From an optimization exercise on the open Yosys and OpenROAD flow, aimed at small area; shortcuts taken in it are not production practice.
Function was checked by simulation only, so behaviour that the tests miss may differ from the original.
The series may have gaps, and a smaller design here may also do less where the tests do not look.
Power is estimated from default activity; no workload was simulated.

[design/flow/run.sh]
#!/bin/bash
# synth_recipe.tcl (not shown) runs the flow's synth.tcl, then flattens the netlist and writes it again
# the make line also repeats each setting of config.mk as NAME=value (left out here)
make -C /OpenROAD-flow-scripts/flow DESIGN_CONFIG=/design/flow/config.mk WORK_HOME=/design/flow/orfs CLKGATE_MAP_FILE= SYNTH_SCRIPT=/design/flow/synth_recipe.tcl finish
[design/flow/config.mk]
export PLATFORM = sky130hd
export DESIGN_NAME = j_systolic_array
export DESIGN_NICKNAME = j_systolic_array
export VERILOG_FILES = /design/flow/design.v
export SDC_FILE = /design/flow/constraint.sdc
export NUM_CORES = 4
export LEC_CHECK = 0
export CAP_MARGIN = 20
export CORE_MARGIN = 2
export CORE_UTILIZATION = 35
export PLACE_DENSITY = 0.55
export SLEW_MARGIN = 20
[design/flow/constraint.sdc]
create_clock -name core_clock -period 6.0 [get_ports {clk}]
set_input_delay 1.2000 -clock core_clock [delete_from_list [all_inputs] [get_ports {clk}]]
set_output_delay 1.2000 -clock core_clock [all_outputs]
set_load 0.01 [all_outputs]
[design/flow/design.v]
module fullAdder(Sum,Cout,Cin,In1,In2);
   input wire In1,In2,Cin;
   output wire Sum,Cout;
   assign Cout = (In1&In2)|(In1&Cin)|(In2&Cin);
   assign Sum = In1^In2^Cin;
endmodule
module j_mac #(
  parameter WEIGHT_RESET_VAL = 8'b00100011,
  parameter SHARED_W         = 0
) (
  input             clk               ,
  input             reset             ,
  input             accumulation      ,
  input             plus_one          ,
  input             clear_accu_control,
  input             dataflow_in       ,  
  input             control1          ,  
  input             update_w          ,
  input             mac_en            ,
  input       [7:0] shared_W          ,
  output reg        result            ,
  output wire       input_accu_adder
);
    wire       dd2        ;
    wire       dd1,dd3,dd4;
    wire [7:0] Sum        ;
    wire [7:0] B          ;
    wire [7:0] transferC  ;
    wire       Cout,cc_in;
    reg  [7:0] W          ;
    reg        p0         ;
    reg        p1         ;
    reg        p2         ;
    reg        p3         ;
    reg        p4         ;
    reg        p5         ;
    reg        p6         ;
    reg        p7         ;
    reg        f_in       ;
    reg        q2         ;
    reg        Sum0_reg   ;
    reg        result_d   ;
    reg        Cin_adder  ;
    reg        Cin_adder_d;
    wire       z0,z1,z2,z3,z4,z5,z6,z7;
    wire       Sum0_dummy ;
    generate if(SHARED_W == 0) begin: g_W
        always @(posedge clk) begin : proc_W
          if(reset) begin
            W <= WEIGHT_RESET_VAL;
          end else if(update_w) begin
            W <= {dataflow_in, W[7:1]};
          end
        end
      end
      else begin
        always @(*) begin : proc_W
          W = shared_W;
        end
      end 
    endgenerate
    assign cc_in      = f_in;
    assign Sum0_dummy = Sum0_reg;
    assign dd1        = ~dd2;
    assign dd2        = Sum[0];
    assign dd3        = dd2;
    wire Cin_adder_d_mask = Cin_adder_d & ~clear_accu_control;
    assign dd4 = mac_en ? (dd1 ^ plus_one ^ Cin_adder_d_mask) : 1'b0;
    assign z0 = W[0] & dataflow_in  ;
    assign z1 = W[1] & dataflow_in  ;
    assign z2 = W[2] & dataflow_in  ;
    assign z3 = W[3] & dataflow_in  ;
    assign z4 = W[4] & dataflow_in  ;
    assign z5 = W[5] & dataflow_in  ;
    assign z6 = W[6] & dataflow_in  ;
    assign z7 = W[7] & dataflow_in  ;
    assign B[0] = p0 & ~clear_accu_control;
    assign B[1] = p1 & ~clear_accu_control;
    assign B[2] = p2 & ~clear_accu_control;
    assign B[3] = p3 & ~clear_accu_control;
    assign B[4] = p4 & ~clear_accu_control;
    assign B[5] = p5 & ~clear_accu_control;
    assign B[6] = p6 & ~clear_accu_control;
    assign B[7] = p7 & ~clear_accu_control;
    assign input_accu_adder = (~control1&dd4)|(control1&dd3);
    fullAdder FA1 (
      .In1 (z0          ),
      .In2 (B[0]        ),
      .Cin (1'b0        ),
      .Sum (Sum[0]      ),
      .Cout(transferC[0])
    );
    fullAdder FA2 (
      .In1 (z1          ),
      .In2 (B[1]        ),
      .Cin (transferC[0]),
      .Sum (Sum[1]      ),
      .Cout(transferC[1])
    );
    fullAdder FA3 (
      .In1 (z2          ),
      .In2 (B[2]        ),
      .Cin (transferC[1]),
      .Sum (Sum[2]      ),
      .Cout(transferC[2])
    );
    fullAdder FA4 (
      .In1 (z3          ),
      .In2 (B[3]        ),
      .Cin (transferC[2]),
      .Sum (Sum[3]      ),
      .Cout(transferC[3])
    );
    fullAdder FA5 (
      .In1 (z4          ),
      .In2 (B[4]        ),
      .Cin (transferC[3]),
      .Sum (Sum[4]      ),
      .Cout(transferC[4])
    );
    fullAdder FA6 (
      .In1 (z5          ),
      .In2 (B[5]        ),
      .Cin (transferC[4]),
      .Sum (Sum[5]      ),
      .Cout(transferC[5])
    );
    fullAdder FA7 (
      .In1 (z6          ),
      .In2 (B[6]        ),
      .Cin (transferC[5]),
      .Sum (Sum[6]      ),
      .Cout(transferC[6])
    );
    fullAdder FA8 (
      .In1 (z7          ),
      .In2 (B[7]        ),
      .Cin (transferC[6]),
      .Sum (Sum[7]      ),
      .Cout(Cout        )
    );
    always@(posedge clk)
      if(reset) begin
        p0   <= 0;
        p1   <= 0;
        p2   <= 0;
        p3   <= 0;
        p4   <= 0;
        p5   <= 0;
        p6   <= 0;
        p7   <= 0;
        f_in <= 0;
      end
      else if(mac_en) begin
        p0   <= Sum[1];
        p1   <= Sum[2];
        p2   <= Sum[3];
        p3   <= Sum[4];
        p4   <= Sum[5];
        p5   <= Sum[6];
        p6   <= Sum[7];
        p7   <= Cout;
        f_in <= dataflow_in;
      end
    always@(posedge clk) begin
      if(reset) begin
        q2       <= 0;
        Sum0_reg <= 0;
      end
      else if(mac_en) begin
        q2       <= dd2;
        Sum0_reg <= Sum[0];
      end
    end
    wire Cin_adder_mask = Cin_adder & ~clear_accu_control;
    wire result_nxt     = input_accu_adder ^ accumulation ^ (Cin_adder_mask);   
    wire Cin_adder_nxt  = (input_accu_adder & Cin_adder_mask) | (accumulation & Cin_adder_mask) | (input_accu_adder & accumulation);
    always@(posedge clk)
      if(reset) begin
        Cin_adder <= 0;
      end
      else if(mac_en) begin
        Cin_adder <= Cin_adder_nxt;   
      end
    always@(posedge clk)
      if(reset) begin
        result    <= 0;
      end
      else if(mac_en) begin
        result    <= result_nxt;
      end
    wire Cin_adder_d_nxt = (dd1 & Cin_adder_d_mask) | (plus_one & Cin_adder_d_mask) | (dd1 & plus_one);
    always@(posedge clk)
      if(reset) begin
        result_d    <= 0;
        Cin_adder_d <= 0;
      end
      else if (mac_en) begin
        result_d    <=  dd1 ^ plus_one ^ Cin_adder_d_mask;   
        Cin_adder_d <= Cin_adder_d_nxt;   
      end
      reg  [5:0] timer;
      wire [5:0] timer_nxt;
      assign     timer_nxt = mac_en             ? timer + 1 :
                             0;
      always @(posedge clk) begin : proc_timer
        if(reset) begin
          timer <= 0;
        end else begin
          timer <= timer_nxt;
        end
      end
  endmodule
module j_MX_cell #(
  parameter DEFAULT_SHARED_WEIGHT = 8'h01            ,
  parameter DATA_WIDTH            = 2                ,
  parameter DATA_MUL_W            = clog2(DATA_WIDTH)
) (
  input                        clk               ,  
  input       [DATA_WIDTH-1:0] dataflow_in       ,  
  input       [DATA_MUL_W-1:0] dataflow_select   ,  
  input                        reset             ,
  input  wire                  control1          ,
  input  wire [           3:0] clr_and_plus_one_i,
  input  wire [           3:0] serial_end_i      ,
  input  wire                  update_w_i        ,
  input  wire [           3:0] mac_en_i          ,
  output wire [           3:0] result            ,  
  output wire [DATA_WIDTH-1:0] dataflow_out      ,  
  output reg  [           3:0] clr_and_plus_one_o,
  output wire [           3:0] serial_end_o      ,
  output reg                   update_w_o        ,
  output reg  [           3:0] mac_en_o          ,
  input  wire [           3:0] accumulation_in      
);
function [31:0] clog2 (input [31:0] x);
    reg [31:0] x_tmp;
    begin
            x_tmp = x-1;
            for(clog2=0; x_tmp>0; clog2=clog2+1) begin
                x_tmp = x_tmp >> 1;
            end
    end
endfunction
wire data_mux_in = dataflow_in[dataflow_select];
wire [3:0] data_in;
reg reg1, reg2;
always @(posedge clk) begin : proc_mac_en_o
  if(reset) begin
    mac_en_o <= 0;
  end else begin
    mac_en_o <= mac_en_i;
  end
end
assign data_in[0] = ((({reg2, reg1} == 2'b00) & ~clr_and_plus_one_i[1] & ~clr_and_plus_one_i[2] & ~clr_and_plus_one_i[3]) | clr_and_plus_one_i[0]) & data_mux_in;
assign data_in[1] = ((({reg2, reg1} == 2'b01) & ~clr_and_plus_one_i[2] & ~clr_and_plus_one_i[3] & ~clr_and_plus_one_i[0]) | clr_and_plus_one_i[1]) & data_mux_in;
assign data_in[2] = ((({reg2, reg1} == 2'b10) & ~clr_and_plus_one_i[3] & ~clr_and_plus_one_i[0] & ~clr_and_plus_one_i[1]) | clr_and_plus_one_i[2]) & data_mux_in;
assign data_in[3] = ((({reg2, reg1} == 2'b11) & ~clr_and_plus_one_i[0] & ~clr_and_plus_one_i[1] & ~clr_and_plus_one_i[2]) | clr_and_plus_one_i[3]) & data_mux_in;
wire [1:0] reg_cnt_nxt = {reg2, reg1} + 2'b01;
wire       reg_cnt_en  = (|clr_and_plus_one_i);
always @(posedge clk) begin : proc_reg
  if(reset) begin
    {reg2, reg1} <= 2'b11;
  end else if(reg_cnt_en) begin
    {reg2, reg1} <= reg_cnt_nxt;
  end
end
reg [7:0] shared_W;
generate
  if(DATA_WIDTH == 1) begin: g_shift_weight
    always @(posedge clk)
      if(reset) begin
        shared_W <= DEFAULT_SHARED_WEIGHT;
      end else if(update_w_i) begin
        shared_W <= {dataflow_in[0], shared_W[7:1]};
      end
  end 
  else if(DATA_WIDTH == 2) begin
    always @(posedge clk)
      if(reset) begin
        shared_W <= DEFAULT_SHARED_WEIGHT;
      end else if(update_w_i) begin
        shared_W <= {dataflow_in[1:0], shared_W[7:2]};
      end
  end
  else if(DATA_WIDTH == 4) begin
    always @(posedge clk)
      if(reset) begin
        shared_W <= DEFAULT_SHARED_WEIGHT;
      end else if(update_w_i) begin
        shared_W <= {dataflow_in[3:0], shared_W[7:4]};
      end
  end
  else if(DATA_WIDTH == 8) begin
    always @(posedge clk)
      if(reset) begin
        shared_W <= DEFAULT_SHARED_WEIGHT;
      end else if(update_w_i) begin
        shared_W <= {dataflow_in[7:0]};
      end
  end
endgenerate
j_mac #(.WEIGHT_RESET_VAL(DEFAULT_SHARED_WEIGHT), .SHARED_W(1)) mac1(.clk(clk), .shared_W(shared_W), .update_w(1'b0), .mac_en(mac_en_i[0]), .control1(control1),.reset(reset),.plus_one(clr_and_plus_one_i[0]),.clear_accu_control(clr_and_plus_one_i[0]),.accumulation(accumulation_in[0]),.dataflow_in(data_in[0]),.result(result[0]));
j_mac #(.WEIGHT_RESET_VAL(DEFAULT_SHARED_WEIGHT), .SHARED_W(1)) mac2(.clk(clk), .shared_W(shared_W), .update_w(1'b0), .mac_en(mac_en_i[1]), .control1(control1),.reset(reset),.plus_one(clr_and_plus_one_i[1]),.clear_accu_control(clr_and_plus_one_i[1]),.accumulation(accumulation_in[1]),.dataflow_in(data_in[1]),.result(result[1]));
j_mac #(.WEIGHT_RESET_VAL(DEFAULT_SHARED_WEIGHT), .SHARED_W(1)) mac3(.clk(clk), .shared_W(shared_W), .update_w(1'b0), .mac_en(mac_en_i[2]), .control1(control1),.reset(reset),.plus_one(clr_and_plus_one_i[2]),.clear_accu_control(clr_and_plus_one_i[2]),.accumulation(accumulation_in[2]),.dataflow_in(data_in[2]),.result(result[2]));
j_mac #(.WEIGHT_RESET_VAL(DEFAULT_SHARED_WEIGHT), .SHARED_W(1)) mac4(.clk(clk), .shared_W(shared_W), .update_w(1'b0), .mac_en(mac_en_i[3]), .control1(control1),.reset(reset),.plus_one(clr_and_plus_one_i[3]),.clear_accu_control(clr_and_plus_one_i[3]),.accumulation(accumulation_in[3]),.dataflow_in(data_in[3]),.result(result[3]));
reg  [DATA_WIDTH-1:0] dataflow_out_tmp;
always@(posedge clk) begin
  if(reset) begin
    dataflow_out_tmp       <= {(DATA_WIDTH){1'b0}};
    clr_and_plus_one_o     <= 4'b0;
    update_w_o             <= 1'b0;
  end else begin
    dataflow_out_tmp       <= dataflow_in;  
    clr_and_plus_one_o     <= clr_and_plus_one_i;
    update_w_o             <= update_w_i;
  end
end
assign serial_end_o = 4'b0;
assign dataflow_out = update_w_o ? shared_W : dataflow_out_tmp;
endmodule
module j_systolic_array #(
    parameter SUBARRAY_WIDTH      = 8                          ,  
    parameter SUBARRAY_HEIGHT     = 4                          ,  
    parameter NUM_DATAFLOW_PER_MX = 8                          ,
    parameter W_DATA_MUX          = clog2(NUM_DATAFLOW_PER_MX)
) (
    input                                                  clk             ,
    input                                                  reset           ,
    input  [                        4*SUBARRAY_HEIGHT-1:0] accumulation_in ,
    input  [                        4*SUBARRAY_HEIGHT-1:0] clr_and_plus_one,
    input  [                        4*SUBARRAY_HEIGHT-1:0] mac_en          ,
    input  [       NUM_DATAFLOW_PER_MX*SUBARRAY_WIDTH-1:0] dataflow_in     ,
    input  [SUBARRAY_WIDTH*SUBARRAY_HEIGHT*W_DATA_MUX-1:0] dataflow_select ,
    input  [                           SUBARRAY_WIDTH-1:0] update_w        ,
    input  [           SUBARRAY_WIDTH*SUBARRAY_HEIGHT-1:0] control1        ,
    output [                        4*SUBARRAY_HEIGHT-1:0] result          ,
    output [                        4*SUBARRAY_HEIGHT-1:0] result_en       ,
    output [                        4*SUBARRAY_HEIGHT-1:0] result_start
); 
function [31:0] clog2 (input [31:0] x);
    reg [31:0] x_tmp;
    begin
            x_tmp = x-1;
            for(clog2=0; x_tmp>0; clog2=clog2+1) begin
                x_tmp = x_tmp >> 1;
            end
    end
endfunction
wire [NUM_DATAFLOW_PER_MX-1:0] arr_dataflow_in       [SUBARRAY_WIDTH-1:0][SUBARRAY_HEIGHT-1:0];
wire [NUM_DATAFLOW_PER_MX-1:0] arr_dataflow_out      [SUBARRAY_WIDTH-1:0][SUBARRAY_HEIGHT-1:0];
wire [                    3:0] arr_clr_and_plus_one_i[SUBARRAY_WIDTH-1:0][SUBARRAY_HEIGHT-1:0];
wire [                    3:0] arr_clr_and_plus_one_o[SUBARRAY_WIDTH-1:0][SUBARRAY_HEIGHT-1:0];
wire [                    3:0] arr_serial_ende_i     [SUBARRAY_WIDTH-1:0][SUBARRAY_HEIGHT-1:0];
wire [                    3:0] arr_serial_ende_o     [SUBARRAY_WIDTH-1:0][SUBARRAY_HEIGHT-1:0];
wire                           arr_update_w_i        [SUBARRAY_WIDTH-1:0][SUBARRAY_HEIGHT-1:0];
wire                           arr_update_w_o        [SUBARRAY_WIDTH-1:0][SUBARRAY_HEIGHT-1:0];
wire [                    3:0] arr_mac_en_i          [SUBARRAY_WIDTH-1:0][SUBARRAY_HEIGHT-1:0];
wire [                    3:0] arr_mac_en_o          [SUBARRAY_WIDTH-1:0][SUBARRAY_HEIGHT-1:0];
wire [                    3:0] arr_accumulation_in   [SUBARRAY_WIDTH-1:0][SUBARRAY_HEIGHT-1:0];
wire [                    3:0] arr_result            [SUBARRAY_WIDTH-1:0][SUBARRAY_HEIGHT-1:0];
genvar i,j;
generate
    for (j=0; j<SUBARRAY_HEIGHT; j=j+1) begin: g_H
        for (i=0; i<SUBARRAY_WIDTH; i=i+1) begin: g_W
            assign arr_update_w_i[i][j] = update_w[i];
        if(j==0) begin: g_j_eq_0
            assign arr_dataflow_in       [i][0] = dataflow_in      [i*NUM_DATAFLOW_PER_MX +: NUM_DATAFLOW_PER_MX];
        end else begin: g_j_others
            assign arr_dataflow_in       [i][j] = arr_dataflow_out       [i][j-1];
        end
        if(i==0) begin: g_i_eq_0
            assign arr_accumulation_in   [0][j] = accumulation_in  [4*j +: 4];
            assign arr_mac_en_i          [0][j] = mac_en           [4*j +: 4];
            assign arr_clr_and_plus_one_i[0][j] = clr_and_plus_one [4*j +: 4];
        end else begin: g_i_others
            assign arr_accumulation_in   [i][j] = arr_result             [i-1][j];
            assign arr_mac_en_i          [i][j] = arr_mac_en_o           [i-1][j];
            assign arr_clr_and_plus_one_i[i][j] = arr_clr_and_plus_one_o [i-1][j];
        end
        if(i==(SUBARRAY_WIDTH-1)) begin: g_i_eq_W
            assign result                [4*j +: 4] = arr_result             [SUBARRAY_WIDTH-1][j];
            assign result_en             [4*j +: 4] = arr_mac_en_o           [SUBARRAY_WIDTH-1][j];
            assign result_start          [4*j +: 4] = arr_clr_and_plus_one_o [SUBARRAY_WIDTH-1][j];
        end
        j_MX_cell #(.DATA_WIDTH(NUM_DATAFLOW_PER_MX)) i_j_MX_cell (
            .clk               (clk                                                             ),
            .reset             (reset                                                           ),
            .dataflow_select   (dataflow_select[((SUBARRAY_WIDTH*j)+i)*W_DATA_MUX +: W_DATA_MUX]),
            .control1          (control1       [((SUBARRAY_WIDTH*j)+i)]                         ),
            .dataflow_in       (arr_dataflow_in       [i][j]                                    ),
            .dataflow_out      (arr_dataflow_out      [i][j]                                    ),
            .clr_and_plus_one_i(arr_clr_and_plus_one_i[i][j]                                    ),
            .clr_and_plus_one_o(arr_clr_and_plus_one_o[i][j]                                    ),
            .update_w_i        (arr_update_w_i        [i][j]                                    ),
            .update_w_o        (arr_update_w_o        [i][j]                                    ),
            .mac_en_i          (arr_mac_en_i          [i][j]                                    ),
            .mac_en_o          (arr_mac_en_o          [i][j]                                    ),
            .accumulation_in   (arr_accumulation_in   [i][j]                                    ),
            .result            (arr_result            [i][j]                                    )
        );
        end
    end
endgenerate
endmodule
==> out/qor.yml, run 1 <==
power:
  swShare_pct: 26.06
  maxPowerGroup: "the clock network"
  p_clk_share_pct: 46.8
  power_sequential_mw: 15.6
  pg_clk_mw: 16.7
  leakage_nw: 51.50
run:
  drv_cap: 0
critical_path:
  crit_buf_inv: 4
  slowest_delay_ns: 0.66
  cp-start-kind: "register"
  crit_family: "adder cells"
  cp-end-kind: "register"
  rr_startpoint: "g_H[2].g_W[7].i_j_MX_cell.update_w_o"
drt:
  top_layer: "met5"
  ant_nets: 0
  routed-wl-met3_um: 13080
  drc: 0
  drt_wl_total_um: 312400
  vias: 84280
clock_tree:
  insertion_delay_ns: 0.90
  clkTransAtPathRegs_ns: 0.06
  post_cts.repair.setup_buffers: 0
  cts_tree: "yes"
yosys:
  synthSimpleGateAreaFrac_pct: 20.52
  async_reset_ff_share_pct: 0
  synth-compound-area-share_pct: 10.54
  seq_area_frac_synth_pct: 35.70
  syn_avg_cell_area_um2: 9.816
  synth_edf_count: 0
  synth_cell_types: 39
  synth_fa_ha_area_share_pct: 21.45
  netlist_top_cells_area: "dfxtp_1, fa_1, nor2b_1, a211oi_1, mux2i_1"
timing:
  rsz0062_at_grt: "no"
  whs_ns: 0.4698
  period_share_pct: 89.28
  clock-skew-final_ns: 0.05164
  finalHoldViolCount: 0
global_route:
  grt_pass1_vias: 84330
  grt_max_degree: 203
  grt_pass1_wl_um: 498500
  grt_util_met2_pct: 29.64
  grtUsageTotal_pct: 17.62
floorplanning:
  die_area_mm2: 0.3546
  start_util_pct: 35.10
  tap_cells: 4599
  ios: 298
layout:
  largest_registers: "g_H.g_W.i_j_MX_cell.shared_W: 256 flops, g_H.g_W.i_j_MX_cell.dataflow_out_tmp: 192 flops"
  design.seq.count: 2184
  largest_class: "multi-input combinational cells"
  diodes: 9
  num-nets-final: 14250
  clkbuf_count: 386
  inverters_excl_clock: 728
  final_cells: 17410
  multi_input_area_mm2: 0.07263
  mostFrequentLayoutCell: "dfxtp_1"
  drive_above_1_share_pct: 7.532
  bufAreaShareNonClock_pct: 3.821
placement:
  place_inst: 16920
  place_congestion: 0.8028
  dp_hpwl_um: 226100
min_path:
  worst_hold_path_type: "reg -> reg"
  whs_endpoint: "g_H[0].g_W[7].i_j_MX_cell.mac1.p6"
run_status:
  status: "timing/DRC/antenna clean"
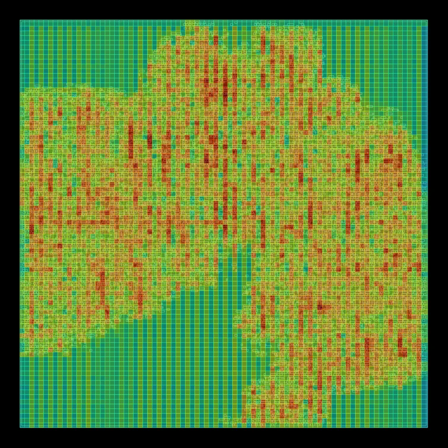
Figure 1: run 1, congestion heat map.
GR Util met3: 2.486%
met1 GRT Util: 23.62%

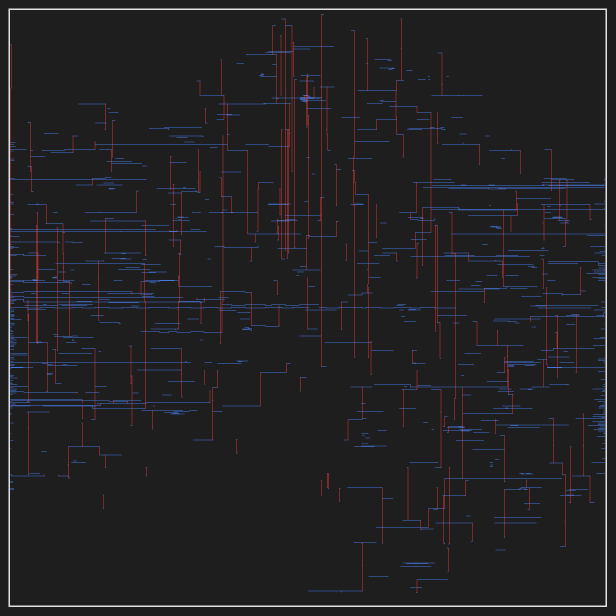
Figure 2: run 1, routed metal, one color a layer.
Drawn at 1 px/µm. Two of the layers only.
Red marks metal 4, wire length 8740 µm. Blue marks metal 3, wire length 13100 µm.

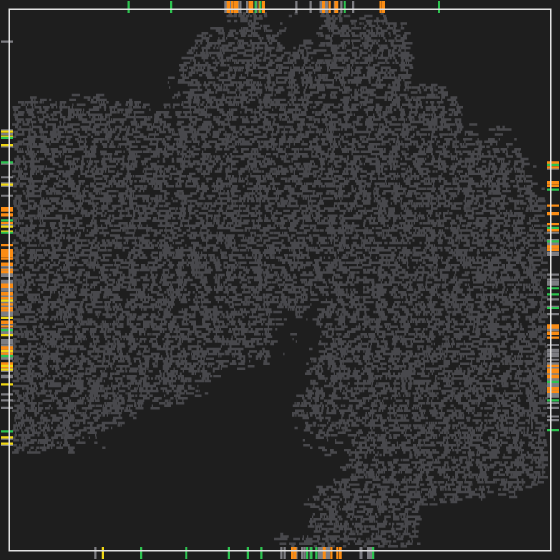
Figure 3: run 1, ports around the boundary.
Pins as bars across the die edge, other pins in gray.
Orange marks dataflow_select, pins 96, direction input, edge 36 left, 30 right, 21 top, 9 bottom. Green marks control1, pins 32, direction input, edge 10 right, 9 bottom, 7 left, 6 top. Yellow marks mac_en, pins 16, direction input, edge 15 left, 1 bottom.

## Run 2: files that changed since run 1, shown whole
==> design/flow/design.v <==
module fullAdder(Sum,Cout,Cin,In1,In2);
   input wire In1,In2,Cin;
   output wire Sum,Cout;
   assign Cout = (In1&In2)|(In1&Cin)|(In2&Cin);
   assign Sum = In1^In2^Cin;
endmodule
module j_mac (
  input            clk     ,
  input            mac_en  ,
  input            take    ,  
  input            clr     ,  
  input            control1,
  input            acc_in  ,
  input      [8:0] t       ,  
  output reg [7:0] p       ,  
  output reg       result
);
wire s_hold  = ~mac_en;
wire s_shift = mac_en & ~take;
wire s_take  = mac_en & take;
wire [7:0] p_n = ({8{s_hold}}  & p)
               | ({8{s_shift}} & {1'b0, p[7:1]})
               | ({8{s_take}}  & t[8:1]);
wire d   = take ? t[0] : p[0];
reg  c;
wire dd  = d ^ ~control1;
wire ci  = clr ? ~control1 : c;
always @(posedge clk) begin
  p <= p_n;
  if (mac_en) c <= (acc_in & dd) | (acc_in & ci) | (dd & ci);
  result <= acc_in ^ dd ^ ci;
end
endmodule
module j_MX_cell (
  input            clk               ,
  input            reset             ,
  input      [7:0] dataflow_in       ,
  input      [2:0] dataflow_select   ,
  input            control1          ,
  input            update_w_i        ,
  input            w_default         ,
  input            ctl_valid         ,
  input      [3:0] clr_and_plus_one_i,
  input      [3:0] mac_en_i          ,
  input      [3:0] accumulation_in   ,
  output reg [7:0] dataflow_out      ,
  output reg [3:0] clr_and_plus_one_o,
  output reg [3:0] mac_en_o          ,
  output     [3:0] result
);
reg [7:0] shared_W;
reg [1:0] cnt;
always @(posedge clk) begin
  if (update_w_i) shared_W <= dataflow_in;
  clr_and_plus_one_o <= clr_and_plus_one_i;
  mac_en_o           <= mac_en_i;
end
always @(posedge clk) begin
  if (reset) begin
    cnt          <= 2'b11;
    dataflow_out <= 8'h00;
  end else begin
    if (ctl_valid & |clr_and_plus_one_i) cnt <= cnt + 2'b01;
    dataflow_out <= dataflow_in;
  end
end
wire       x    = dataflow_in[dataflow_select];
wire       nc   = ~|clr_and_plus_one_i;
wire [3:0] take = clr_and_plus_one_i | ({4{nc}} & (4'b0001 << cnt));
wire       xw = x & ~w_default;
wire [7:0] wx = {shared_W[7:1] & {7{xw}}, (shared_W[0] | w_default) & x};
wire [7:0] p0, p1, p2, p3;
reg  [7:0] pc;
always @(*) begin
  case (cnt)
    2'd0: pc = p0;
    2'd1: pc = p1;
    2'd2: pc = p2;
    default: pc = p3;
  endcase
end
wire [7:0] b = nc ? pc : 8'h00;
wire [8:0] t;
wire [7:0] cy;
assign t[0]  = wx[0] ^ b[0];
assign cy[0] = wx[0] & b[0];
genvar k;
generate
  for (k = 1; k < 8; k = k + 1) begin: g_fa
    fullAdder fa (.Sum(t[k]), .Cout(cy[k]), .Cin(cy[k-1]), .In1(wx[k]), .In2(b[k]));
  end
endgenerate
assign t[8] = cy[7];
j_mac mac0 (.clk(clk), .mac_en(mac_en_i[0]), .take(take[0]), .clr(clr_and_plus_one_i[0]), .control1(control1), .acc_in(accumulation_in[0]), .t(t), .p(p0), .result(result[0]));
j_mac mac1 (.clk(clk), .mac_en(mac_en_i[1]), .take(take[1]), .clr(clr_and_plus_one_i[1]), .control1(control1), .acc_in(accumulation_in[1]), .t(t), .p(p1), .result(result[1]));
j_mac mac2 (.clk(clk), .mac_en(mac_en_i[2]), .take(take[2]), .clr(clr_and_plus_one_i[2]), .control1(control1), .acc_in(accumulation_in[2]), .t(t), .p(p2), .result(result[2]));
j_mac mac3 (.clk(clk), .mac_en(mac_en_i[3]), .take(take[3]), .clr(clr_and_plus_one_i[3]), .control1(control1), .acc_in(accumulation_in[3]), .t(t), .p(p3), .result(result[3]));
endmodule
module j_systolic_array (
    input         clk             ,
    input         reset           ,
    input  [15:0] accumulation_in ,
    input  [15:0] clr_and_plus_one,
    input  [15:0] mac_en          ,
    input  [63:0] dataflow_in     ,
    input  [95:0] dataflow_select ,
    input  [ 7:0] update_w        ,
    input  [31:0] control1        ,
    output [15:0] result          ,
    output [15:0] result_en       ,
    output [15:0] result_start
);
localparam W = 8, H = 4;
reg [8:1] ctl_valid_q;
wire [8:0] ctl_valid = {ctl_valid_q, 1'b1};
always @(posedge clk) begin
  if (reset) ctl_valid_q <= 8'h00;
  else       ctl_valid_q <= ctl_valid[7:0];
end
reg [W-1:0] w_default;
always @(posedge clk) begin
  if (reset) w_default <= {W{1'b1}};
  else       w_default <= w_default & ~update_w;
end
wire [7:0] df_in  [W-1:0][H-1:0];
wire [7:0] df_out [W-1:0][H-1:0];
wire [3:0] clr_i  [W-1:0][H-1:0];
wire [3:0] clr_o  [W-1:0][H-1:0];
wire [3:0] en_i   [W-1:0][H-1:0];
wire [3:0] en_o   [W-1:0][H-1:0];
wire [3:0] acc_i  [W-1:0][H-1:0];
wire [3:0] res    [W-1:0][H-1:0];
genvar i, j;
generate
  for (j = 0; j < H; j = j + 1) begin: g_H
    for (i = 0; i < W; i = i + 1) begin: g_W
      if (j == 0) begin: g_j_eq_0
        assign df_in[i][0] = dataflow_in[8*i +: 8];
      end else begin: g_j_others
        assign df_in[i][j] = df_out[i][j-1];
      end
      if (i == 0) begin: g_i_eq_0
        assign acc_i[0][j] = accumulation_in [4*j +: 4];
        assign en_i [0][j] = mac_en          [4*j +: 4];
        assign clr_i[0][j] = clr_and_plus_one[4*j +: 4];
      end else begin: g_i_others
        assign acc_i[i][j] = res  [i-1][j];
        assign en_i [i][j] = en_o [i-1][j];
        assign clr_i[i][j] = clr_o[i-1][j];
      end
      if (i == W-1) begin: g_i_eq_W
        assign result      [4*j +: 4] = res  [i][j];
        assign result_en   [4*j +: 4] = en_o [i][j] & {4{ctl_valid[W]}};
        assign result_start[4*j +: 4] = clr_o[i][j] & {4{ctl_valid[W]}};
      end
      j_MX_cell i_j_MX_cell (
        .clk               (clk                                 ),
        .reset             (reset                               ),
        .dataflow_in       (df_in[i][j]                         ),
        .dataflow_select   (dataflow_select[3*(W*j+i) +: 3]     ),
        .control1          (control1[W*j+i]                     ),
        .update_w_i        (update_w[i]                         ),
        .w_default         (w_default[i]                        ),
        .ctl_valid         (ctl_valid[i]                        ),
        .clr_and_plus_one_i(clr_i[i][j]                         ),
        .mac_en_i          (en_i[i][j]                          ),
        .accumulation_in   (acc_i[i][j]                         ),
        .dataflow_out      (df_out[i][j]                        ),
        .clr_and_plus_one_o(clr_o[i][j]                         ),
        .mac_en_o          (en_o[i][j]                          ),
        .result            (res[i][j]                           )
      );
    end
  end
endgenerate
endmodule
==> design/flow/config.mk <==
export PLATFORM = sky130hd
export DESIGN_NAME = j_systolic_array
export DESIGN_NICKNAME = j_systolic_array
export VERILOG_FILES = /design/flow/design.v
export SDC_FILE = /design/flow/constraint.sdc
export NUM_CORES = 4
export LEC_CHECK = 0
export CAP_MARGIN = 20
export CORE_MARGIN = 2
export CORE_UTILIZATION = 35
export PLACE_DENSITY = 0.55
export SLEW_MARGIN = 20
export SYNTH_HIERARCHICAL = 1
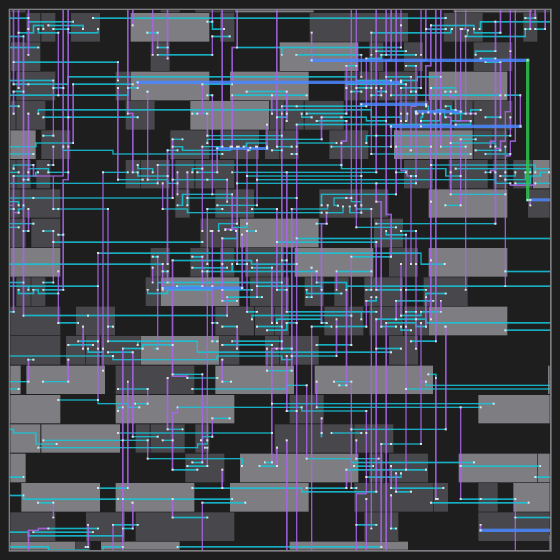
Figure 4: run 2, zoomed window.
Region (108, 108) to (158, 158) µm. Cells in gray, sequential cells in the stronger gray; small squares are vias.
Cyan marks metal 1. Purple marks metal 2. Blue marks metal 3. Green marks metal 4.
Netlist names of flops here include g_H.g_W.i_j_MX_cell.mac0.p (5), g_H.g_W.i_j_MX_cell.mac1.p (5), g_H.g_W.i_j_MX_cell.mac_en_o (4). Sequential cells in the window: 27. Most frequent: dfxtp_1 (24), mux2i_1 (23), nor2_1 (19). 128 logic cells have their middle in the window.

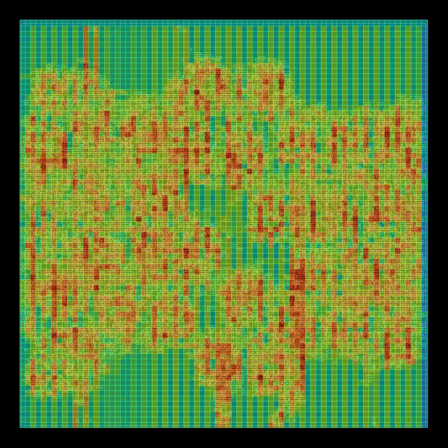
Figure 5: run 2, congestion heat map.
met1 GRT Util: 22.37%
M2 GR Usage: 28.62%

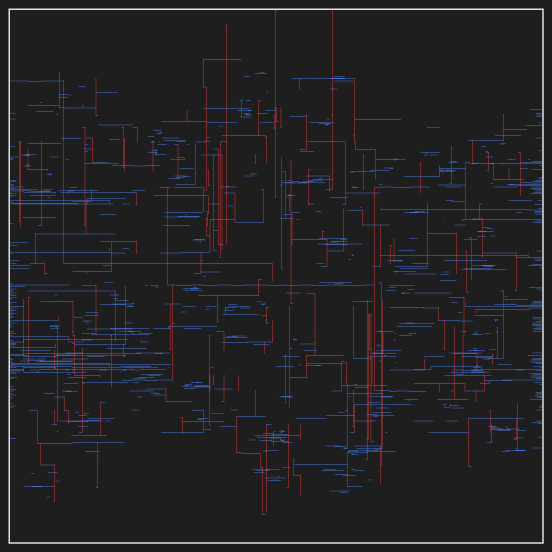
Figure 6: run 2, routed metal, one color a layer.
Drawn at 1 px/µm. Two of the layers only.
Blue marks metal 3, wire length 13500 µm. Red marks metal 4, wire length 7660 µm.

==> out/qor.yml, run 2 <==
layout:
  multi_input_area_share_pct: 41.85  # was 52.18%
  design.seq.count: 2064  # was 2184
  utilization_pct: 40.09  # was 39.89%
  final_cell_mix: "dfxtp_1, nor2_1, mux2i_1"  # was dfxtp_1, nor2_1, nor2b_1
  final_cells: 13440  # was 17410
  drive_above_1_share_pct: 8.326  # was 7.532%
  num-nets-final: 10370  # was 14250
  mostFrequentLayoutCell: "dfxtp_1"  # unchanged
  largest_class: "multi-input combinational cells"  # unchanged
  multi_input_area_mm2: 0.04647  # was 0.07263 mm²
  clkCellAreaFrac_pct: 7.015  # was 6.469%
  bufAreaShareNonClock_pct: 4.399  # was 3.821%
  clkbuf_count: 330  # was 386
  inverters_excl_clock: 553  # was 728
  sh_seq_area_pct: 40.67  # was 31.41%
  n_fill_cell: 26740  # was 34570
  diodes: 9  # unchanged
power:
  switchingPower_mw: 9.742  # was 9.281 mW
  p_int_mw: 27.04  # was 26.33 mW
  pg_clk_mw: 14.5  # was 16.7 mW
  pwr-share-seq_pct: 47.5  # was 43.7%
  leakage_nw: 47.41  # was 51.50 nW
  powerComb_mw: 4.79  # was 3.37 mW
  maxPowerGroup: "registers"  # was the clock network
  power_sequential_mw: 17.5  # was 15.6 mW
  ir_drop_uv: 235.8  # was 232.7 µV
  p_clk_share_pct: 39.5  # was 46.8%
  p_comb_share_pct: 13.0  # was 9.5%
  p_total_mw: 36.78  # was 35.61 mW
  swShare_pct: 26.49  # was 26.06%
drt:
  drc: 0  # unchanged
  firstDrtPassIters: 12  # unchanged
  vias_per_cell: 5.051  # was 4.842
  top_layer: "met5"  # unchanged
  drtIter0Drc: 5566  # was 4902
  wl_per_cell_um: 18.57  # was 17.95 µm
  drt_wl_total_um: 249600  # was 312400 µm
  ant_nets: 0  # unchanged
  routed-wl-met3_um: 13530  # was 13080 µm
  wl_met2_um: 117800  # was 147500 µm
  vias: 67900  # was 84280
clock_tree:
  clkTransAtPathRegs_ns: 0.06  # about the same
  numCtsBuffers: 227  # was 269
  post_cts.repair.setup_buffers: 0  # unchanged
  cts-root-buf: "clkbuf_16"  # unchanged
  insertion_delay_ns: 0.89  # was 0.90 ns
  htree_levels: 4  # was 5
  cts_resized: 0  # unchanged
  clock_sinks: 2064  # was 2184
  cts_tree: "yes"  # unchanged
critical_path:
  slowest_delay_ns: 0.56  # was 0.66 ns
  crit_required_ns: 6.72  # was 6.80 ns
  rr_startpoint: "g_H[1].g_W[1].i_j_MX_cell.cnt[0]"  # was g_H[2].g_W[7].i_j_MX_cell.update_w_o
  crit_buf_inv: 1  # was 4
  r2r_end: "g_H[1].g_W[1].i_j_MX_cell.mac0.p[6]"  # was g_H[3].g_W[7].i_j_MX_cell.mac1.p6
  critPathCapture: "g_H[0].g_W[1].i_j_MX_cell.mac3.p[6]"  # was g_H[3].g_W[7].i_j_MX_cell.mac1.p6
  crit_path_frequent_cell: "fa_1"  # unchanged
  path_cells: "clkdlybuf4s50_1 > mux2_2 > o22ai_1 > nor3_1 > ha_1 > fa_1 > fa_1 > fa_1 > fa_1 > fa_1 > fa_1 > fa_1 > mux2i_1 > a21oi_1"  # was buf_4 > mux2i_1 > a222oi_1 > a32oi_2 > nor2b_1 > ha_1 > inv_1 > fa_1 > fa_1 > inv_1 > fa_1 > fa_1 > fa_1 > fa_1 > inv_1 > fa_1 > a211oi_1
  rr_worst_depth: 15  # was 17
  cp.depth: 14  # was 17
  cp-start-kind: "input port"  # was register
  cp-end-kind: "register"  # unchanged
  slowest_stage: "fa_1"  # was dfxtp_1
  worstPathArrival_ns: 6.41  # was 6.16 ns
  cp_max_fo: 4  # was 16
  crit_family: "adder cells"  # unchanged
global_route:
  grt_max_degree: 133  # was 203
  top_usage_layer: "met2"  # unchanged
  antenna_found_initial: 46  # was 45
  use_met3_pct: 2.974  # was 2.486%
  grt_pass1_vias: 67770  # was 84330
  grt_pass1_wl_um: 390500  # was 498500 µm
  grtUsageTotal_pct: 17.11  # was 17.62%
timing:
  finalSetupTns_ns: 0  # unchanged
  rsz0062_at_grt: "no"  # unchanged
  whs_ns: 0.4293  # was 0.4698 ns
  slew_headroom_pct: 28.44  # was 26.38%
  period_share_pct: 94.78  # was 89.28%
  finalCriticalPeriod_ns: 5.687  # was 5.357 ns
  setup_violations: 0  # unchanged
  fmax_ghz: 0.1758  # was 0.1867 GHz
  finalHoldViolCount: 0  # unchanged
  finalMaxSlewViolations: 0  # unchanged
  clock-skew-final_ns: 0.04054  # was 0.05164 ns
min_path:
  worst_hold_path_type: "reg -> reg"  # unchanged
  hp-start: "g_H[2].g_W[2].i_j_MX_cell.dataflow_out[5]"  # was g_H[0].g_W[7].i_j_MX_cell.mac1.p6
  whs_endpoint: "g_H[3].g_W[2].i_j_MX_cell.shared_W[5]"  # was g_H[0].g_W[7].i_j_MX_cell.mac1.p6
  holdPathStages: 0  # was 2
floorplanning:
  core-area_mm2: 0.2770  # was 0.3489 mm²
  num_rows: 193  # was 217
  tap_cells: 3705  # was 4599
  die_h_um: 532.3  # was 595.5 µm
  fp.dieW_um: 532.3  # was 595.5 µm
  die_area_mm2: 0.2833  # was 0.3546 mm²
  ios: 298  # unchanged
  start_util_pct: 35.26  # was 35.10%
placement:
  place_congestion: 0.8628  # was 0.8028
  io_buffers: 297  # unchanged
  place_inst: 13020  # was 16920
  dp_hpwl_um: 182200  # was 226100 µm
run_status:
  status: "timing/DRC/antenna clean"  # unchanged
yosys:
  syn_avg_cell_area_um2: 10.48  # was 9.816 µm²
  yosysWarnings: 9  # was 3
  syn_inst: 9324  # was 12480
run:
  drv_cap: 0  # unchanged
==> inputs of run 3 (changes only) <==
--- a/design/flow/design.v
+++ b/design/flow/design.v
@@ -3,6 +3,28 @@
    output wire Sum,Cout;
    assign Cout = (In1&In2)|(In1&Cin)|(In2&Cin);
    assign Sum = In1^In2^Cin;
+endmodule
+module j_pbit (
+  input      clk    ,
+  input      s_hold ,
+  input      s_shift,
+  input      s_take ,
+  input      shift_v,
+  input      take_v ,
+  output reg q
+);
+always @(posedge clk)
+  q <= (s_hold & q) | (s_shift & shift_v) | (s_take & take_v);
+endmodule
+module j_pbit_top (
+  input      clk    ,
+  input      s_hold ,
+  input      s_take ,
+  input      take_v ,
+  output reg q
+);
+always @(posedge clk)
+  q <= (s_hold & q) | (s_take & take_v);
 endmodule
 module j_mac (
   input            clk     ,
@@ -12,24 +34,54 @@
   input            control1,
   input            acc_in  ,
   input      [8:0] t       ,  
-  output reg [7:0] p       ,  
+  output     [7:0] p       ,  
   output reg       result
 );
 wire s_hold  = ~mac_en;
 wire s_shift = mac_en & ~take;
 wire s_take  = mac_en & take;
-wire [7:0] p_n = ({8{s_hold}}  & p)
-               | ({8{s_shift}} & {1'b0, p[7:1]})
-               | ({8{s_take}}  & t[8:1]);
+genvar b;
+generate
+  for (b = 0; b < 7; b = b + 1) begin: g_p
+    j_pbit pb (.clk(clk), .s_hold(s_hold), .s_shift(s_shift), .s_take(s_take),
+               .shift_v(p[b+1]), .take_v(t[b+1]), .q(p[b]));
+  end
+endgenerate
+j_pbit_top pb7 (.clk(clk), .s_hold(s_hold), .s_take(s_take), .take_v(t[8]), .q(p[7]));
 wire d   = take ? t[0] : p[0];
 reg  c;
 wire dd  = d ^ ~control1;
 wire ci  = clr ? ~control1 : c;
 always @(posedge clk) begin
-  p <= p_n;
   if (mac_en) c <= (acc_in & dd) | (acc_in & ci) | (dd & ci);
   result <= acc_in ^ dd ^ ci;
 end
+endmodule
+module j_tbit0 (
+  input  [3:0] act ,
+  input  [3:0] pv  ,
+  input        w   ,
+  input        x   ,
+  output       t   ,
+  output       cout
+);
+wire a = w & x;
+wire b = |(act & pv);
+assign t    = a ^ b;
+assign cout = a & b;
+endmodule
+module j_tbit (
+  input  [3:0] act ,
+  input  [3:0] pv  ,
+  input        w   ,
+  input        x   ,
+  input        cin ,
+  output       t   ,
+  output       cout
+);
+wire a = w & x;
+wire b = |(act & pv);
+fullAdder fa (.Sum(t), .Cout(cout), .Cin(cin), .In1(a), .In2(b));
 endmodule
 module j_MX_cell (
   input            clk               ,
@@ -57,37 +109,31 @@
 end
 always @(posedge clk) begin
   if (reset) begin
-    cnt          <= 2'b11;
+    cnt          <= 2'b10;
     dataflow_out <= 8'h00;
   end else begin
-    if (ctl_valid & |clr_and_plus_one_i) cnt <= cnt + 2'b01;
+    if (ctl_valid & |clr_and_plus_one_i) cnt <= {cnt[0], ~cnt[1]};
     dataflow_out <= dataflow_in;
   end
 end
 wire       x    = dataflow_in[dataflow_select];
 wire       nc   = ~|clr_and_plus_one_i;
-wire [3:0] take = clr_and_plus_one_i | ({4{nc}} & (4'b0001 << cnt));
+wire [3:0] act;   
+assign act[0] = nc & ~cnt[1] & ~cnt[0];
+assign act[1] = nc & ~cnt[1] &  cnt[0];
+assign act[2] = nc &  cnt[1] &  cnt[0];
+assign act[3] = nc &  cnt[1] & ~cnt[0];
+wire [3:0] take = clr_and_plus_one_i | act;
 wire       xw = x & ~w_default;
-wire [7:0] wx = {shared_W[7:1] & {7{xw}}, (shared_W[0] | w_default) & x};
+wire       w0 = shared_W[0] | w_default;
 wire [7:0] p0, p1, p2, p3;
-reg  [7:0] pc;
-always @(*) begin
-  case (cnt)
-    2'd0: pc = p0;
-    2'd1: pc = p1;
-    2'd2: pc = p2;
-    default: pc = p3;
-  endcase
-end
-wire [7:0] b = nc ? pc : 8'h00;
 wire [8:0] t;
 wire [7:0] cy;
-assign t[0]  = wx[0] ^ b[0];
-assign cy[0] = wx[0] & b[0];
+j_tbit0 tb0 (.act(act), .pv({p3[0], p2[0], p1[0], p0[0]}), .w(w0), .x(x), .t(t[0]), .cout(cy[0]));
 genvar k;
 generate
-  for (k = 1; k < 8; k = k + 1) begin: g_fa
-    fullAdder fa (.Sum(t[k]), .Cout(cy[k]), .Cin(cy[k-1]), .In1(wx[k]), .In2(b[k]));
+  for (k = 1; k < 8; k = k + 1) begin: g_t
+    j_tbit tb (.act(act), .pv({p3[k], p2[k], p1[k], p0[k]}), .w(shared_W[k]), .x(xw), .cin(cy[k-1]), .t(t[k]), .cout(cy[k]));
   end
 endgenerate
 assign t[8] = cy[7];
--- a/design/flow/config.mk
+++ b/design/flow/config.mk
@@ -8,6 +8,9 @@
 export CAP_MARGIN = 20
 export CORE_MARGIN = 2
 export CORE_UTILIZATION = 35
+export CTS_BUF_LIST = sky130_fd_sc_hd__clkbuf_16
+export CTS_CLUSTER_DIAMETER = 60
+export CTS_CLUSTER_SIZE = 20
 export PLACE_DENSITY = 0.55
 export SLEW_MARGIN = 20
 export SYNTH_HIERARCHICAL = 1
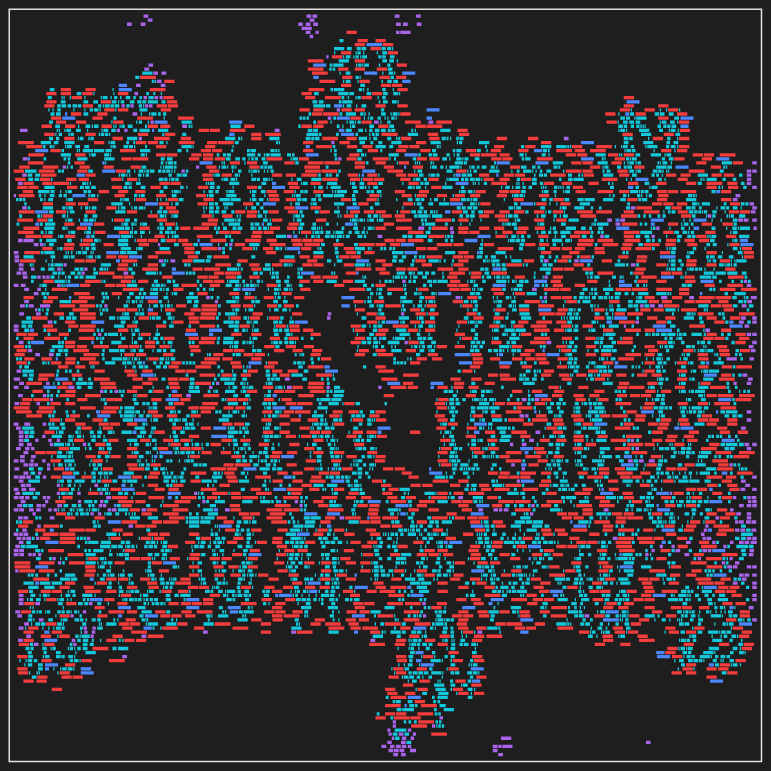
Figure 7: run 3, placed cells, one color a class.
Drawn at 1.5 px/µm.
Blue marks clock drivers and dummy loads, cells 297, share of their area 5.7%. Cyan marks combinational and other logic, cells 5276, share of their area 43%. Red marks sequential cells, cells 2064, share of their area 47%. Purple marks remaining buffers and delay cells, cells 476, share of their area 4.6%.
Core Util, Final: 40.71%
core box area: 0.2455 mm²

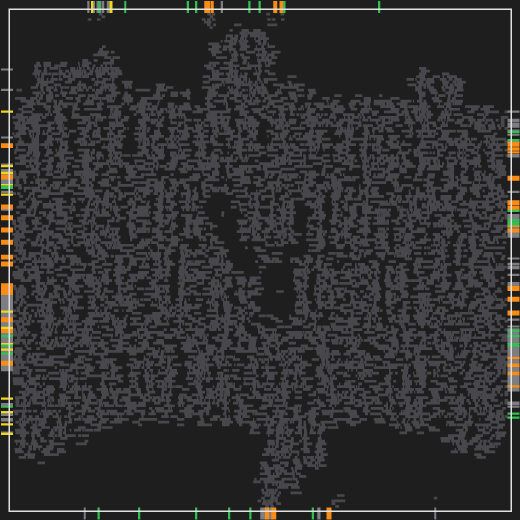
Figure 8: run 3, ports around the boundary.
Drawn at 1 px/µm. Pins as bars across the die edge, other pins in gray.
Green marks control1, pins 32, direction input, edge 12 right, 8 top, 6 left, 6 bottom. Orange marks dataflow_select, pins 96, direction input, edge 41 left, 33 right, 13 top, 9 bottom. Yellow marks mac_en, pins 16, direction input, edge 13 left, 3 top.
All pins by edge: 120 left, 117 right, 33 top, 28 bottom.
# port buffers: 297
DIE WIDTH: 500.5 µm

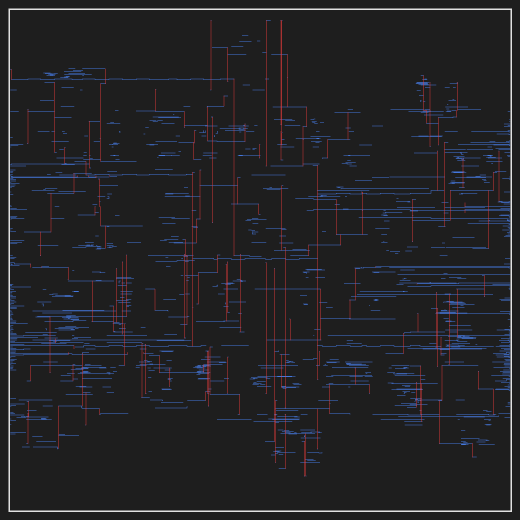
Figure 9: run 3, routed metal, one color a layer.
Drawn at 1 px/µm. Two of the layers only.
Blue marks metal 3, wire length 14800 µm. Red marks metal 4, wire length 5580 µm.
drt wl/cell: 19.71 µm
WL final: 223600 µm
GRT Total Usage: 17.32%
vias: 61460

==> out/qor.yml, run 3 <==
critical_path:
  crit_path_frequent_cell: "fa_1"  # unchanged
  cp.depth: 15  # was 14
  critPathCapture: "g_H[2].g_W[5].i_j_MX_cell.mac2.g_p[6].pb.q"  # was g_H[0].g_W[1].i_j_MX_cell.mac3.p[6]
  cp_max_fo: 4  # unchanged
  slowest_delay_ns: 0.61  # was 0.56 ns
  path_cells: "clkdlybuf4s50_1 > mux2i_1 > mux4_2 > inv_1 > and2_1 > ha_1 > fa_1 > fa_1 > fa_1 > fa_1 > fa_1 > fa_1 > fa_1 > a222oi_1 > inv_1"  # was clkdlybuf4s50_1 > mux2_2 > o22ai_1 > nor3_1 > ha_1 > fa_1 > fa_1 > fa_1 > fa_1 > fa_1 > fa_1 > fa_1 > mux2i_1 > a21oi_1
  crit_family: "adder cells"  # unchanged
  crit_buf_inv: 3  # was 1
  r2r_end: "g_H[1].g_W[1].i_j_MX_cell.mac2.g_p[6].pb.q"  # was g_H[1].g_W[1].i_j_MX_cell.mac0.p[6]
  slowest_stage: "clkdlybuf4s50_1"  # was fa_1
  worstPathArrival_ns: 6.48  # was 6.41 ns
  crit_required_ns: 6.67  # was 6.72 ns
power:
  switchingPower_mw: 7.971  # was 9.742 mW
  powerComb_mw: 2.79  # was 4.79 mW
  p_comb_share_pct: 9.3  # was 13.0%
  swShare_pct: 26.49  # about the same
  p_int_mw: 22.12  # was 27.04 mW
  power_sequential_mw: 16.2  # was 17.5 mW
  pg_clk_mw: 11.1  # was 14.5 mW
drt:
  drc: 0  # unchanged
  vias_per_cell: 5.418  # was 5.051
  top_layer: "met5"  # unchanged
  routed-wl-met3_um: 14820  # was 13530 µm
  ant_nets: 0  # unchanged
  wl_met2_um: 103800  # was 117800 µm
layout:
  mostFrequentLayoutCell: "dfxtp_1"  # unchanged
  final_cell_mix: "dfxtp_1, inv_1, a222oi_1"  # was dfxtp_1, nor2_1, mux2i_1
  final_cells: 11340  # was 13440
  n_fill_cell: 23370  # was 26740
  multi_input_area_mm2: 0.03688  # was 0.04647 mm²
  diodes: 10  # was 9
  num-nets-final: 8613  # was 10370
  multi_input_area_share_pct: 36.90  # was 41.85%
  design.seq.count: 2064  # unchanged
timing:
  finalCriticalPeriod_ns: 5.805  # was 5.687 ns
  clock-skew-final_ns: 0.02985  # was 0.04054 ns
  slew_headroom_pct: 38.53  # was 28.44%
  rsz0062_at_grt: "no"  # unchanged
  setup_violations: 0  # unchanged
  finalHoldViolCount: 0  # unchanged
  finalSetupTns_ns: 0  # unchanged
  whs_ns: 0.4041  # was 0.4293 ns
run_status:
  status: "timing/DRC/antenna clean"  # unchanged
clock_tree:
  cts_tree: "yes"  # unchanged
  numCtsBuffers: 161  # was 227
  insertion_delay_ns: 0.82  # was 0.89 ns
  cts_resized: 0  # unchanged
  post_cts.repair.setup_buffers: 0  # unchanged
floorplanning:
  die_area_mm2: 0.2505  # was 0.2833 mm²
  ios: 298  # unchanged
  start_util_pct: 35.14  # was 35.26%
global_route:
  grt_pass1_vias: 60760  # was 67770
  grt_max_degree: 66  # was 133
  grt_pass1_wl_um: 349900  # was 390500 µm
  grt_util_met2_pct: 28.47  # was 28.62%
min_path:
  worst_hold_path_type: "reg -> reg"  # unchanged
  hp-start: "g_H[2].g_W[2].i_j_MX_cell.mac_en_o[3]"  # was g_H[2].g_W[2].i_j_MX_cell.dataflow_out[5]
yosys:
  yosysWarnings: 11  # was 9
placement:
  place_congestion: 0.8740  # was 0.8628
==> inputs of run 4 (changes only) <==
--- a/design/flow/config.mk
+++ b/design/flow/config.mk
@@ -7,10 +7,10 @@
 export LEC_CHECK = 0
 export CAP_MARGIN = 20
 export CORE_MARGIN = 2
-export CORE_UTILIZATION = 35
+export CORE_UTILIZATION = 55
 export CTS_BUF_LIST = sky130_fd_sc_hd__clkbuf_16
 export CTS_CLUSTER_DIAMETER = 60
 export CTS_CLUSTER_SIZE = 20
-export PLACE_DENSITY = 0.55
+export PLACE_DENSITY = 0.7
 export SLEW_MARGIN = 20
 export SYNTH_HIERARCHICAL = 1
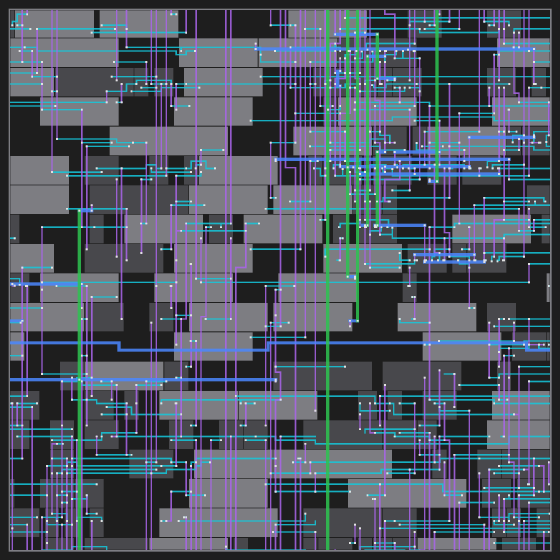
Figure 10: run 4, zoomed window.
Region (75, 75) to (125, 125) µm. Cells in gray, sequential cells in the stronger gray; small squares are vias.
Purple marks metal 2. Blue marks metal 3. Cyan marks metal 1. Green marks metal 4.
Sequential cells in the window: 46. 129 logic cells have their middle in the window. Netlist names of flops here include g_H.g_W.i_j_MX_cell.dataflow_out (8), g_H.g_W.i_j_MX_cell.clr_and_plus_one_o (7), g_H.g_W.i_j_MX_cell.mac0.g_p.pb.q (5). Most frequent: dfxtp_1 (41), inv_1 (13), a222oi_1 (10).

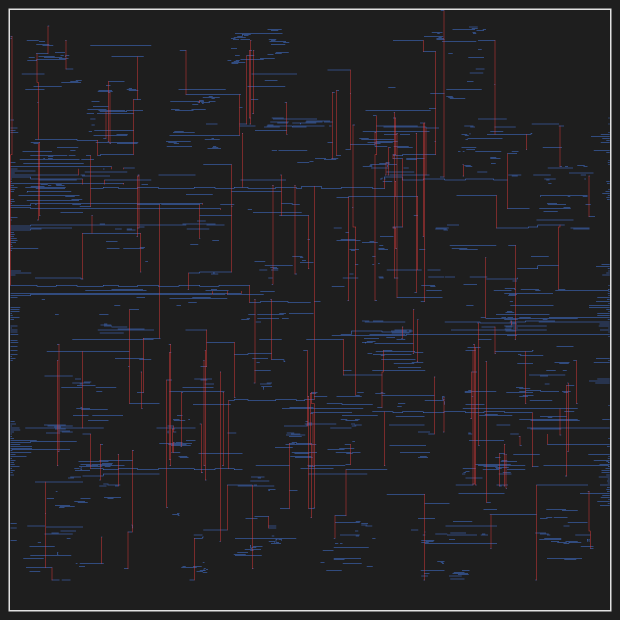
Figure 11: run 4, routed metal, one color a layer.
Drawn at 1.5 px/µm. Two of the layers only.
Blue marks metal 3, wire length 12300 µm. Red marks metal 4, wire length 6510 µm.

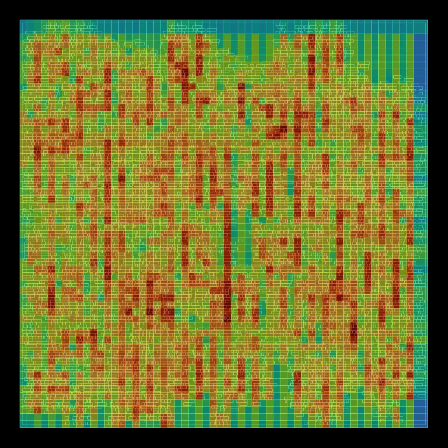
Figure 12: run 4, congestion heat map.
met1 GRT Util: 32.75%
Core Util, Final: 62.89%
global route hottest layer: met2

==> out/qor.yml, run 4 <==
run:
  drv_cap: 0  # unchanged
critical_path:
  path_cells: "clkdlybuf4s50_1 > mux2i_1 > mux4_2 > inv_1 > and2_1 > ha_1 > fa_1 > fa_1 > fa_1 > fa_1 > fa_1 > fa_1 > fa_1 > a222oi_1 > inv_1"  # unchanged
  crit_buf_inv: 3  # unchanged
  worstPathArrival_ns: 6.47  # was 6.48 ns
  slowest_stage: "clkdlybuf4s50_1"  # unchanged
  crit_required_ns: 6.67  # about the same
  critPathCapture: "g_H[2].g_W[7].i_j_MX_cell.mac1.g_p[6].pb.q"  # was g_H[2].g_W[5].i_j_MX_cell.mac2.g_p[6].pb.q
  rr_startpoint: "g_H[1].g_W[1].i_j_MX_cell.clr_and_plus_one_o[2]"  # was g_H[1].g_W[0].i_j_MX_cell.clr_and_plus_one_o[0]
  cp-start-kind: "input port"  # unchanged
  rr_worst_depth: 15  # unchanged
  crit_path_frequent_cell: "fa_1"  # unchanged
  crit_family: "adder cells"  # unchanged
timing:
  clock-skew-final_ns: 0.02986  # was 0.02985 ns
  period_share_pct: 96.68  # was 96.75%
  finalMaxSlewViolations: 0  # unchanged
  setup_violations: 0  # unchanged
  finalCriticalPeriod_ns: 5.801  # was 5.805 ns
  whs_ns: 0.3968  # was 0.4041 ns
  finalHoldViolCount: 0  # unchanged
drt:
  firstDrtPassIters: 13  # unchanged
  drtIter0Drc: 8380  # was 8020
  top_layer: "met5"  # unchanged
  drt_wl_total_um: 204200  # was 223600 µm
  routed-wl-met3_um: 12280  # was 14820 µm
  vias_per_cell: 6.035  # was 5.418
  ant_nets: 0  # unchanged
global_route:
  grtUsageTotal_pct: 25.23  # was 17.32%
  grt_pass1_wl_um: 326200  # was 349900 µm
  grt_util_met2_pct: 43.34  # was 28.47%
  use_met3_pct: 3.677  # was 3.086%
  grt_max_degree: 98  # was 66
  grt_pass1_vias: 60420  # was 60760
floorplanning:
  die_h_um: 400.0  # was 500.5 µm
  start_util_pct: 55.29  # was 35.14%
  fp.dieW_um: 400.0  # was 500.5 µm
  die_area_mm2: 0.1600  # was 0.2505 mm²
  num_rows: 145  # was 182
  core-area_mm2: 0.1560  # was 0.2455 mm²
yosys:
  yosysWarnings: 11  # unchanged
  syn_inst: 7372  # unchanged
run_status:
  status: "timing/DRC/antenna clean"  # unchanged
power:
  p_int_mw: 21.87  # was 22.12 mW
  swShare_pct: 25.31  # was 26.49%
  switchingPower_mw: 7.413  # was 7.971 mW
  p_comb_share_pct: 9.2  # was 9.3%
  maxPowerGroup: "registers"  # unchanged
  pg_clk_mw: 10.4  # was 11.1 mW
  powerComb_mw: 2.69  # was 2.79 mW
  leakage_nw: 45.69  # was 45.78 nW
  p_total_mw: 29.29  # was 30.10 mW
  pwr-share-seq_pct: 55.2  # was 53.7%
layout:
  final_cell_mix: "dfxtp_1, inv_1, a222oi_1"  # unchanged
  final_cells: 10160  # was 11340
  num-nets-final: 8611  # was 8613
  bufAreaShareNonClock_pct: 4.580  # was 4.404%
  sh_seq_area_pct: 46.03  # was 45.19%
  clkbuf_count: 160  # was 167
  multi_input_area_mm2: 0.03687  # was 0.03688 mm²
  drive_above_1_share_pct: 10.45  # was 10.90%
  n_fill_cell: 12330  # was 23370
  mostFrequentLayoutCell: "dfxtp_1"  # unchanged
  diodes: 7  # was 10
  clkCellAreaFrac_pct: 5.104  # was 5.454%
  largest_class: "sequential cells"  # unchanged
  multi_input_area_share_pct: 37.57  # was 36.90%
min_path:
  holdPathStages: 0  # unchanged
  worst_hold_path_type: "reg -> reg"  # unchanged
  whs_endpoint: "g_H[1].g_W[3].i_j_MX_cell.mac_en_o[0]"  # was g_H[2].g_W[3].i_j_MX_cell.mac_en_o[3]
clock_tree:
  cts-root-buf: "clkbuf_16"  # unchanged
  numCtsBuffers: 147  # was 161
  htree_levels: 4  # unchanged
  clkTransAtPathRegs_ns: 0.08  # about the same
  insertion_delay_ns: 0.80  # was 0.82 ns
  post_cts.repair.setup_buffers: 0  # unchanged
  cts_tree: "yes"  # unchanged
  clock_sinks: 2064  # unchanged
placement:
  place_congestion: 0.9305  # was 0.8740
  dp_hpwl_um: 156900  # was 172600 µm
  place_inst: 9886  # was 11040
  io_buffers: 297  # unchanged
==> inputs of run 5 (changes only) <==
==> design/flow/flow/run.sh (new file) <==
#!/bin/bash
# The standard layout (standard.sh) with two changes:
#  - port buffers are buf_1 cells instead of the flow's default pick;
#  - CTS uses clkbuf_8 clusters of at most 16 sinks within 50 um, and no
#    dummy loads.
# make's full output goes to flow_make.log; each ORFS step also keeps its own
# log under orfs/logs/.
set -uo pipefail
bash standard.sh \
  BUFFER_PORTS_ARGS="-buffer_cell sky130_fd_sc_hd__buf_1" \
  CTS_ARGS="-sink_clustering_enable -repair_clock_nets -buf_list sky130_fd_sc_hd__clkbuf_8 -sink_clustering_size 16 -sink_clustering_max_diameter 50 -dont_use_dummy_load" \
  finish > flow_make.log 2>&1
==> design/flow/standard.sh (new file) <==
#!/bin/bash
# synth_recipe.tcl (not shown) runs the flow's synth.tcl, then flattens the netlist and writes it again
# the make line also repeats each setting of config.mk as NAME=value (left out here)
make -C /OpenROAD-flow-scripts/flow DESIGN_CONFIG=/design/flow/config.mk WORK_HOME=/design/flow/orfs CLKGATE_MAP_FILE= SYNTH_SCRIPT=/design/flow/synth_recipe.tcl "${@:-finish}"
removed: design/flow/run.sh
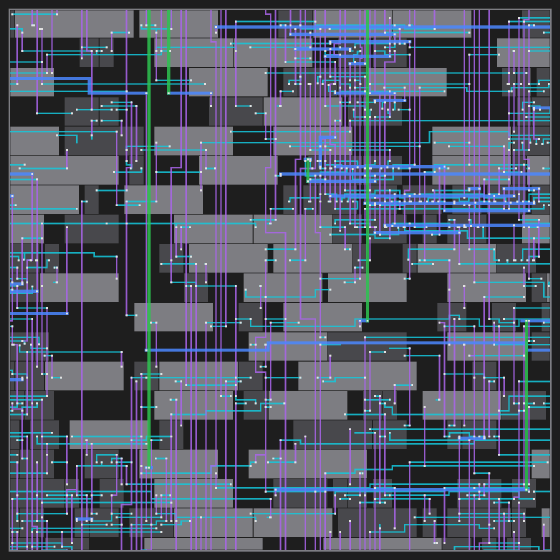
Figure 13: run 5, zoomed window.
Region (75, 75) to (125, 125) µm. Cells in gray, sequential cells in the stronger gray; small squares are vias.
Blue marks metal 3. Cyan marks metal 1. Green marks metal 4. Purple marks metal 2.
Sequential cells in the window: 45. Most frequent: dfxtp_1 (41), inv_1 (15), a222oi_1 (13). Netlist names of flops here include g_H.g_W.i_j_MX_cell.dataflow_out (8), g_H.g_W.i_j_MX_cell.mac0.g_p.pb.q (6), g_H.g_W.i_j_MX_cell.clr_and_plus_one_o (5). 135 logic cells have their middle in the window.

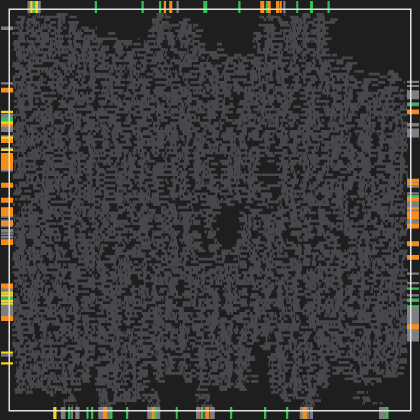
Figure 14: run 5, ports around the boundary.
Drawn at 1 px/µm. Pins as bars across the die edge, other pins in gray.
Yellow marks mac_en, pins 16, direction input, edge 10 left, 4 top, 2 bottom. Green marks control1, pins 32, direction input, edge 12 bottom, 12 top, 5 right, 3 left. Orange marks dataflow_select, pins 96, direction input, edge 45 left, 27 right, 12 bottom, 12 top.
DIE WIDTH: 400.0 µm
DIE HEIGHT: 400.0 µm

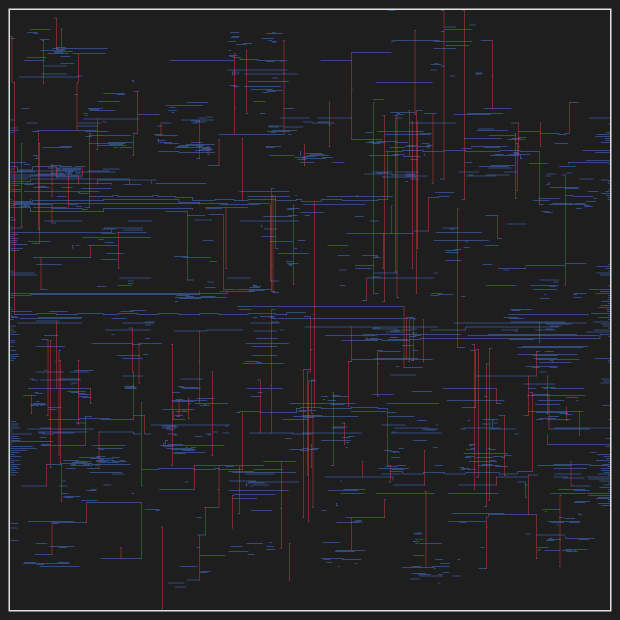
Figure 15: run 5, routed metal, one color a layer.
Drawn at 1.5 px/µm. Two of the layers only.
Blue marks metal 3, wire length 14500 µm. Red marks metal 4, wire length 6360 µm.

==> out/qor.yml, run 5 <==
critical_path:
  crit_path_frequent_cell: "fa_1"  # unchanged
  worstPathArrival_ns: 6.29  # was 6.47 ns
  cp_max_fo: 8  # was 4
  critPathCapture: "g_H[1].g_W[1].i_j_MX_cell.mac1.g_p[6].pb.q"  # was g_H[2].g_W[7].i_j_MX_cell.mac1.g_p[6].pb.q
  slowest_stage: "fa_1"  # was clkdlybuf4s50_1
  slowest_delay_ns: 0.59  # was 0.60 ns
  cp.depth: 15  # unchanged
  rr_worst_depth: 15  # unchanged
  cp-end-kind: "register"  # unchanged
  crit_family: "adder cells"  # unchanged
  cp-start-kind: "register"  # was input port
  rr_startpoint: "g_H[1].g_W[0].i_j_MX_cell.clr_and_plus_one_o[1]"  # was g_H[1].g_W[1].i_j_MX_cell.clr_and_plus_one_o[2]
  path_cells: "or4_4 > nor2_1 > and2_2 > a22oi_1 > nand2_1 > ha_1 > fa_1 > fa_1 > fa_1 > fa_1 > fa_1 > fa_1 > fa_1 > a222oi_1 > inv_1"  # was clkdlybuf4s50_1 > mux2i_1 > mux4_2 > inv_1 > and2_1 > ha_1 > fa_1 > fa_1 > fa_1 > fa_1 > fa_1 > fa_1 > fa_1 > a222oi_1 > inv_1
clock_tree:
  numCtsBuffers: 183  # was 147
  clkTransAtPathRegs_ns: 0.10  # was 0.08 ns
  cts_tree: "yes"  # unchanged
  insertion_delay_ns: 0.93  # was 0.80 ns
  cts-root-buf: "clkbuf_8"  # was clkbuf_16
  htree_levels: 4  # unchanged
  clock_sinks: 2064  # unchanged
  cts_resized: 0  # unchanged
layout:
  bufAreaShareNonClock_pct: 2.623  # was 4.580%
  utilization_pct: 59.99  # was 62.89%
  multi_input_area_share_pct: 39.38  # was 37.57%
  final_cells: 10060  # was 10160
  multi_input_area_mm2: 0.03686  # was 0.03687 mm²
  n_fill_cell: 12990  # was 12330
  diodes: 9  # was 7
  sh_seq_area_pct: 48.26  # was 46.03%
  clkCellAreaFrac_pct: 2.691  # was 5.104%
  final_cell_mix: "dfxtp_1, inv_1, a222oi_1"  # unchanged
  largest_class: "sequential cells"  # unchanged
yosys:
  syn_inst: 7372  # unchanged
  yosysWarnings: 11  # unchanged
power:
  p_clk_share_pct: 27.2  # was 35.6%
  p_comb_share_pct: 9.8  # was 9.2%
  switchingPower_mw: 6.587  # was 7.413 mW
  ir_drop_uv: 247.0  # was 321.5 µV
  leakage_nw: 43.45  # was 45.69 nW
  pwr-share-seq_pct: 63.0  # was 55.2%
  maxPowerGroup: "registers"  # unchanged
  p_total_mw: 25.67  # was 29.29 mW
  powerComb_mw: 2.51  # was 2.69 mW
  swShare_pct: 25.66  # was 25.31%
floorplanning:
  num_rows: 145  # unchanged
  core-area_mm2: 0.1560  # unchanged
  start_util_pct: 55.29  # unchanged
  ios: 298  # unchanged
global_route:
  use_met3_pct: 4.246  # was 3.677%
  grt_util_met2_pct: 43.27  # was 43.34%
  grt_pass1_wl_um: 326000  # was 326200 µm
  grt_util_met1_pct: 32.60  # was 32.75%
  grtUsageTotal_pct: 25.29  # was 25.23%
  top_usage_layer: "met2"  # unchanged
  antenna_found_initial: 24  # was 19
min_path:
  whs_endpoint: "g_H[2].g_W[4].i_j_MX_cell.mac_en_o[0]"  # was g_H[1].g_W[3].i_j_MX_cell.mac_en_o[0]
  hp-start: "g_H[2].g_W[3].i_j_MX_cell.mac_en_o[0]"  # was g_H[1].g_W[2].i_j_MX_cell.mac_en_o[0]
  worst_hold_path_type: "reg -> reg"  # unchanged
timing:
  clock-skew-final_ns: 0.07891  # was 0.02986 ns
  fmax_ghz: 0.1826  # was 0.1724 GHz
  finalMaxSlewViolations: 0  # unchanged
  period_share_pct: 91.27  # was 96.68%
placement:
  place_congestion: 0.9177  # was 0.9305
  io_buffers: 297  # unchanged
  dp_hpwl_um: 157500  # was 156900 µm
drt:
  vias_per_cell: 6.086  # was 6.035
  wl_met2_um: 99520  # was 100100 µm
  vias: 61210  # was 61330
  firstDrtPassIters: 14  # was 13
  drtIter0Drc: 8618  # was 8380
  routed-wl-met3_um: 14530  # was 12280 µm
  wl_per_cell_um: 20.33  # was 20.09 µm
  drc: 0  # unchanged
run_status:
  status: "timing/DRC/antenna clean"  # unchanged
==> inputs of run 6 (changes only) <==
--- a/design/flow/design.v
+++ b/design/flow/design.v
@@ -83,7 +83,9 @@
 wire b = |(act & pv);
 fullAdder fa (.Sum(t), .Cout(cout), .Cin(cin), .In1(a), .In2(b));
 endmodule
-module j_MX_cell (
+module j_MX_cell #(
+  parameter FIRST = 0
+) (
   input            clk               ,
   input            reset             ,
   input      [7:0] dataflow_in       ,
@@ -91,31 +93,36 @@
   input            control1          ,
   input            update_w_i        ,
   input            w_default         ,
-  input            ctl_valid         ,
+  input      [1:0] cnt_i             ,  
   input      [3:0] clr_and_plus_one_i,
   input      [3:0] mac_en_i          ,
   input      [3:0] accumulation_in   ,
   output reg [7:0] dataflow_out      ,
   output reg [3:0] clr_and_plus_one_o,
   output reg [3:0] mac_en_o          ,
+  output reg [1:0] cnt               ,
   output     [3:0] result
 );
 reg [7:0] shared_W;
-reg [1:0] cnt;
 always @(posedge clk) begin
   if (update_w_i) shared_W <= dataflow_in;
   clr_and_plus_one_o <= clr_and_plus_one_i;
   mac_en_o           <= mac_en_i;
 end
 always @(posedge clk) begin
-  if (reset) begin
-    cnt          <= 2'b10;
-    dataflow_out <= 8'h00;
-  end else begin
-    if (ctl_valid & |clr_and_plus_one_i) cnt <= {cnt[0], ~cnt[1]};
-    dataflow_out <= dataflow_in;
-  end
-end
+  if (reset) dataflow_out <= 8'h00;
+  else       dataflow_out <= dataflow_in;
+end
+generate
+  if (FIRST) begin: g_count
+    always @(posedge clk) begin
+      if (reset) cnt <= 2'b10;
+      else if (|clr_and_plus_one_i) cnt <= {cnt[0], ~cnt[1]};
+    end
+  end else begin: g_copy
+    always @(posedge clk) cnt <= cnt_i;
+  end
+endgenerate
 wire       x    = dataflow_in[dataflow_select];
 wire       nc   = ~|clr_and_plus_one_i;
 wire [3:0] act;   
@@ -176,6 +183,7 @@
 wire [3:0] en_o   [W-1:0][H-1:0];
 wire [3:0] acc_i  [W-1:0][H-1:0];
 wire [3:0] res    [W-1:0][H-1:0];
+wire [1:0] cnt    [W-1:0][H-1:0];
 genvar i, j;
 generate
   for (j = 0; j < H; j = j + 1) begin: g_H
@@ -199,7 +207,7 @@
         assign result_en   [4*j +: 4] = en_o [i][j] & {4{ctl_valid[W]}};
         assign result_start[4*j +: 4] = clr_o[i][j] & {4{ctl_valid[W]}};
       end
-      j_MX_cell i_j_MX_cell (
+      j_MX_cell #(.FIRST(i == 0)) i_j_MX_cell (
         .clk               (clk                                 ),
         .reset             (reset                               ),
         .dataflow_in       (df_in[i][j]                         ),
@@ -207,13 +215,14 @@
         .control1          (control1[W*j+i]                     ),
         .update_w_i        (update_w[i]                         ),
         .w_default         (w_default[i]                        ),
-        .ctl_valid         (ctl_valid[i]                        ),
+        .cnt_i             (i == 0 ? 2'b00 : cnt[(i+W-1)%W][j]  ),
         .clr_and_plus_one_i(clr_i[i][j]                         ),
         .mac_en_i          (en_i[i][j]                          ),
         .accumulation_in   (acc_i[i][j]                         ),
         .dataflow_out      (df_out[i][j]                        ),
         .clr_and_plus_one_o(clr_o[i][j]                         ),
         .mac_en_o          (en_o[i][j]                          ),
+        .cnt               (cnt[i][j]                           ),
         .result            (res[i][j]                           )
       );
     end
--- a/design/flow/config.mk
+++ b/design/flow/config.mk
@@ -8,9 +8,6 @@
 export CAP_MARGIN = 20
 export CORE_MARGIN = 2
 export CORE_UTILIZATION = 55
-export CTS_BUF_LIST = sky130_fd_sc_hd__clkbuf_16
-export CTS_CLUSTER_DIAMETER = 60
-export CTS_CLUSTER_SIZE = 20
 export PLACE_DENSITY = 0.7
 export SLEW_MARGIN = 20
 export SYNTH_HIERARCHICAL = 1
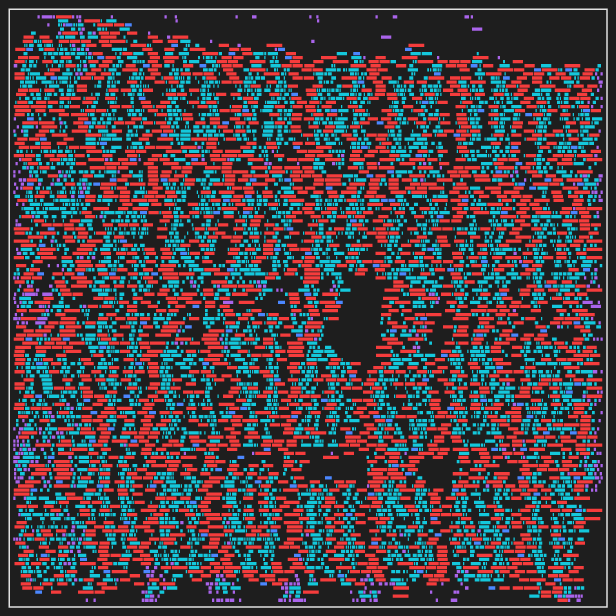
Figure 16: run 6, placed cells, one color a class.
Drawn at 1.5 px/µm.
Blue marks clock drivers, cells 188, share of their area 2.9%. Red marks sequential cells, cells 2064, share of their area 50%. Purple marks remaining buffers and delay cells, cells 474, share of their area 2.9%. Cyan marks combinational and other logic, cells 5128, share of their area 44%.

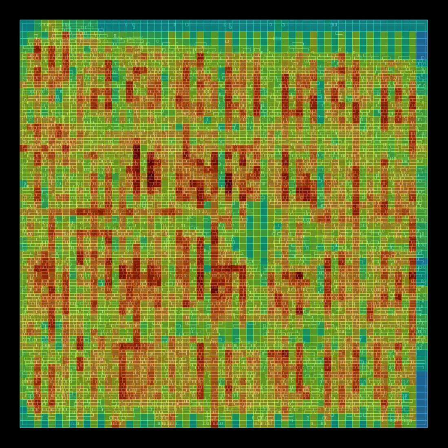
Figure 17: run 6, congestion heat map.
drt wl/cell: 20.06 µm
GRT Total Usage: 24.77%
Core Util, Final: 60.16%
M2 GR Usage: 42.93%
met1 GRT Util: 31.32%

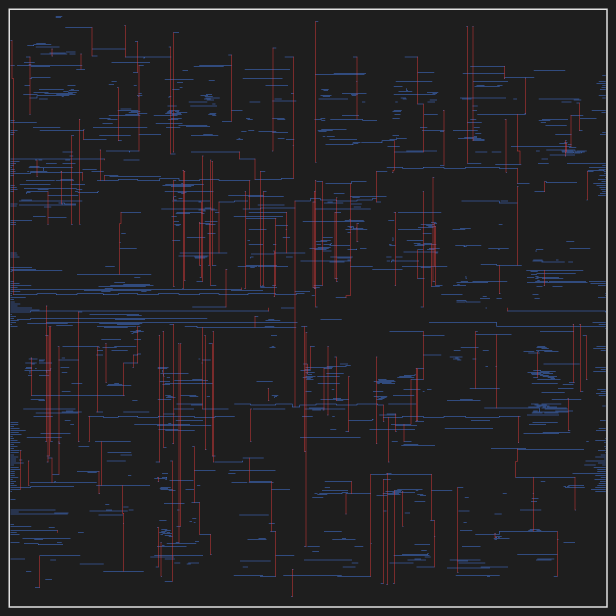
Figure 18: run 6, routed metal, one color a layer.
Drawn at 1.5 px/µm. Two of the layers only.
Blue marks metal 3, wire length 12100 µm. Red marks metal 4, wire length 7020 µm.

==> out/qor.yml, run 6 <==
power:
  switchingPower_mw: 6.534  # was 6.587 mW
  swShare_pct: 25.45  # was 25.66%
  powerComb_mw: 2.43  # was 2.51 mW
  p_comb_share_pct: 9.5  # was 9.8%
  p_total_mw: 25.68  # was 25.67 mW
  p_clk_share_pct: 27.5  # was 27.2%
  pwr-share-seq_pct: 63.1  # was 63.0%
critical_path:
  rr_startpoint: "g_H[2].g_W[4].i_j_MX_cell.clr_and_plus_one_o[1]"  # was g_H[1].g_W[0].i_j_MX_cell.clr_and_plus_one_o[1]
  slowest_delay_ns: 0.58  # was 0.59 ns
  cp.depth: 15  # unchanged
  path_cells: "or4_4 > nor2_1 > and2_1 > a22oi_1 > nand2_1 > ha_1 > fa_1 > fa_1 > fa_1 > fa_1 > fa_1 > fa_1 > fa_1 > a222oi_1 > inv_1"  # was or4_4 > nor2_1 > and2_2 > a22oi_1 > nand2_1 > ha_1 > fa_1 > fa_1 > fa_1 > fa_1 > fa_1 > fa_1 > fa_1 > a222oi_1 > inv_1
  worstPathArrival_ns: 6.28  # was 6.29 ns
  cp-start-kind: "register"  # unchanged
  critPathCapture: "g_H[2].g_W[5].i_j_MX_cell.mac3.g_p[6].pb.q"  # was g_H[1].g_W[1].i_j_MX_cell.mac1.g_p[6].pb.q
  r2r_end: "g_H[2].g_W[5].i_j_MX_cell.mac3.g_p[6].pb.q"  # was g_H[1].g_W[1].i_j_MX_cell.mac1.g_p[6].pb.q
  slowest_stage: "fa_1"  # unchanged
  rr_worst_depth: 15  # unchanged
  crit_path_frequent_cell: "fa_1"  # unchanged
  crit_buf_inv: 1  # unchanged
  crit_family: "adder cells"  # unchanged
floorplanning:
  tap_cells: 2044  # was 2058
  start_util_pct: 55.37  # was 55.29%
  num_rows: 144  # was 145
  die_area_mm2: 0.1581  # was 0.1600 mm²
layout:
  clkCellAreaFrac_pct: 2.795  # was 2.691%
  multi_input_area_mm2: 0.03567  # was 0.03686 mm²
  num-nets-final: 8490  # was 8626
  design.seq.count: 2064  # unchanged
  n_fill_cell: 12630  # was 12990
  final_cell_mix: "dfxtp_1, inv_1, a222oi_1"  # unchanged
  inverters_excl_clock: 1065  # unchanged
  sh_seq_area_pct: 48.79  # was 48.26%
  largest_class: "sequential cells"  # unchanged
  mostFrequentLayoutCell: "dfxtp_1"  # unchanged
  drive_above_1_share_pct: 9.346  # was 9.750%
run:
  drv_cap: 0  # unchanged
drt:
  vias: 59730  # was 61210
  firstDrtPassIters: 11  # was 14
  drtIter0Drc: 7089  # was 8618
  wl_met2_um: 97620  # was 99520 µm
  drt_wl_total_um: 198700  # was 204400 µm
  drc: 0  # unchanged
  routed-wl-met3_um: 12080  # was 14530 µm
  ant_nets: 0  # unchanged
  top_layer: "met5"  # unchanged
timing:
  slew_headroom_pct: 34.84  # was 34.21%
  finalSetupTns_ns: 0  # unchanged
  clock-skew-final_ns: 0.08170  # was 0.07891 ns
  rsz0062_at_grt: "no"  # unchanged
  period_share_pct: 92.10  # was 91.27%
  finalHoldViolCount: 0  # unchanged
  finalMaxSlewViolations: 0  # unchanged
  setup_violations: 0  # unchanged
  fmax_ghz: 0.1810  # was 0.1826 GHz
placement:
  io_buffers: 297  # unchanged
  place_congestion: 0.9174  # was 0.9177
  place_inst: 9710  # was 9865
  dp_hpwl_um: 153700  # was 157500 µm
min_path:
  holdPathStages: 1  # was 0
  whs_endpoint: "ctl_valid_q[2]"  # was g_H[2].g_W[4].i_j_MX_cell.mac_en_o[0]
  worst_hold_path_type: "reg -> reg"  # unchanged
clock_tree:
  clkTransAtPathRegs_ns: 0.10  # about the same
  insertion_delay_ns: 0.91  # was 0.93 ns
  clock_sinks: 2064  # unchanged
  htree_levels: 4  # unchanged
  cts-root-buf: "clkbuf_8"  # unchanged
  cts_resized: 0  # unchanged
  post_cts.repair.setup_buffers: 0  # unchanged
run_status:
  status: "timing/DRC/antenna clean"  # unchanged
yosys:
  yosysWarnings: 12  # was 11
  syn_inst: 7227  # was 7372
global_route:
  top_usage_layer: "met2"  # unchanged
  antenna_found_initial: 13  # was 24
  grt_pass1_wl_um: 317700  # was 326000 µm
==> inputs of run 7 (changes only) <==
--- a/design/flow/config.mk
+++ b/design/flow/config.mk
@@ -8,6 +8,7 @@
 export CAP_MARGIN = 20
 export CORE_MARGIN = 2
 export CORE_UTILIZATION = 55
+export GPL_TIMING_DRIVEN = 0
 export PLACE_DENSITY = 0.7
 export SLEW_MARGIN = 20
 export SYNTH_HIERARCHICAL = 1
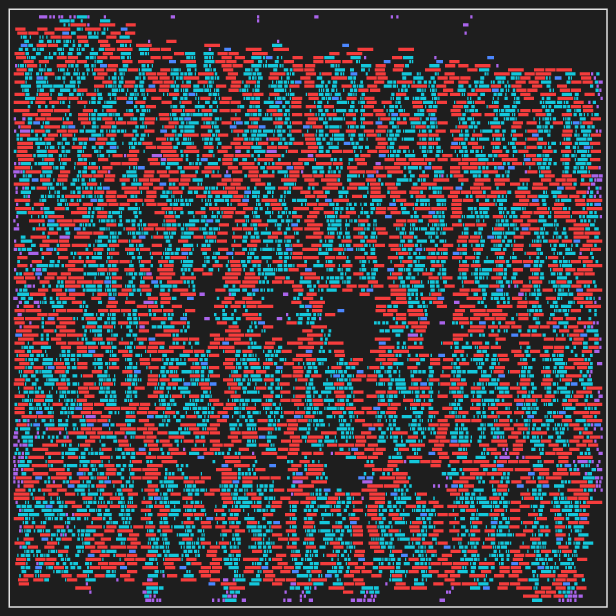
Figure 19: run 7, placed cells, one color a class.
Drawn at 1.5 px/µm.
Purple marks remaining buffers and delay cells, cells 312, share of their area 1.8%. Cyan marks combinational and other logic, cells 5128, share of their area 45%. Red marks sequential cells, cells 2064, share of their area 51%. Blue marks clock drivers, cells 184, share of their area 2.8%.
fin area: 0.09155 mm²
Core Util, Final: 59.50%

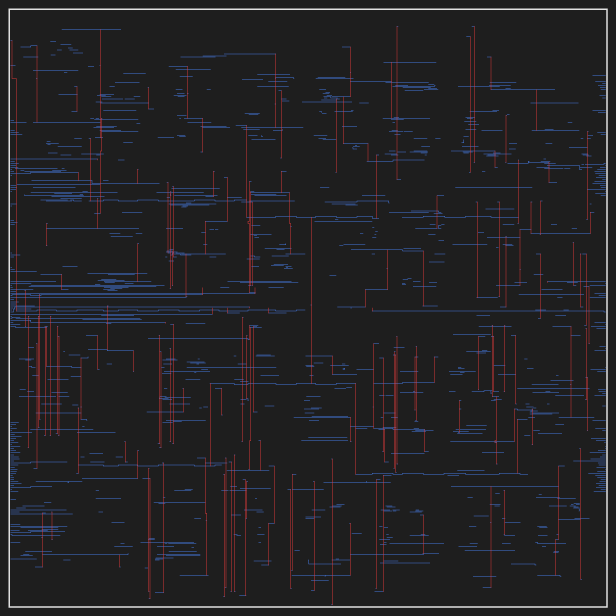
Figure 20: run 7, routed metal, one color a layer.
Drawn at 1.5 px/µm. Two of the layers only.
Red marks metal 4, wire length 6940 µm. Blue marks metal 3, wire length 10900 µm.

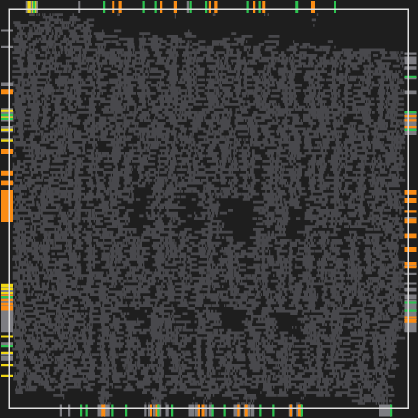
Figure 21: run 7, ports around the boundary.
Drawn at 1 px/µm. Pins as bars across the die edge, other pins in gray.
Green marks control1, pins 32, direction input, edge 12 bottom, 11 top, 5 right, 4 left. Yellow marks mac_en, pins 16, direction input, edge 12 left, 4 top. Orange marks dataflow_select, pins 96, direction input, edge 41 left, 25 right, 15 bottom, 15 top.
# port buffers: 265
DIE HEIGHT: 397.6 µm
DIE WIDTH: 397.6 µm

==> out/qor.yml, run 7 <==
layout:
  largest_class: "sequential cells"  # unchanged
  n_fill_cell: 12530  # was 12630
  clkCellAreaFrac_pct: 2.766  # was 2.795%
  diodes: 6  # was 7
  final_cell_mix: "dfxtp_1, inv_1, a222oi_1"  # unchanged
  mostFrequentLayoutCell: "dfxtp_1"  # unchanged
  sh_seq_area_pct: 49.33  # was 48.79%
  final_cells: 9738  # was 9905
  num-nets-final: 8324  # was 8490
  multi_input_area_mm2: 0.03567  # unchanged
  drive_above_1_share_pct: 7.804  # was 9.346%
  clkbuf_count: 184  # was 188
  inverters_excl_clock: 1065  # unchanged
  multi_input_area_share_pct: 38.97  # was 38.54%
  design.seq.count: 2064  # unchanged
critical_path:
  cp-start-kind: "input port"  # was register
  r2r_slack_ns: 0.48  # was 0.47 ns
  crit_family: "adder cells"  # unchanged
  critPathCapture: "g_H[2].g_W[0].i_j_MX_cell.mac3.g_p[6].pb.q"  # was g_H[2].g_W[5].i_j_MX_cell.mac3.g_p[6].pb.q
  cp.depth: 16  # was 15
  slowest_delay_ns: 0.59  # was 0.58 ns
  rr_worst_depth: 15  # unchanged
  r2r_end: "g_H[1].g_W[6].i_j_MX_cell.mac1.g_p[6].pb.q"  # was g_H[2].g_W[5].i_j_MX_cell.mac3.g_p[6].pb.q
  crit_buf_inv: 2  # was 1
  rr_startpoint: "g_H[1].g_W[5].i_j_MX_cell.clr_and_plus_one_o[1]"  # was g_H[2].g_W[4].i_j_MX_cell.clr_and_plus_one_o[1]
  path_cells: "buf_1 > or4_4 > nor2_1 > and2_2 > a22oi_1 > nand2_1 > ha_1 > fa_1 > fa_1 > fa_1 > fa_1 > fa_1 > fa_1 > fa_1 > a222oi_1 > inv_1"  # was or4_4 > nor2_1 > and2_1 > a22oi_1 > nand2_1 > ha_1 > fa_1 > fa_1 > fa_1 > fa_1 > fa_1 > fa_1 > fa_1 > a222oi_1 > inv_1
  crit_required_ns: 6.81  # was 6.75 ns
  cp-end-kind: "register"  # unchanged
  worstPathArrival_ns: 6.45  # was 6.28 ns
  cp_max_fo: 8  # unchanged
  slowest_stage: "fa_1"  # unchanged
drt:
  wl_per_cell_um: 19.53  # was 20.06 µm
  routed-wl-met3_um: 10870  # was 12080 µm
  wl_met2_um: 92240  # was 97620 µm
  drt_wl_total_um: 190200  # was 198700 µm
  top_layer: "met5"  # unchanged
  vias_per_cell: 5.937  # was 6.030
  drtIter0Drc: 6615  # was 7089
  firstDrtPassIters: 12  # was 11
  drc: 0  # unchanged
min_path:
  worst_hold_path_type: "reg -> reg"  # unchanged
  whs_endpoint: "g_H[1].g_W[5].i_j_MX_cell.mac_en_o[1]"  # was ctl_valid_q[2]
  hp-start: "g_H[1].g_W[4].i_j_MX_cell.mac_en_o[1]"  # was ctl_valid_q[1]
  holdPathStages: 0  # was 1
run_status:
  status: "timing/DRC/antenna clean"  # unchanged
clock_tree:
  cts_tree: "yes"  # unchanged
  cts_resized: 0  # unchanged
  cts-root-buf: "clkbuf_8"  # unchanged
  clock_sinks: 2064  # unchanged
  cts_hold_buf: 0  # unchanged
  clkTransAtPathRegs_ns: 0.09  # was 0.10 ns
  numCtsBuffers: 184  # was 188
  insertion_delay_ns: 0.96  # was 0.91 ns
  htree_levels: 4  # unchanged
placement:
  place_congestion: 0.8925  # was 0.9174
  place_inst: 9548  # was 9710
power:
  pg_clk_mw: 7.00  # was 7.05 mW
  p_clk_share_pct: 27.4  # was 27.5%
  switchingPower_mw: 6.488  # was 6.534 mW
  powerComb_mw: 2.34  # was 2.43 mW
  maxPowerGroup: "registers"  # unchanged
  p_int_mw: 19.03  # was 19.14 mW
  power_sequential_mw: 16.2  # about the same
  p_comb_share_pct: 9.2  # was 9.5%
  p_total_mw: 25.52  # was 25.68 mW
timing:
  slew_headroom_pct: 47.53  # was 34.84%
  clock-skew-final_ns: 0.07531  # was 0.08170 ns
  setup_violations: 0  # unchanged
  finalSetupTns_ns: 0  # unchanged
  finalCriticalPeriod_ns: 5.640  # was 5.526 ns
  finalMaxSlewViolations: 0  # unchanged
  rsz0062_at_grt: "no"  # unchanged
  finalHoldViolCount: 0  # unchanged
  period_share_pct: 94.00  # was 92.10%
  fin_ws_ns: 0.3599  # was 0.4739 ns
  whs_ns: 0.3950  # was 0.3750 ns
global_route:
  grt_pass1_vias: 57080  # was 59140
  grt_pass1_wl_um: 305500  # was 317700 µm
  top_usage_layer: "met2"  # unchanged
  grt_max_degree: 42  # was 79
  antenna_found_initial: 17  # was 13
  use_met3_pct: 4.169  # was 3.735%
  grt_util_met1_pct: 30.12  # was 31.32%
floorplanning:
  start_util_pct: 55.37  # unchanged
  core-area_mm2: 0.1539  # unchanged
  ios: 298  # unchanged
run:
  drv_cap: 0  # unchanged
yosys:
  yosysWarnings: 12  # unchanged
==> inputs of run 8 (changes only) <==
==> design/flow/flow/run.sh (replaced) <==
#!/bin/bash
# The standard layout (standard.sh) with two changes:
#  - port buffers are buf_1 cells instead of the flow's default pick;
#  - CTS uses clkbuf_8 clusters of at most 18 sinks within 60 um, and no
#    dummy loads.
# make's full output goes to flow_make.log; each ORFS step also keeps its own
# log under orfs/logs/.
set -uo pipefail
bash standard.sh \
  BUFFER_PORTS_ARGS="-buffer_cell sky130_fd_sc_hd__buf_1" \
  CTS_ARGS="-sink_clustering_enable -repair_clock_nets -buf_list sky130_fd_sc_hd__clkbuf_8 -sink_clustering_size 18 -sink_clustering_max_diameter 60 -dont_use_dummy_load" \
  finish > flow_make.log 2>&1
--- a/design/flow/config.mk
+++ b/design/flow/config.mk
@@ -7,8 +7,8 @@
 export LEC_CHECK = 0
 export CAP_MARGIN = 20
 export CORE_MARGIN = 2
-export CORE_UTILIZATION = 55
+export CORE_UTILIZATION = 70
 export GPL_TIMING_DRIVEN = 0
-export PLACE_DENSITY = 0.7
+export PLACE_DENSITY = 0.85
 export SLEW_MARGIN = 20
 export SYNTH_HIERARCHICAL = 1
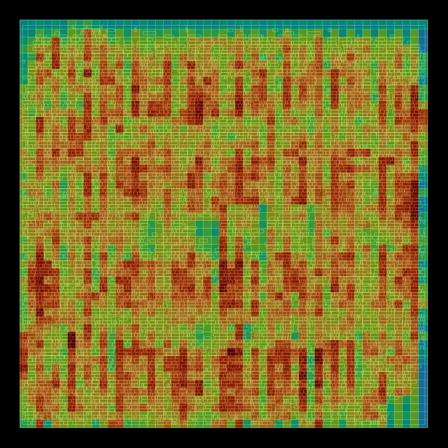
Figure 22: run 8, congestion heat map.
drt wl/cell: 20.31 µm
met1 GRT Util: 36.31%
GRT Total Usage: 29.75%
GR Util met3: 4.351%

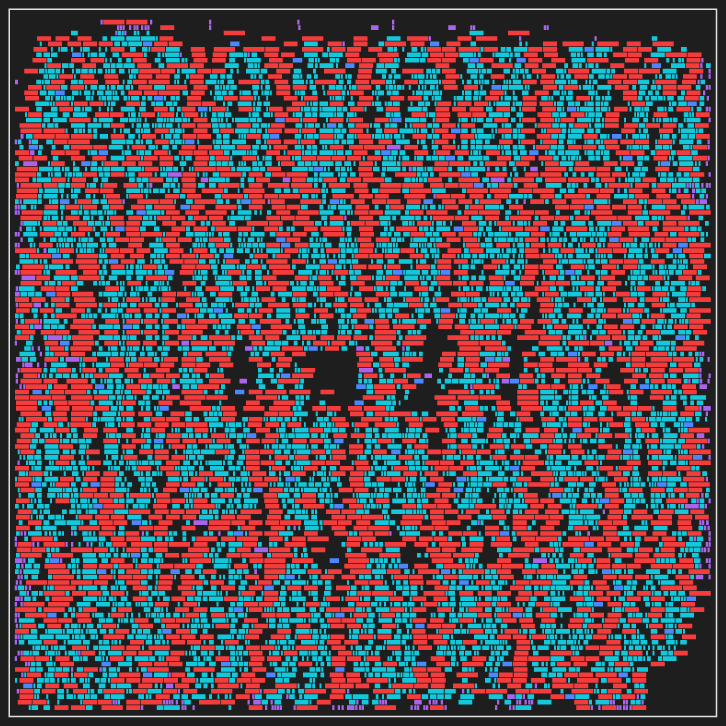
Figure 23: run 8, placed cells, one color a class.
Drawn at 2 px/µm.
Red marks sequential cells, cells 2064, share of their area 51%. Cyan marks combinational and other logic, cells 5128, share of their area 45%. Purple marks remaining buffers and delay cells, cells 312, share of their area 1.8%. Blue marks clock drivers, cells 143, share of their area 2.2%.

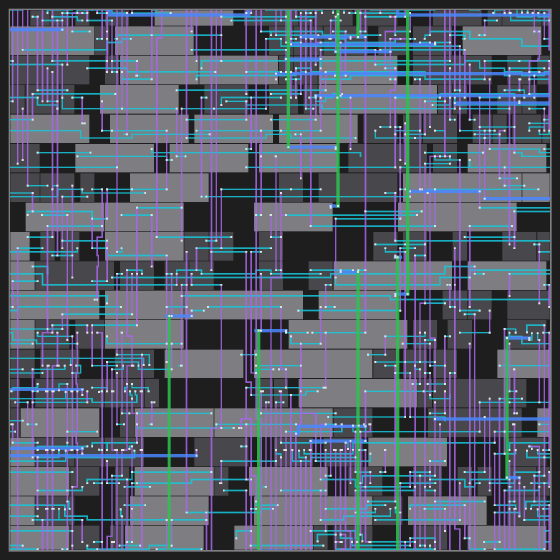
Figure 24: run 8, zoomed window.
Region (63, 63) to (113, 113) µm. Cells in gray, sequential cells in the stronger gray; small squares are vias.
Purple marks metal 2. Green marks metal 4. Cyan marks metal 1. Blue marks metal 3.
Netlist names of flops here include g_H.g_W.i_j_MX_cell.shared_W (8), g_H.g_W.i_j_MX_cell.mac3.g_p.pb.q (6), g_H.g_W.i_j_MX_cell.mac2.g_p.pb.q (5). Most frequent: dfxtp_1 (37), inv_1 (18), a222oi_1 (16). 166 logic cells have their middle in the window. Sequential cells in the window: 50.

==> out/qor.yml, run 8 <==
yosys:
  syn_inst: 7227  # unchanged
  yosysWarnings: 12  # unchanged
  syn_avg_cell_area_um2: 11.79  # unchanged
floorplanning:
  fp.dieW_um: 352.9  # was 397.6 µm
  die_h_um: 352.9  # was 397.6 µm
  tap_cells: 1612  # was 2044
  ios: 298  # unchanged
  core-area_mm2: 0.1203  # was 0.1539 mm²
  die_area_mm2: 0.1245  # was 0.1581 mm²
  num_rows: 127  # was 144
power:
  p_comb_share_pct: 9.4  # was 9.2%
  p_int_mw: 18.44  # was 19.03 mW
  powerComb_mw: 2.32  # was 2.34 mW
  pg_clk_mw: 6.22  # was 7.00 mW
  ir_drop_uv: 253.4  # was 250.7 µV
  p_total_mw: 24.71  # was 25.52 mW
  switchingPower_mw: 6.276  # was 6.488 mW
  p_clk_share_pct: 25.2  # was 27.4%
  power_sequential_mw: 16.2  # about the same
  pwr-share-seq_pct: 65.4  # was 63.4%
  swShare_pct: 25.40  # was 25.42%
  leakage_nw: 42.48  # was 42.78 nW
layout:
  sh_seq_area_pct: 49.93  # was 49.33%
  multi_input_area_mm2: 0.03567  # unchanged
  multi_input_area_share_pct: 39.44  # was 38.97%
  inverters_excl_clock: 1065  # unchanged
  largest_class: "sequential cells"  # unchanged
  bufAreaShareNonClock_pct: 1.776  # was 1.755%
  n_fill_cell: 8066  # was 12530
  final_cells: 9269  # was 9738
  mostFrequentLayoutCell: "dfxtp_1"  # unchanged
  final_cell_mix: "dfxtp_1, inv_1, a222oi_1"  # unchanged
  finalInstanceArea_mm2: 0.09045  # was 0.09155 mm²
  design.seq.count: 2064  # unchanged
  clkbuf_count: 143  # was 184
  utilization_pct: 75.20  # was 59.50%
  drive_above_1_share_pct: 7.310  # was 7.804%
critical_path:
  r2r_end: "g_H[3].g_W[4].i_j_MX_cell.mac1.g_p[6].pb.q"  # was g_H[1].g_W[6].i_j_MX_cell.mac1.g_p[6].pb.q
  path_cells: "buf_1 > or4_4 > nor2_1 > and2_2 > a22oi_1 > nand2_1 > ha_1 > fa_1 > fa_1 > fa_1 > fa_1 > fa_1 > fa_1 > fa_1 > a222oi_1 > inv_1"  # unchanged
  cp_max_fo: 8  # unchanged
  crit_path_frequent_cell: "fa_1"  # unchanged
  crit_buf_inv: 2  # unchanged
  cp.depth: 16  # unchanged
  slowest_delay_ns: 0.57  # was 0.59 ns
  cp-end-kind: "register"  # unchanged
  r2r_slack_ns: 0.50  # was 0.48 ns
  crit_family: "adder cells"  # unchanged
  rr_startpoint: "g_H[3].g_W[3].i_j_MX_cell.clr_and_plus_one_o[1]"  # was g_H[1].g_W[5].i_j_MX_cell.clr_and_plus_one_o[1]
  slowest_stage: "fa_1"  # unchanged
  cp-start-kind: "input port"  # unchanged
clock_tree:
  cts_hold_buf: 0  # unchanged
  clkTransAtPathRegs_ns: 0.09  # about the same
  numCtsBuffers: 143  # was 184
  cts_resized: 0  # unchanged
  post_cts.repair.setup_buffers: 0  # unchanged
  htree_levels: 4  # unchanged
  cts_tree: "yes"  # unchanged
  insertion_delay_ns: 0.91  # was 0.96 ns
timing:
  clock-skew-final_ns: 0.06948  # was 0.07531 ns
  finalSetupTns_ns: 0  # unchanged
  finalMaxSlewViolations: 0  # unchanged
  fmax_ghz: 0.1783  # was 0.1773 GHz
  finalCriticalPeriod_ns: 5.608  # was 5.640 ns
  period_share_pct: 93.47  # was 94.00%
  finalHoldViolCount: 0  # unchanged
  fin_ws_ns: 0.3920  # was 0.3599 ns
  slew_headroom_pct: 50.93  # was 47.53%
  setup_violations: 0  # unchanged
drt:
  drc: 0  # unchanged
  top_layer: "met5"  # unchanged
  vias_per_cell: 6.392  # was 5.937
  drt_wl_total_um: 188200  # was 190200 µm
  ant_nets: 0  # unchanged
  wl_met2_um: 94300  # was 92240 µm
  firstDrtPassIters: 13  # was 12
placement:
  io_buffers: 265  # unchanged
  place_congestion: 0.9146  # was 0.8925
  dp_hpwl_um: 146100  # was 148600 µm
  place_inst: 9116  # was 9548
min_path:
  hp-start: "g_H[1].g_W[5].i_j_MX_cell.mac_en_o[2]"  # was g_H[1].g_W[4].i_j_MX_cell.mac_en_o[1]
  worst_hold_path_type: "reg -> reg"  # unchanged
  holdPathStages: 0  # unchanged
  whs_endpoint: "g_H[1].g_W[6].i_j_MX_cell.mac_en_o[2]"  # was g_H[1].g_W[5].i_j_MX_cell.mac_en_o[1]
global_route:
  top_usage_layer: "met2"  # unchanged
  grt_util_met2_pct: 52.20  # was 40.93%
  grt_max_degree: 46  # was 42
  antenna_found_initial: 16  # was 17
run:
  drv_cap: 0  # unchanged
run_status:
  status: "timing/DRC/antenna clean"  # unchanged
==> inputs of run 9 (changes only) <==
--- a/design/flow/design.v
+++ b/design/flow/design.v
@@ -29,7 +29,7 @@
 module j_mac (
   input            clk     ,
   input            mac_en  ,
-  input            take    ,  
+  input            act     ,  
   input            clr     ,  
   input            control1,
   input            acc_in  ,
@@ -38,8 +38,8 @@
   output reg       result
 );
 wire s_hold  = ~mac_en;
-wire s_shift = mac_en & ~take;
-wire s_take  = mac_en & take;
+wire s_shift = mac_en & ~(clr | act);
+wire s_take  = mac_en &  (clr | act);
 genvar b;
 generate
   for (b = 0; b < 7; b = b + 1) begin: g_p
@@ -48,7 +48,7 @@
   end
 endgenerate
 j_pbit_top pb7 (.clk(clk), .s_hold(s_hold), .s_take(s_take), .take_v(t[8]), .q(p[7]));
-wire d   = take ? t[0] : p[0];
+wire d   = s_take ? t[0] : p[0];
 reg  c;
 wire dd  = d ^ ~control1;
 wire ci  = clr ? ~control1 : c;
@@ -84,7 +84,9 @@
 fullAdder fa (.Sum(t), .Cout(cout), .Cin(cin), .In1(a), .In2(b));
 endmodule
 module j_MX_cell #(
-  parameter FIRST = 0
+  parameter FIRST  = 0,  
+  parameter HAS_WZ = 0,  
+  parameter MASK_X = 0   
 ) (
   input            clk               ,
   input            reset             ,
@@ -93,6 +95,7 @@
   input            control1          ,
   input            update_w_i        ,
   input            w_default         ,
+  input            df_valid          ,
   input      [1:0] cnt_i             ,  
   input      [3:0] clr_and_plus_one_i,
   input      [3:0] mac_en_i          ,
@@ -109,10 +112,17 @@
   clr_and_plus_one_o <= clr_and_plus_one_i;
   mac_en_o           <= mac_en_i;
 end
-always @(posedge clk) begin
-  if (reset) dataflow_out <= 8'h00;
-  else       dataflow_out <= dataflow_in;
-end
+always @(posedge clk) dataflow_out <= dataflow_in;
+wire w_zero;
+generate
+  if (HAS_WZ) begin: g_wz
+    reg wz;
+    always @(posedge clk) if (update_w_i) wz <= ~df_valid;
+    assign w_zero = wz;
+  end else begin: g_no_wz
+    assign w_zero = 1'b0;
+  end
+endgenerate
 generate
   if (FIRST) begin: g_count
     always @(posedge clk) begin
@@ -123,16 +133,16 @@
     always @(posedge clk) cnt <= cnt_i;
   end
 endgenerate
-wire       x    = dataflow_in[dataflow_select];
+wire       x_df = dataflow_in[dataflow_select];
+wire       x    = MASK_X ? x_df & df_valid : x_df;
 wire       nc   = ~|clr_and_plus_one_i;
 wire [3:0] act;   
 assign act[0] = nc & ~cnt[1] & ~cnt[0];
 assign act[1] = nc & ~cnt[1] &  cnt[0];
 assign act[2] = nc &  cnt[1] &  cnt[0];
 assign act[3] = nc &  cnt[1] & ~cnt[0];
-wire [3:0] take = clr_and_plus_one_i | act;
-wire       xw = x & ~w_default;
-wire       w0 = shared_W[0] | w_default;
+wire       xw = x & ~w_default & ~w_zero;
+wire       w0 = (shared_W[0] & ~w_zero) | w_default;
 wire [7:0] p0, p1, p2, p3;
 wire [8:0] t;
 wire [7:0] cy;
@@ -144,10 +154,10 @@
   end
 endgenerate
 assign t[8] = cy[7];
-j_mac mac0 (.clk(clk), .mac_en(mac_en_i[0]), .take(take[0]), .clr(clr_and_plus_one_i[0]), .control1(control1), .acc_in(accumulation_in[0]), .t(t), .p(p0), .result(result[0]));
-j_mac mac1 (.clk(clk), .mac_en(mac_en_i[1]), .take(take[1]), .clr(clr_and_plus_one_i[1]), .control1(control1), .acc_in(accumulation_in[1]), .t(t), .p(p1), .result(result[1]));
-j_mac mac2 (.clk(clk), .mac_en(mac_en_i[2]), .take(take[2]), .clr(clr_and_plus_one_i[2]), .control1(control1), .acc_in(accumulation_in[2]), .t(t), .p(p2), .result(result[2]));
-j_mac mac3 (.clk(clk), .mac_en(mac_en_i[3]), .take(take[3]), .clr(clr_and_plus_one_i[3]), .control1(control1), .acc_in(accumulation_in[3]), .t(t), .p(p3), .result(result[3]));
+j_mac mac0 (.clk(clk), .mac_en(mac_en_i[0]), .act(act[0]), .clr(clr_and_plus_one_i[0]), .control1(control1), .acc_in(accumulation_in[0]), .t(t), .p(p0), .result(result[0]));
+j_mac mac1 (.clk(clk), .mac_en(mac_en_i[1]), .act(act[1]), .clr(clr_and_plus_one_i[1]), .control1(control1), .acc_in(accumulation_in[1]), .t(t), .p(p1), .result(result[1]));
+j_mac mac2 (.clk(clk), .mac_en(mac_en_i[2]), .act(act[2]), .clr(clr_and_plus_one_i[2]), .control1(control1), .acc_in(accumulation_in[2]), .t(t), .p(p2), .result(result[2]));
+j_mac mac3 (.clk(clk), .mac_en(mac_en_i[3]), .act(act[3]), .clr(clr_and_plus_one_i[3]), .control1(control1), .acc_in(accumulation_in[3]), .t(t), .p(p3), .result(result[3]));
 endmodule
 module j_systolic_array (
     input         clk             ,
@@ -207,7 +217,7 @@
         assign result_en   [4*j +: 4] = en_o [i][j] & {4{ctl_valid[W]}};
         assign result_start[4*j +: 4] = clr_o[i][j] & {4{ctl_valid[W]}};
       end
-      j_MX_cell #(.FIRST(i == 0)) i_j_MX_cell (
+      j_MX_cell #(.FIRST(i == 0), .HAS_WZ(j > 0), .MASK_X(i < j)) i_j_MX_cell (
         .clk               (clk                                 ),
         .reset             (reset                               ),
         .dataflow_in       (df_in[i][j]                         ),
@@ -215,6 +225,7 @@
         .control1          (control1[W*j+i]                     ),
         .update_w_i        (update_w[i]                         ),
         .w_default         (w_default[i]                        ),
+        .df_valid          (ctl_valid[j]                        ),
         .cnt_i             (i == 0 ? 2'b00 : cnt[(i+W-1)%W][j]  ),
         .clr_and_plus_one_i(clr_i[i][j]                         ),
         .mac_en_i          (en_i[i][j]                          ),
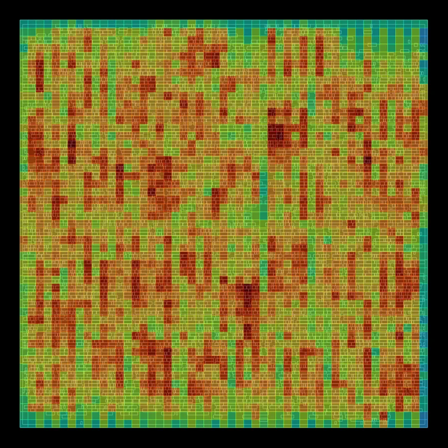
Figure 25: run 9, congestion heat map.
GR Util met3: 6.254%
GRT Total Usage: 30.70%

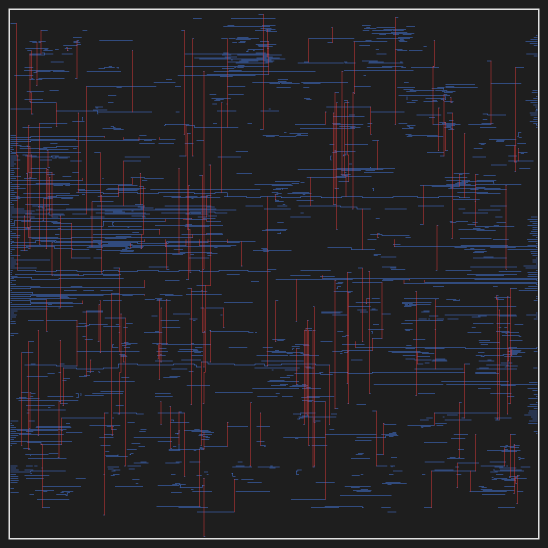
Figure 26: run 9, routed metal, one color a layer.
Drawn at 1.5 px/µm. Two of the layers only.
Blue marks metal 3, wire length 15400 µm. Red marks metal 4, wire length 7140 µm.
drt wl/cell: 21.28 µm
vias: 59390
WL final: 194000 µm

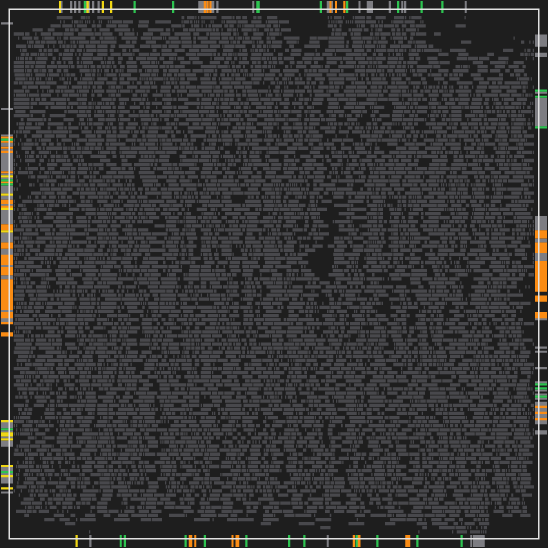
Figure 27: run 9, ports around the boundary.
Drawn at 1.5 px/µm. Pins as bars across the die edge, other pins in gray.
Green marks control1, pins 32, direction input, edge 11 bottom, 10 top, 6 right, 5 left. Orange marks dataflow_select, pins 96, direction input, edge 45 left, 33 right, 12 bottom, 6 top. Yellow marks mac_en, pins 16, direction input, edge 11 left, 4 top, 1 bottom.
All pins by edge: 121 left, 93 right, 49 top, 35 bottom.
# port buffers: 297
DIE HEIGHT: 351.9 µm
DIE WIDTH: 351.9 µm

==> out/qor.yml, run 9 <==
clock_tree:
  htree_levels: 4  # unchanged
  numCtsBuffers: 145  # was 143
  clock_sinks: 2088  # was 2064
  cts_tree: "yes"  # unchanged
  clkTransAtPathRegs_ns: 0.11  # was 0.09 ns
  cts_resized: 0  # unchanged
floorplanning:
  core-area_mm2: 0.1200  # was 0.1203 mm²
  start_util_pct: 70.63  # was 70.83%
  tap_cells: 1612  # unchanged
  die_area_mm2: 0.1239  # was 0.1245 mm²
  num_rows: 127  # unchanged
drt:
  ant_nets: 0  # unchanged
  drc: 0  # unchanged
  top_layer: "met5"  # unchanged
  wl_met2_um: 93640  # was 94300 µm
  drtIter0Drc: 9669  # was 8989
  firstDrtPassIters: 13  # unchanged
  routed-wl-met3_um: 15380  # was 11280 µm
layout:
  bufAreaShareNonClock_pct: 1.448  # was 1.776%
  largest_class: "sequential cells"  # unchanged
  n_fill_cell: 7917  # was 8066
  diodes: 11  # was 10
  utilization_pct: 75.18  # was 75.20%
  clkCellAreaFrac_pct: 2.212  # was 2.176%
  multi_input_area_mm2: 0.03443  # was 0.03567 mm²
timing:
  period_share_pct: 96.45  # was 93.47%
  whs_ns: 0.3713  # was 0.3826 ns
  fin_ws_ns: 0.2130  # was 0.3920 ns
  rsz0062_at_grt: "no"  # unchanged
  finalHoldViolCount: 0  # unchanged
  setup_violations: 0  # unchanged
critical_path:
  worstPathArrival_ns: 6.56  # was 6.40 ns
  crit_required_ns: 6.78  # was 6.79 ns
  path_cells: "buf_1 > mux2_2 > nor3b_1 > nor3_1 > and2_1 > ha_1 > fa_1 > fa_1 > fa_1 > fa_1 > fa_1 > fa_1 > fa_1 > a222oi_1 > inv_1"  # was buf_1 > or4_4 > nor2_1 > and2_2 > a22oi_1 > nand2_1 > ha_1 > fa_1 > fa_1 > fa_1 > fa_1 > fa_1 > fa_1 > fa_1 > a222oi_1 > inv_1
  crit_buf_inv: 2  # unchanged
  cp-end-kind: "register"  # unchanged
  slowest_stage: "fa_1"  # unchanged
  rr_worst_depth: 14  # was 15
  cp.depth: 15  # was 16
global_route:
  grt_util_met2_pct: 51.55  # was 52.20%
  grt_max_degree: 37  # was 46
  grt_util_met1_pct: 39.21  # was 36.31%
  grt_pass1_vias: 57760  # was 58190
  antenna_found_initial: 36  # was 16
run_status:
  status: "timing/DRC/antenna clean"  # unchanged
placement:
  place_inst: 8960  # was 9116
power:
  powerComb_mw: 2.49  # was 2.32 mW
  maxPowerGroup: "registers"  # unchanged
min_path:
  whs_endpoint: "g_H[1].g_W[7].i_j_MX_cell.dataflow_out[3]"  # was g_H[1].g_W[6].i_j_MX_cell.mac_en_o[2]
  hp-start: "g_H[0].g_W[7].i_j_MX_cell.dataflow_out[3]"  # was g_H[1].g_W[5].i_j_MX_cell.mac_en_o[2]
run:
  drv_cap: 0  # unchanged
==> inputs of run 10 (changes only) <==
==> design/flow/flow/run.sh (replaced) <==
#!/bin/bash
# The standard layout (standard.sh) with two changes:
#  - port buffers are buf_1 cells instead of the flow's default pick;
#  - CTS uses clkbuf_8 clusters of at most 16 sinks within 50 um, and no
#    dummy loads.
# make's full output goes to flow_make.log; each ORFS step also keeps its own
# log under orfs/logs/.
set -uo pipefail
bash standard.sh \
  BUFFER_PORTS_ARGS="-buffer_cell sky130_fd_sc_hd__buf_1" \
  CTS_ARGS="-sink_clustering_enable -repair_clock_nets -buf_list sky130_fd_sc_hd__clkbuf_8 -sink_clustering_size 16 -sink_clustering_max_diameter 50 -dont_use_dummy_load" \
  finish > flow_make.log 2>&1
--- a/design/flow/config.mk
+++ b/design/flow/config.mk
@@ -7,8 +7,8 @@
 export LEC_CHECK = 0
 export CAP_MARGIN = 20
 export CORE_MARGIN = 2
-export CORE_UTILIZATION = 70
+export CORE_UTILIZATION = 55
 export GPL_TIMING_DRIVEN = 0
-export PLACE_DENSITY = 0.85
+export PLACE_DENSITY = 0.7
 export SLEW_MARGIN = 20
 export SYNTH_HIERARCHICAL = 1
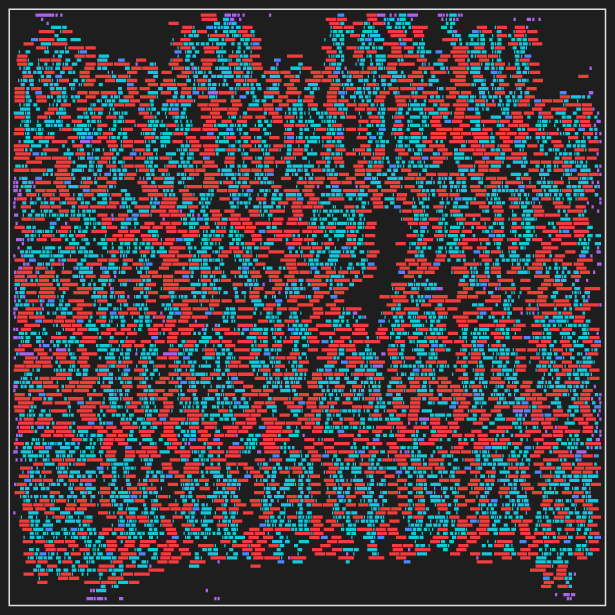
Figure 28: run 10, placed cells, one color a class.
Drawn at 1.5 px/µm.
Cyan marks combinational and other logic, cells 4952, share of their area 44%. Red marks sequential cells, cells 2088, share of their area 52%. Blue marks clock drivers, cells 182, share of their area 2.8%. Purple marks remaining buffers and delay cells, cells 311, share of their area 1.5%.
core box area: 0.1535 mm²
FP Rows: 144
fin area: 0.09135 mm²

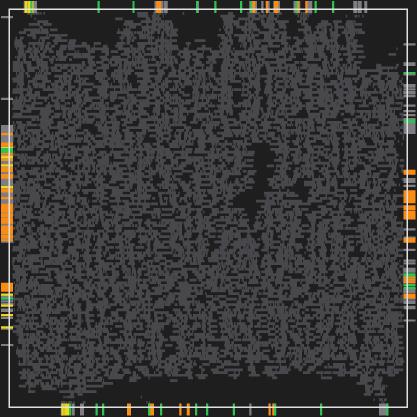
Figure 29: run 10, ports around the boundary.
Drawn at 1 px/µm. Pins as bars across the die edge, other pins in gray.
Orange marks dataflow_select, pins 96, direction input, edge 42 left, 30 right, 12 top, 12 bottom. Green marks control1, pins 32, direction input, edge 11 bottom, 10 top, 7 right, 4 left. Yellow marks mac_en, pins 16, direction input, edge 8 left, 4 top, 4 bottom.
All pins by edge: 108 left, 82 right, 65 top, 43 bottom.

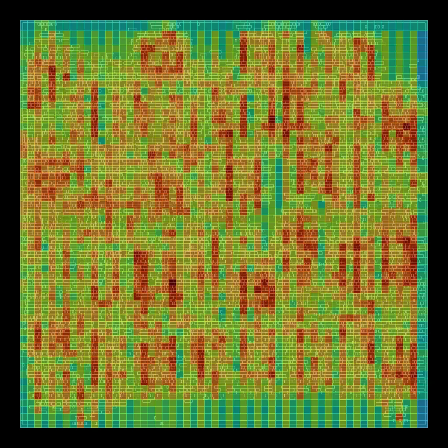
Figure 30: run 10, congestion heat map.
GR Util met3: 4.498%
Core Util, Final: 59.51%

==> out/qor.yml, run 10 <==
clock_tree:
  post_cts.repair.setup_buffers: 0  # unchanged
  htree_levels: 4  # unchanged
  cts_resized: 0  # unchanged
  numCtsBuffers: 182  # was 145
  clock_sinks: 2088  # unchanged
  cts_hold_buf: 0  # unchanged
  clkTransAtPathRegs_ns: 0.10  # was 0.11 ns
  insertion_delay_ns: 0.91  # was 0.92 ns
layout:
  clkCellAreaFrac_pct: 2.742  # was 2.212%
  largest_class: "sequential cells"  # unchanged
  multi_input_area_mm2: 0.03448  # was 0.03443 mm²
  multi_input_area_share_pct: 37.74  # was 38.17%
  bufAreaShareNonClock_pct: 1.476  # was 1.448%
  final_cells: 9594  # was 9117
  drive_above_1_share_pct: 5.124  # was 4.564%
  inverters_excl_clock: 1209  # unchanged
  num-nets-final: 8169  # was 8130
  mostFrequentLayoutCell: "dfxtp_1"  # unchanged
  final_cell_mix: "dfxtp_1, inv_1, a222oi_1"  # unchanged
  design.seq.count: 2088  # unchanged
  sh_seq_area_pct: 50.23  # was 50.87%
  n_fill_cell: 12520  # was 7917
power:
  p_clk_share_pct: 27.0  # was 24.9%
  power_sequential_mw: 16.5  # about the same
  swShare_pct: 25.74  # was 25.62%
  p_comb_share_pct: 9.6  # was 9.9%
  pwr-share-seq_pct: 63.4  # was 65.2%
  p_total_mw: 26.00  # was 25.24 mW
  ir_drop_uv: 220.4  # was 275.3 µV
min_path:
  hp-start: "g_H[1].g_W[4].i_j_MX_cell.dataflow_out[7]"  # was g_H[0].g_W[7].i_j_MX_cell.dataflow_out[3]
  whs_endpoint: "g_H[2].g_W[4].i_j_MX_cell.dataflow_out[7]"  # was g_H[1].g_W[7].i_j_MX_cell.dataflow_out[3]
  worst_hold_path_type: "reg -> reg"  # unchanged
  holdPathStages: 0  # unchanged
critical_path:
  rr_worst_depth: 14  # unchanged
  path_cells: "buf_1 > nor2b_1 > a2111oi_4 > nor3_1 > and2_1 > ha_1 > fa_1 > fa_1 > fa_1 > fa_1 > fa_1 > fa_1 > fa_1 > a222oi_1 > inv_1"  # was buf_1 > mux2_2 > nor3b_1 > nor3_1 > and2_1 > ha_1 > fa_1 > fa_1 > fa_1 > fa_1 > fa_1 > fa_1 > fa_1 > a222oi_1 > inv_1
  crit_required_ns: 6.77  # was 6.78 ns
  r2r_end: "g_H[2].g_W[3].i_j_MX_cell.mac2.g_p[6].pb.q"  # was g_H[2].g_W[7].i_j_MX_cell.mac3.g_p[6].pb.q
  r2r_slack_ns: 0.43  # was 0.46 ns
  crit_path_frequent_cell: "fa_1"  # unchanged
  crit_family: "adder cells"  # unchanged
  cp_max_fo: 4  # was 5
  cp-start-kind: "input port"  # unchanged
  worstPathArrival_ns: 6.63  # was 6.56 ns
  cp-end-kind: "register"  # unchanged
  critPathCapture: "g_H[0].g_W[4].i_j_MX_cell.mac3.g_p[6].pb.q"  # was g_H[0].g_W[0].i_j_MX_cell.mac3.g_p[6].pb.q
  slowest_stage: "a2111oi_4"  # was fa_1
  crit_buf_inv: 2  # unchanged
  slowest_delay_ns: 0.59  # was 0.58 ns
  rr_startpoint: "g_H[1].g_W[3].i_j_MX_cell.dataflow_out[0]"  # was g_H[1].g_W[7].i_j_MX_cell.dataflow_out[3]
yosys:
  yosysWarnings: 15  # unchanged
  syn_avg_cell_area_um2: 12.03  # unchanged
  syn_inst: 7043  # unchanged
drt:
  top_layer: "met5"  # unchanged
  firstDrtPassIters: 11  # was 13
  vias_per_cell: 6.113  # was 6.514
  vias: 58640  # was 59390
  drtIter0Drc: 8558  # was 9669
  drc: 0  # unchanged
  wl_per_cell_um: 20.83  # was 21.28 µm
  ant_nets: 0  # unchanged
  drt_wl_total_um: 199800  # was 194000 µm
floorplanning:
  start_util_pct: 55.20  # was 70.63%
  die_h_um: 396.5  # was 351.9 µm
  die_area_mm2: 0.1572  # was 0.1239 mm²
  ios: 298  # unchanged
  tap_cells: 2044  # was 1612
  fp.dieW_um: 396.5  # was 351.9 µm
timing:
  finalSetupTns_ns: 0  # unchanged
  finalMaxSlewViolations: 0  # unchanged
  fin_ws_ns: 0.1391  # was 0.2130 ns
  whs_ns: 0.3531  # was 0.3713 ns
  finalHoldViolCount: 0  # unchanged
  setup_violations: 0  # unchanged
  slew_headroom_pct: 20.76  # was 22.87%
  rsz0062_at_grt: "no"  # unchanged
  clock-skew-final_ns: 0.06669  # was 0.06518 ns
  period_share_pct: 97.68  # was 96.45%
  fmax_ghz: 0.1706  # was 0.1728 GHz
placement:
  dp_hpwl_um: 153800  # was 149300 µm
  place_congestion: 0.9267  # was 0.9697
  io_buffers: 297  # unchanged
  place_inst: 9393  # was 8960
run_status:
  status: "timing/DRC/antenna clean"  # unchanged
global_route:
  grt_util_met2_pct: 41.69  # was 51.55%
  grt_pass1_wl_um: 316900  # was 308700 µm
  antenna_found_initial: 44  # was 36
  grtUsageTotal_pct: 25.02  # was 30.70%
  top_usage_layer: "met2"  # unchanged
  grt_max_degree: 33  # was 37
  grt_util_met1_pct: 33.02  # was 39.21%
run:
  drv_cap: 0  # unchanged
==> inputs of run 11 (changes only) <==
--- a/design/flow/design.v
+++ b/design/flow/design.v
@@ -31,7 +31,7 @@
   input            mac_en  ,
   input            act     ,  
   input            clr     ,  
-  input            control1,
+  input            sub     ,  
   input            acc_in  ,
   input      [8:0] t       ,  
   output     [7:0] p       ,  
@@ -50,8 +50,8 @@
 j_pbit_top pb7 (.clk(clk), .s_hold(s_hold), .s_take(s_take), .take_v(t[8]), .q(p[7]));
 wire d   = s_take ? t[0] : p[0];
 reg  c;
-wire dd  = d ^ ~control1;
-wire ci  = clr ? ~control1 : c;
+wire dd  = d ^ sub;
+wire ci  = clr ? sub : c;
 always @(posedge clk) begin
   if (mac_en) c <= (acc_in & dd) | (acc_in & ci) | (dd & ci);
   result <= acc_in ^ dd ^ ci;
@@ -143,6 +143,7 @@
 assign act[3] = nc &  cnt[1] & ~cnt[0];
 wire       xw = x & ~w_default & ~w_zero;
 wire       w0 = (shared_W[0] & ~w_zero) | w_default;
+wire       sub = ~control1;
 wire [7:0] p0, p1, p2, p3;
 wire [8:0] t;
 wire [7:0] cy;
@@ -154,10 +155,10 @@
   end
 endgenerate
 assign t[8] = cy[7];
-j_mac mac0 (.clk(clk), .mac_en(mac_en_i[0]), .act(act[0]), .clr(clr_and_plus_one_i[0]), .control1(control1), .acc_in(accumulation_in[0]), .t(t), .p(p0), .result(result[0]));
-j_mac mac1 (.clk(clk), .mac_en(mac_en_i[1]), .act(act[1]), .clr(clr_and_plus_one_i[1]), .control1(control1), .acc_in(accumulation_in[1]), .t(t), .p(p1), .result(result[1]));
-j_mac mac2 (.clk(clk), .mac_en(mac_en_i[2]), .act(act[2]), .clr(clr_and_plus_one_i[2]), .control1(control1), .acc_in(accumulation_in[2]), .t(t), .p(p2), .result(result[2]));
-j_mac mac3 (.clk(clk), .mac_en(mac_en_i[3]), .act(act[3]), .clr(clr_and_plus_one_i[3]), .control1(control1), .acc_in(accumulation_in[3]), .t(t), .p(p3), .result(result[3]));
+j_mac mac0 (.clk(clk), .mac_en(mac_en_i[0]), .act(act[0]), .clr(clr_and_plus_one_i[0]), .sub(sub), .acc_in(accumulation_in[0]), .t(t), .p(p0), .result(result[0]));
+j_mac mac1 (.clk(clk), .mac_en(mac_en_i[1]), .act(act[1]), .clr(clr_and_plus_one_i[1]), .sub(sub), .acc_in(accumulation_in[1]), .t(t), .p(p1), .result(result[1]));
+j_mac mac2 (.clk(clk), .mac_en(mac_en_i[2]), .act(act[2]), .clr(clr_and_plus_one_i[2]), .sub(sub), .acc_in(accumulation_in[2]), .t(t), .p(p2), .result(result[2]));
+j_mac mac3 (.clk(clk), .mac_en(mac_en_i[3]), .act(act[3]), .clr(clr_and_plus_one_i[3]), .sub(sub), .acc_in(accumulation_in[3]), .t(t), .p(p3), .result(result[3]));
 endmodule
 module j_systolic_array (
     input         clk             ,
==> design/flow/flow/run.sh (replaced) <==
#!/bin/bash
# The standard layout (standard.sh) with two changes:
#  - port buffers are buf_1 cells instead of the flow's default pick;
#  - CTS uses clkbuf_8 clusters of at most 18 sinks within 60 um, and no
#    dummy loads.
# make's full output goes to flow_make.log; each ORFS step also keeps its own
# log under orfs/logs/.
set -uo pipefail
bash standard.sh \
  BUFFER_PORTS_ARGS="-buffer_cell sky130_fd_sc_hd__buf_1" \
  CTS_ARGS="-sink_clustering_enable -repair_clock_nets -buf_list sky130_fd_sc_hd__clkbuf_8 -sink_clustering_size 18 -sink_clustering_max_diameter 60 -dont_use_dummy_load" \
  finish > flow_make.log 2>&1
--- a/design/flow/config.mk
+++ b/design/flow/config.mk
@@ -7,8 +7,8 @@
 export LEC_CHECK = 0
 export CAP_MARGIN = 20
 export CORE_MARGIN = 2
-export CORE_UTILIZATION = 55
+export CORE_UTILIZATION = 70
 export GPL_TIMING_DRIVEN = 0
-export PLACE_DENSITY = 0.7
+export PLACE_DENSITY = 0.85
 export SLEW_MARGIN = 20
 export SYNTH_HIERARCHICAL = 1
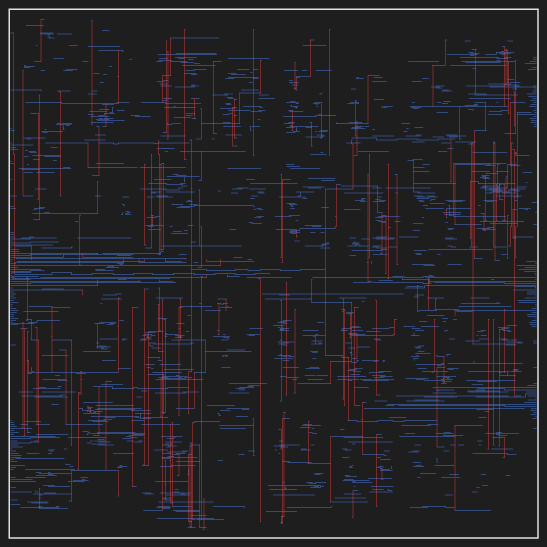
Figure 31: run 11, routed metal, one color a layer.
Drawn at 1.5 px/µm. Two of the layers only.
Blue marks metal 3, wire length 13900 µm. Red marks metal 4, wire length 8140 µm.

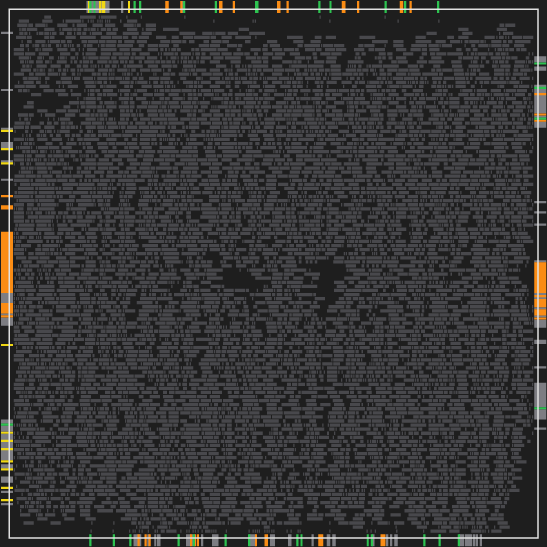
Figure 32: run 11, ports around the boundary.
Drawn at 1.5 px/µm. Pins as bars across the die edge, other pins in gray.
Green marks control1, pins 32, direction input, edge 14 bottom, 13 top, 4 right, 1 left. Yellow marks mac_en, pins 16, direction input, edge 11 left, 5 top. Orange marks dataflow_select, pins 96, direction input, edge 39 left, 27 right, 15 bottom, 15 top.
All pins by edge: 92 left, 85 right, 76 bottom, 45 top.

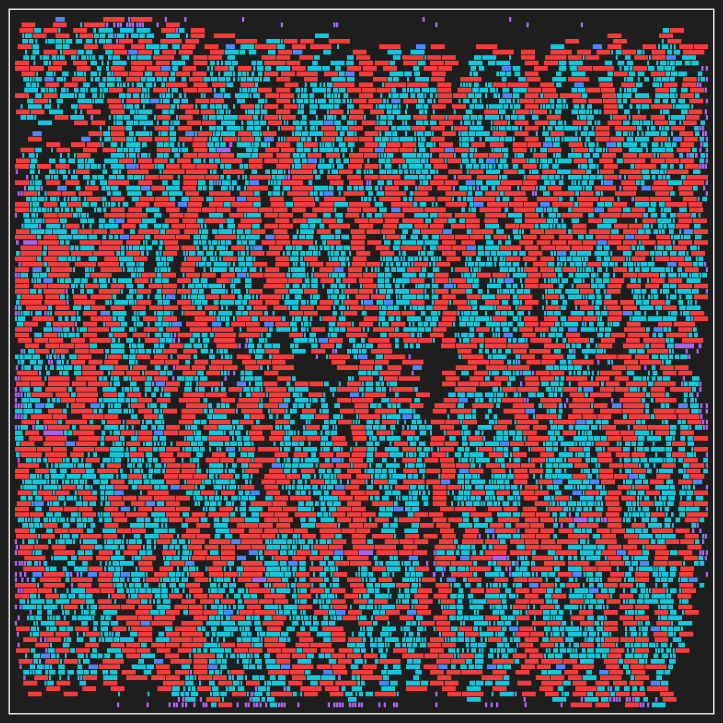
Figure 33: run 11, placed cells, one color a class.
Drawn at 2 px/µm.
Red marks sequential cells, cells 2088, share of their area 52%. Purple marks remaining buffers and delay cells, cells 308, share of their area 1.5%. Blue marks clock drivers, cells 145, share of their area 2.3%. Cyan marks combinational and other logic, cells 4856, share of their area 44%.

==> out/qor.yml, run 11 <==
run_status:
  status: "timing/DRC/antenna clean"  # unchanged
critical_path:
  crit_required_ns: 6.72  # was 6.77 ns
  path_cells: "buf_1 > mux2_1 > nor3b_1 > nor3_1 > and2_1 > ha_1 > fa_1 > fa_1 > fa_1 > fa_1 > fa_1 > fa_1 > fa_1 > a222oi_1 > inv_1"  # was buf_1 > nor2b_1 > a2111oi_4 > nor3_1 > and2_1 > ha_1 > fa_1 > fa_1 > fa_1 > fa_1 > fa_1 > fa_1 > fa_1 > a222oi_1 > inv_1
  crit_buf_inv: 2  # unchanged
  cp-end-kind: "register"  # unchanged
  cp.depth: 15  # unchanged
  critPathCapture: "g_H[2].g_W[6].i_j_MX_cell.mac0.g_p[6].pb.q"  # was g_H[0].g_W[4].i_j_MX_cell.mac3.g_p[6].pb.q
  r2r_end: "g_H[2].g_W[5].i_j_MX_cell.mac1.g_p[6].pb.q"  # was g_H[2].g_W[3].i_j_MX_cell.mac2.g_p[6].pb.q
  slowest_delay_ns: 0.59  # about the same
  cp-start-kind: "input port"  # unchanged
  rr_startpoint: "g_H[1].g_W[5].i_j_MX_cell.dataflow_out[0]"  # was g_H[1].g_W[3].i_j_MX_cell.dataflow_out[0]
  rr_worst_depth: 14  # unchanged
  cp_max_fo: 5  # was 4
drt:
  vias_per_cell: 6.586  # was 6.113
  ant_nets: 0  # unchanged
  drtIter0Drc: 9645  # was 8558
  wl_per_cell_um: 21.56  # was 20.83 µm
  drc: 0  # unchanged
  routed-wl-met3_um: 13930  # was 13730 µm
  top_layer: "met5"  # unchanged
  firstDrtPassIters: 13  # was 11
layout:
  n_fill_cell: 7850  # was 12520
  final_cells: 9030  # was 9594
  clkbuf_count: 145  # was 182
  finalInstanceArea_mm2: 0.09004  # was 0.09135 mm²
  multi_input_area_share_pct: 38.43  # was 37.74%
  clkCellAreaFrac_pct: 2.216  # was 2.742%
  sh_seq_area_pct: 50.96  # was 50.23%
  utilization_pct: 75.15  # was 59.51%
  largest_class: "sequential cells"  # unchanged
  diodes: 21  # was 17
  drive_above_1_share_pct: 6.367  # was 5.124%
  num-nets-final: 8033  # was 8169
  inverters_excl_clock: 1113  # was 1209
clock_tree:
  cts_tree: "yes"  # unchanged
  cts-root-buf: "clkbuf_8"  # unchanged
  cts_resized: 0  # unchanged
timing:
  whs_ns: 0.3648  # was 0.3531 ns
  fin_ws_ns: 0.2482  # was 0.1391 ns
  finalCriticalPeriod_ns: 5.752  # was 5.861 ns
  slew_headroom_pct: 23.76  # was 20.76%
  finalMaxSlewViolations: 0  # unchanged
  fmax_ghz: 0.1739  # was 0.1706 GHz
  clock-skew-final_ns: 0.04641  # was 0.06669 ns
  finalHoldViolCount: 0  # unchanged
floorplanning:
  fp.dieW_um: 351.5  # was 396.5 µm
  core-area_mm2: 0.1198  # was 0.1535 mm²
  start_util_pct: 70.56  # was 55.20%
  num_rows: 127  # was 144
  die_area_mm2: 0.1236  # was 0.1572 mm²
  tap_cells: 1612  # was 2044
global_route:
  grtUsageTotal_pct: 31.05  # was 25.02%
  use_met3_pct: 4.895  # was 4.498%
  top_usage_layer: "met2"  # unchanged
  grt_util_met1_pct: 38.66  # was 33.02%
  grt_max_degree: 34  # was 33
  grt_pass1_vias: 57640  # was 57200
power:
  p_comb_share_pct: 9.9  # was 9.6%
  p_clk_share_pct: 24.9  # was 27.0%
  pg_clk_mw: 6.26  # was 7.01 mW
  swShare_pct: 25.24  # was 25.74%
  ir_drop_uv: 251.1  # was 220.4 µV
  p_int_mw: 18.82  # was 19.31 mW
  maxPowerGroup: "registers"  # unchanged
placement:
  place_inst: 8864  # was 9393
  io_buffers: 297  # unchanged
run:
  drv_cap: 0  # unchanged
min_path:
  whs_endpoint: "g_H[1].g_W[1].i_j_MX_cell.dataflow_out[0]"  # was g_H[2].g_W[4].i_j_MX_cell.dataflow_out[7]

Setup slack of run 11, layout unchanged: 0.248 ns with ideal ports, 0.250 ns with driving cells assumed (clock clkbuf_16, inputs buf_2), -0.678 ns with port delays also shifted by the 0.927 ns mid clock arrival.
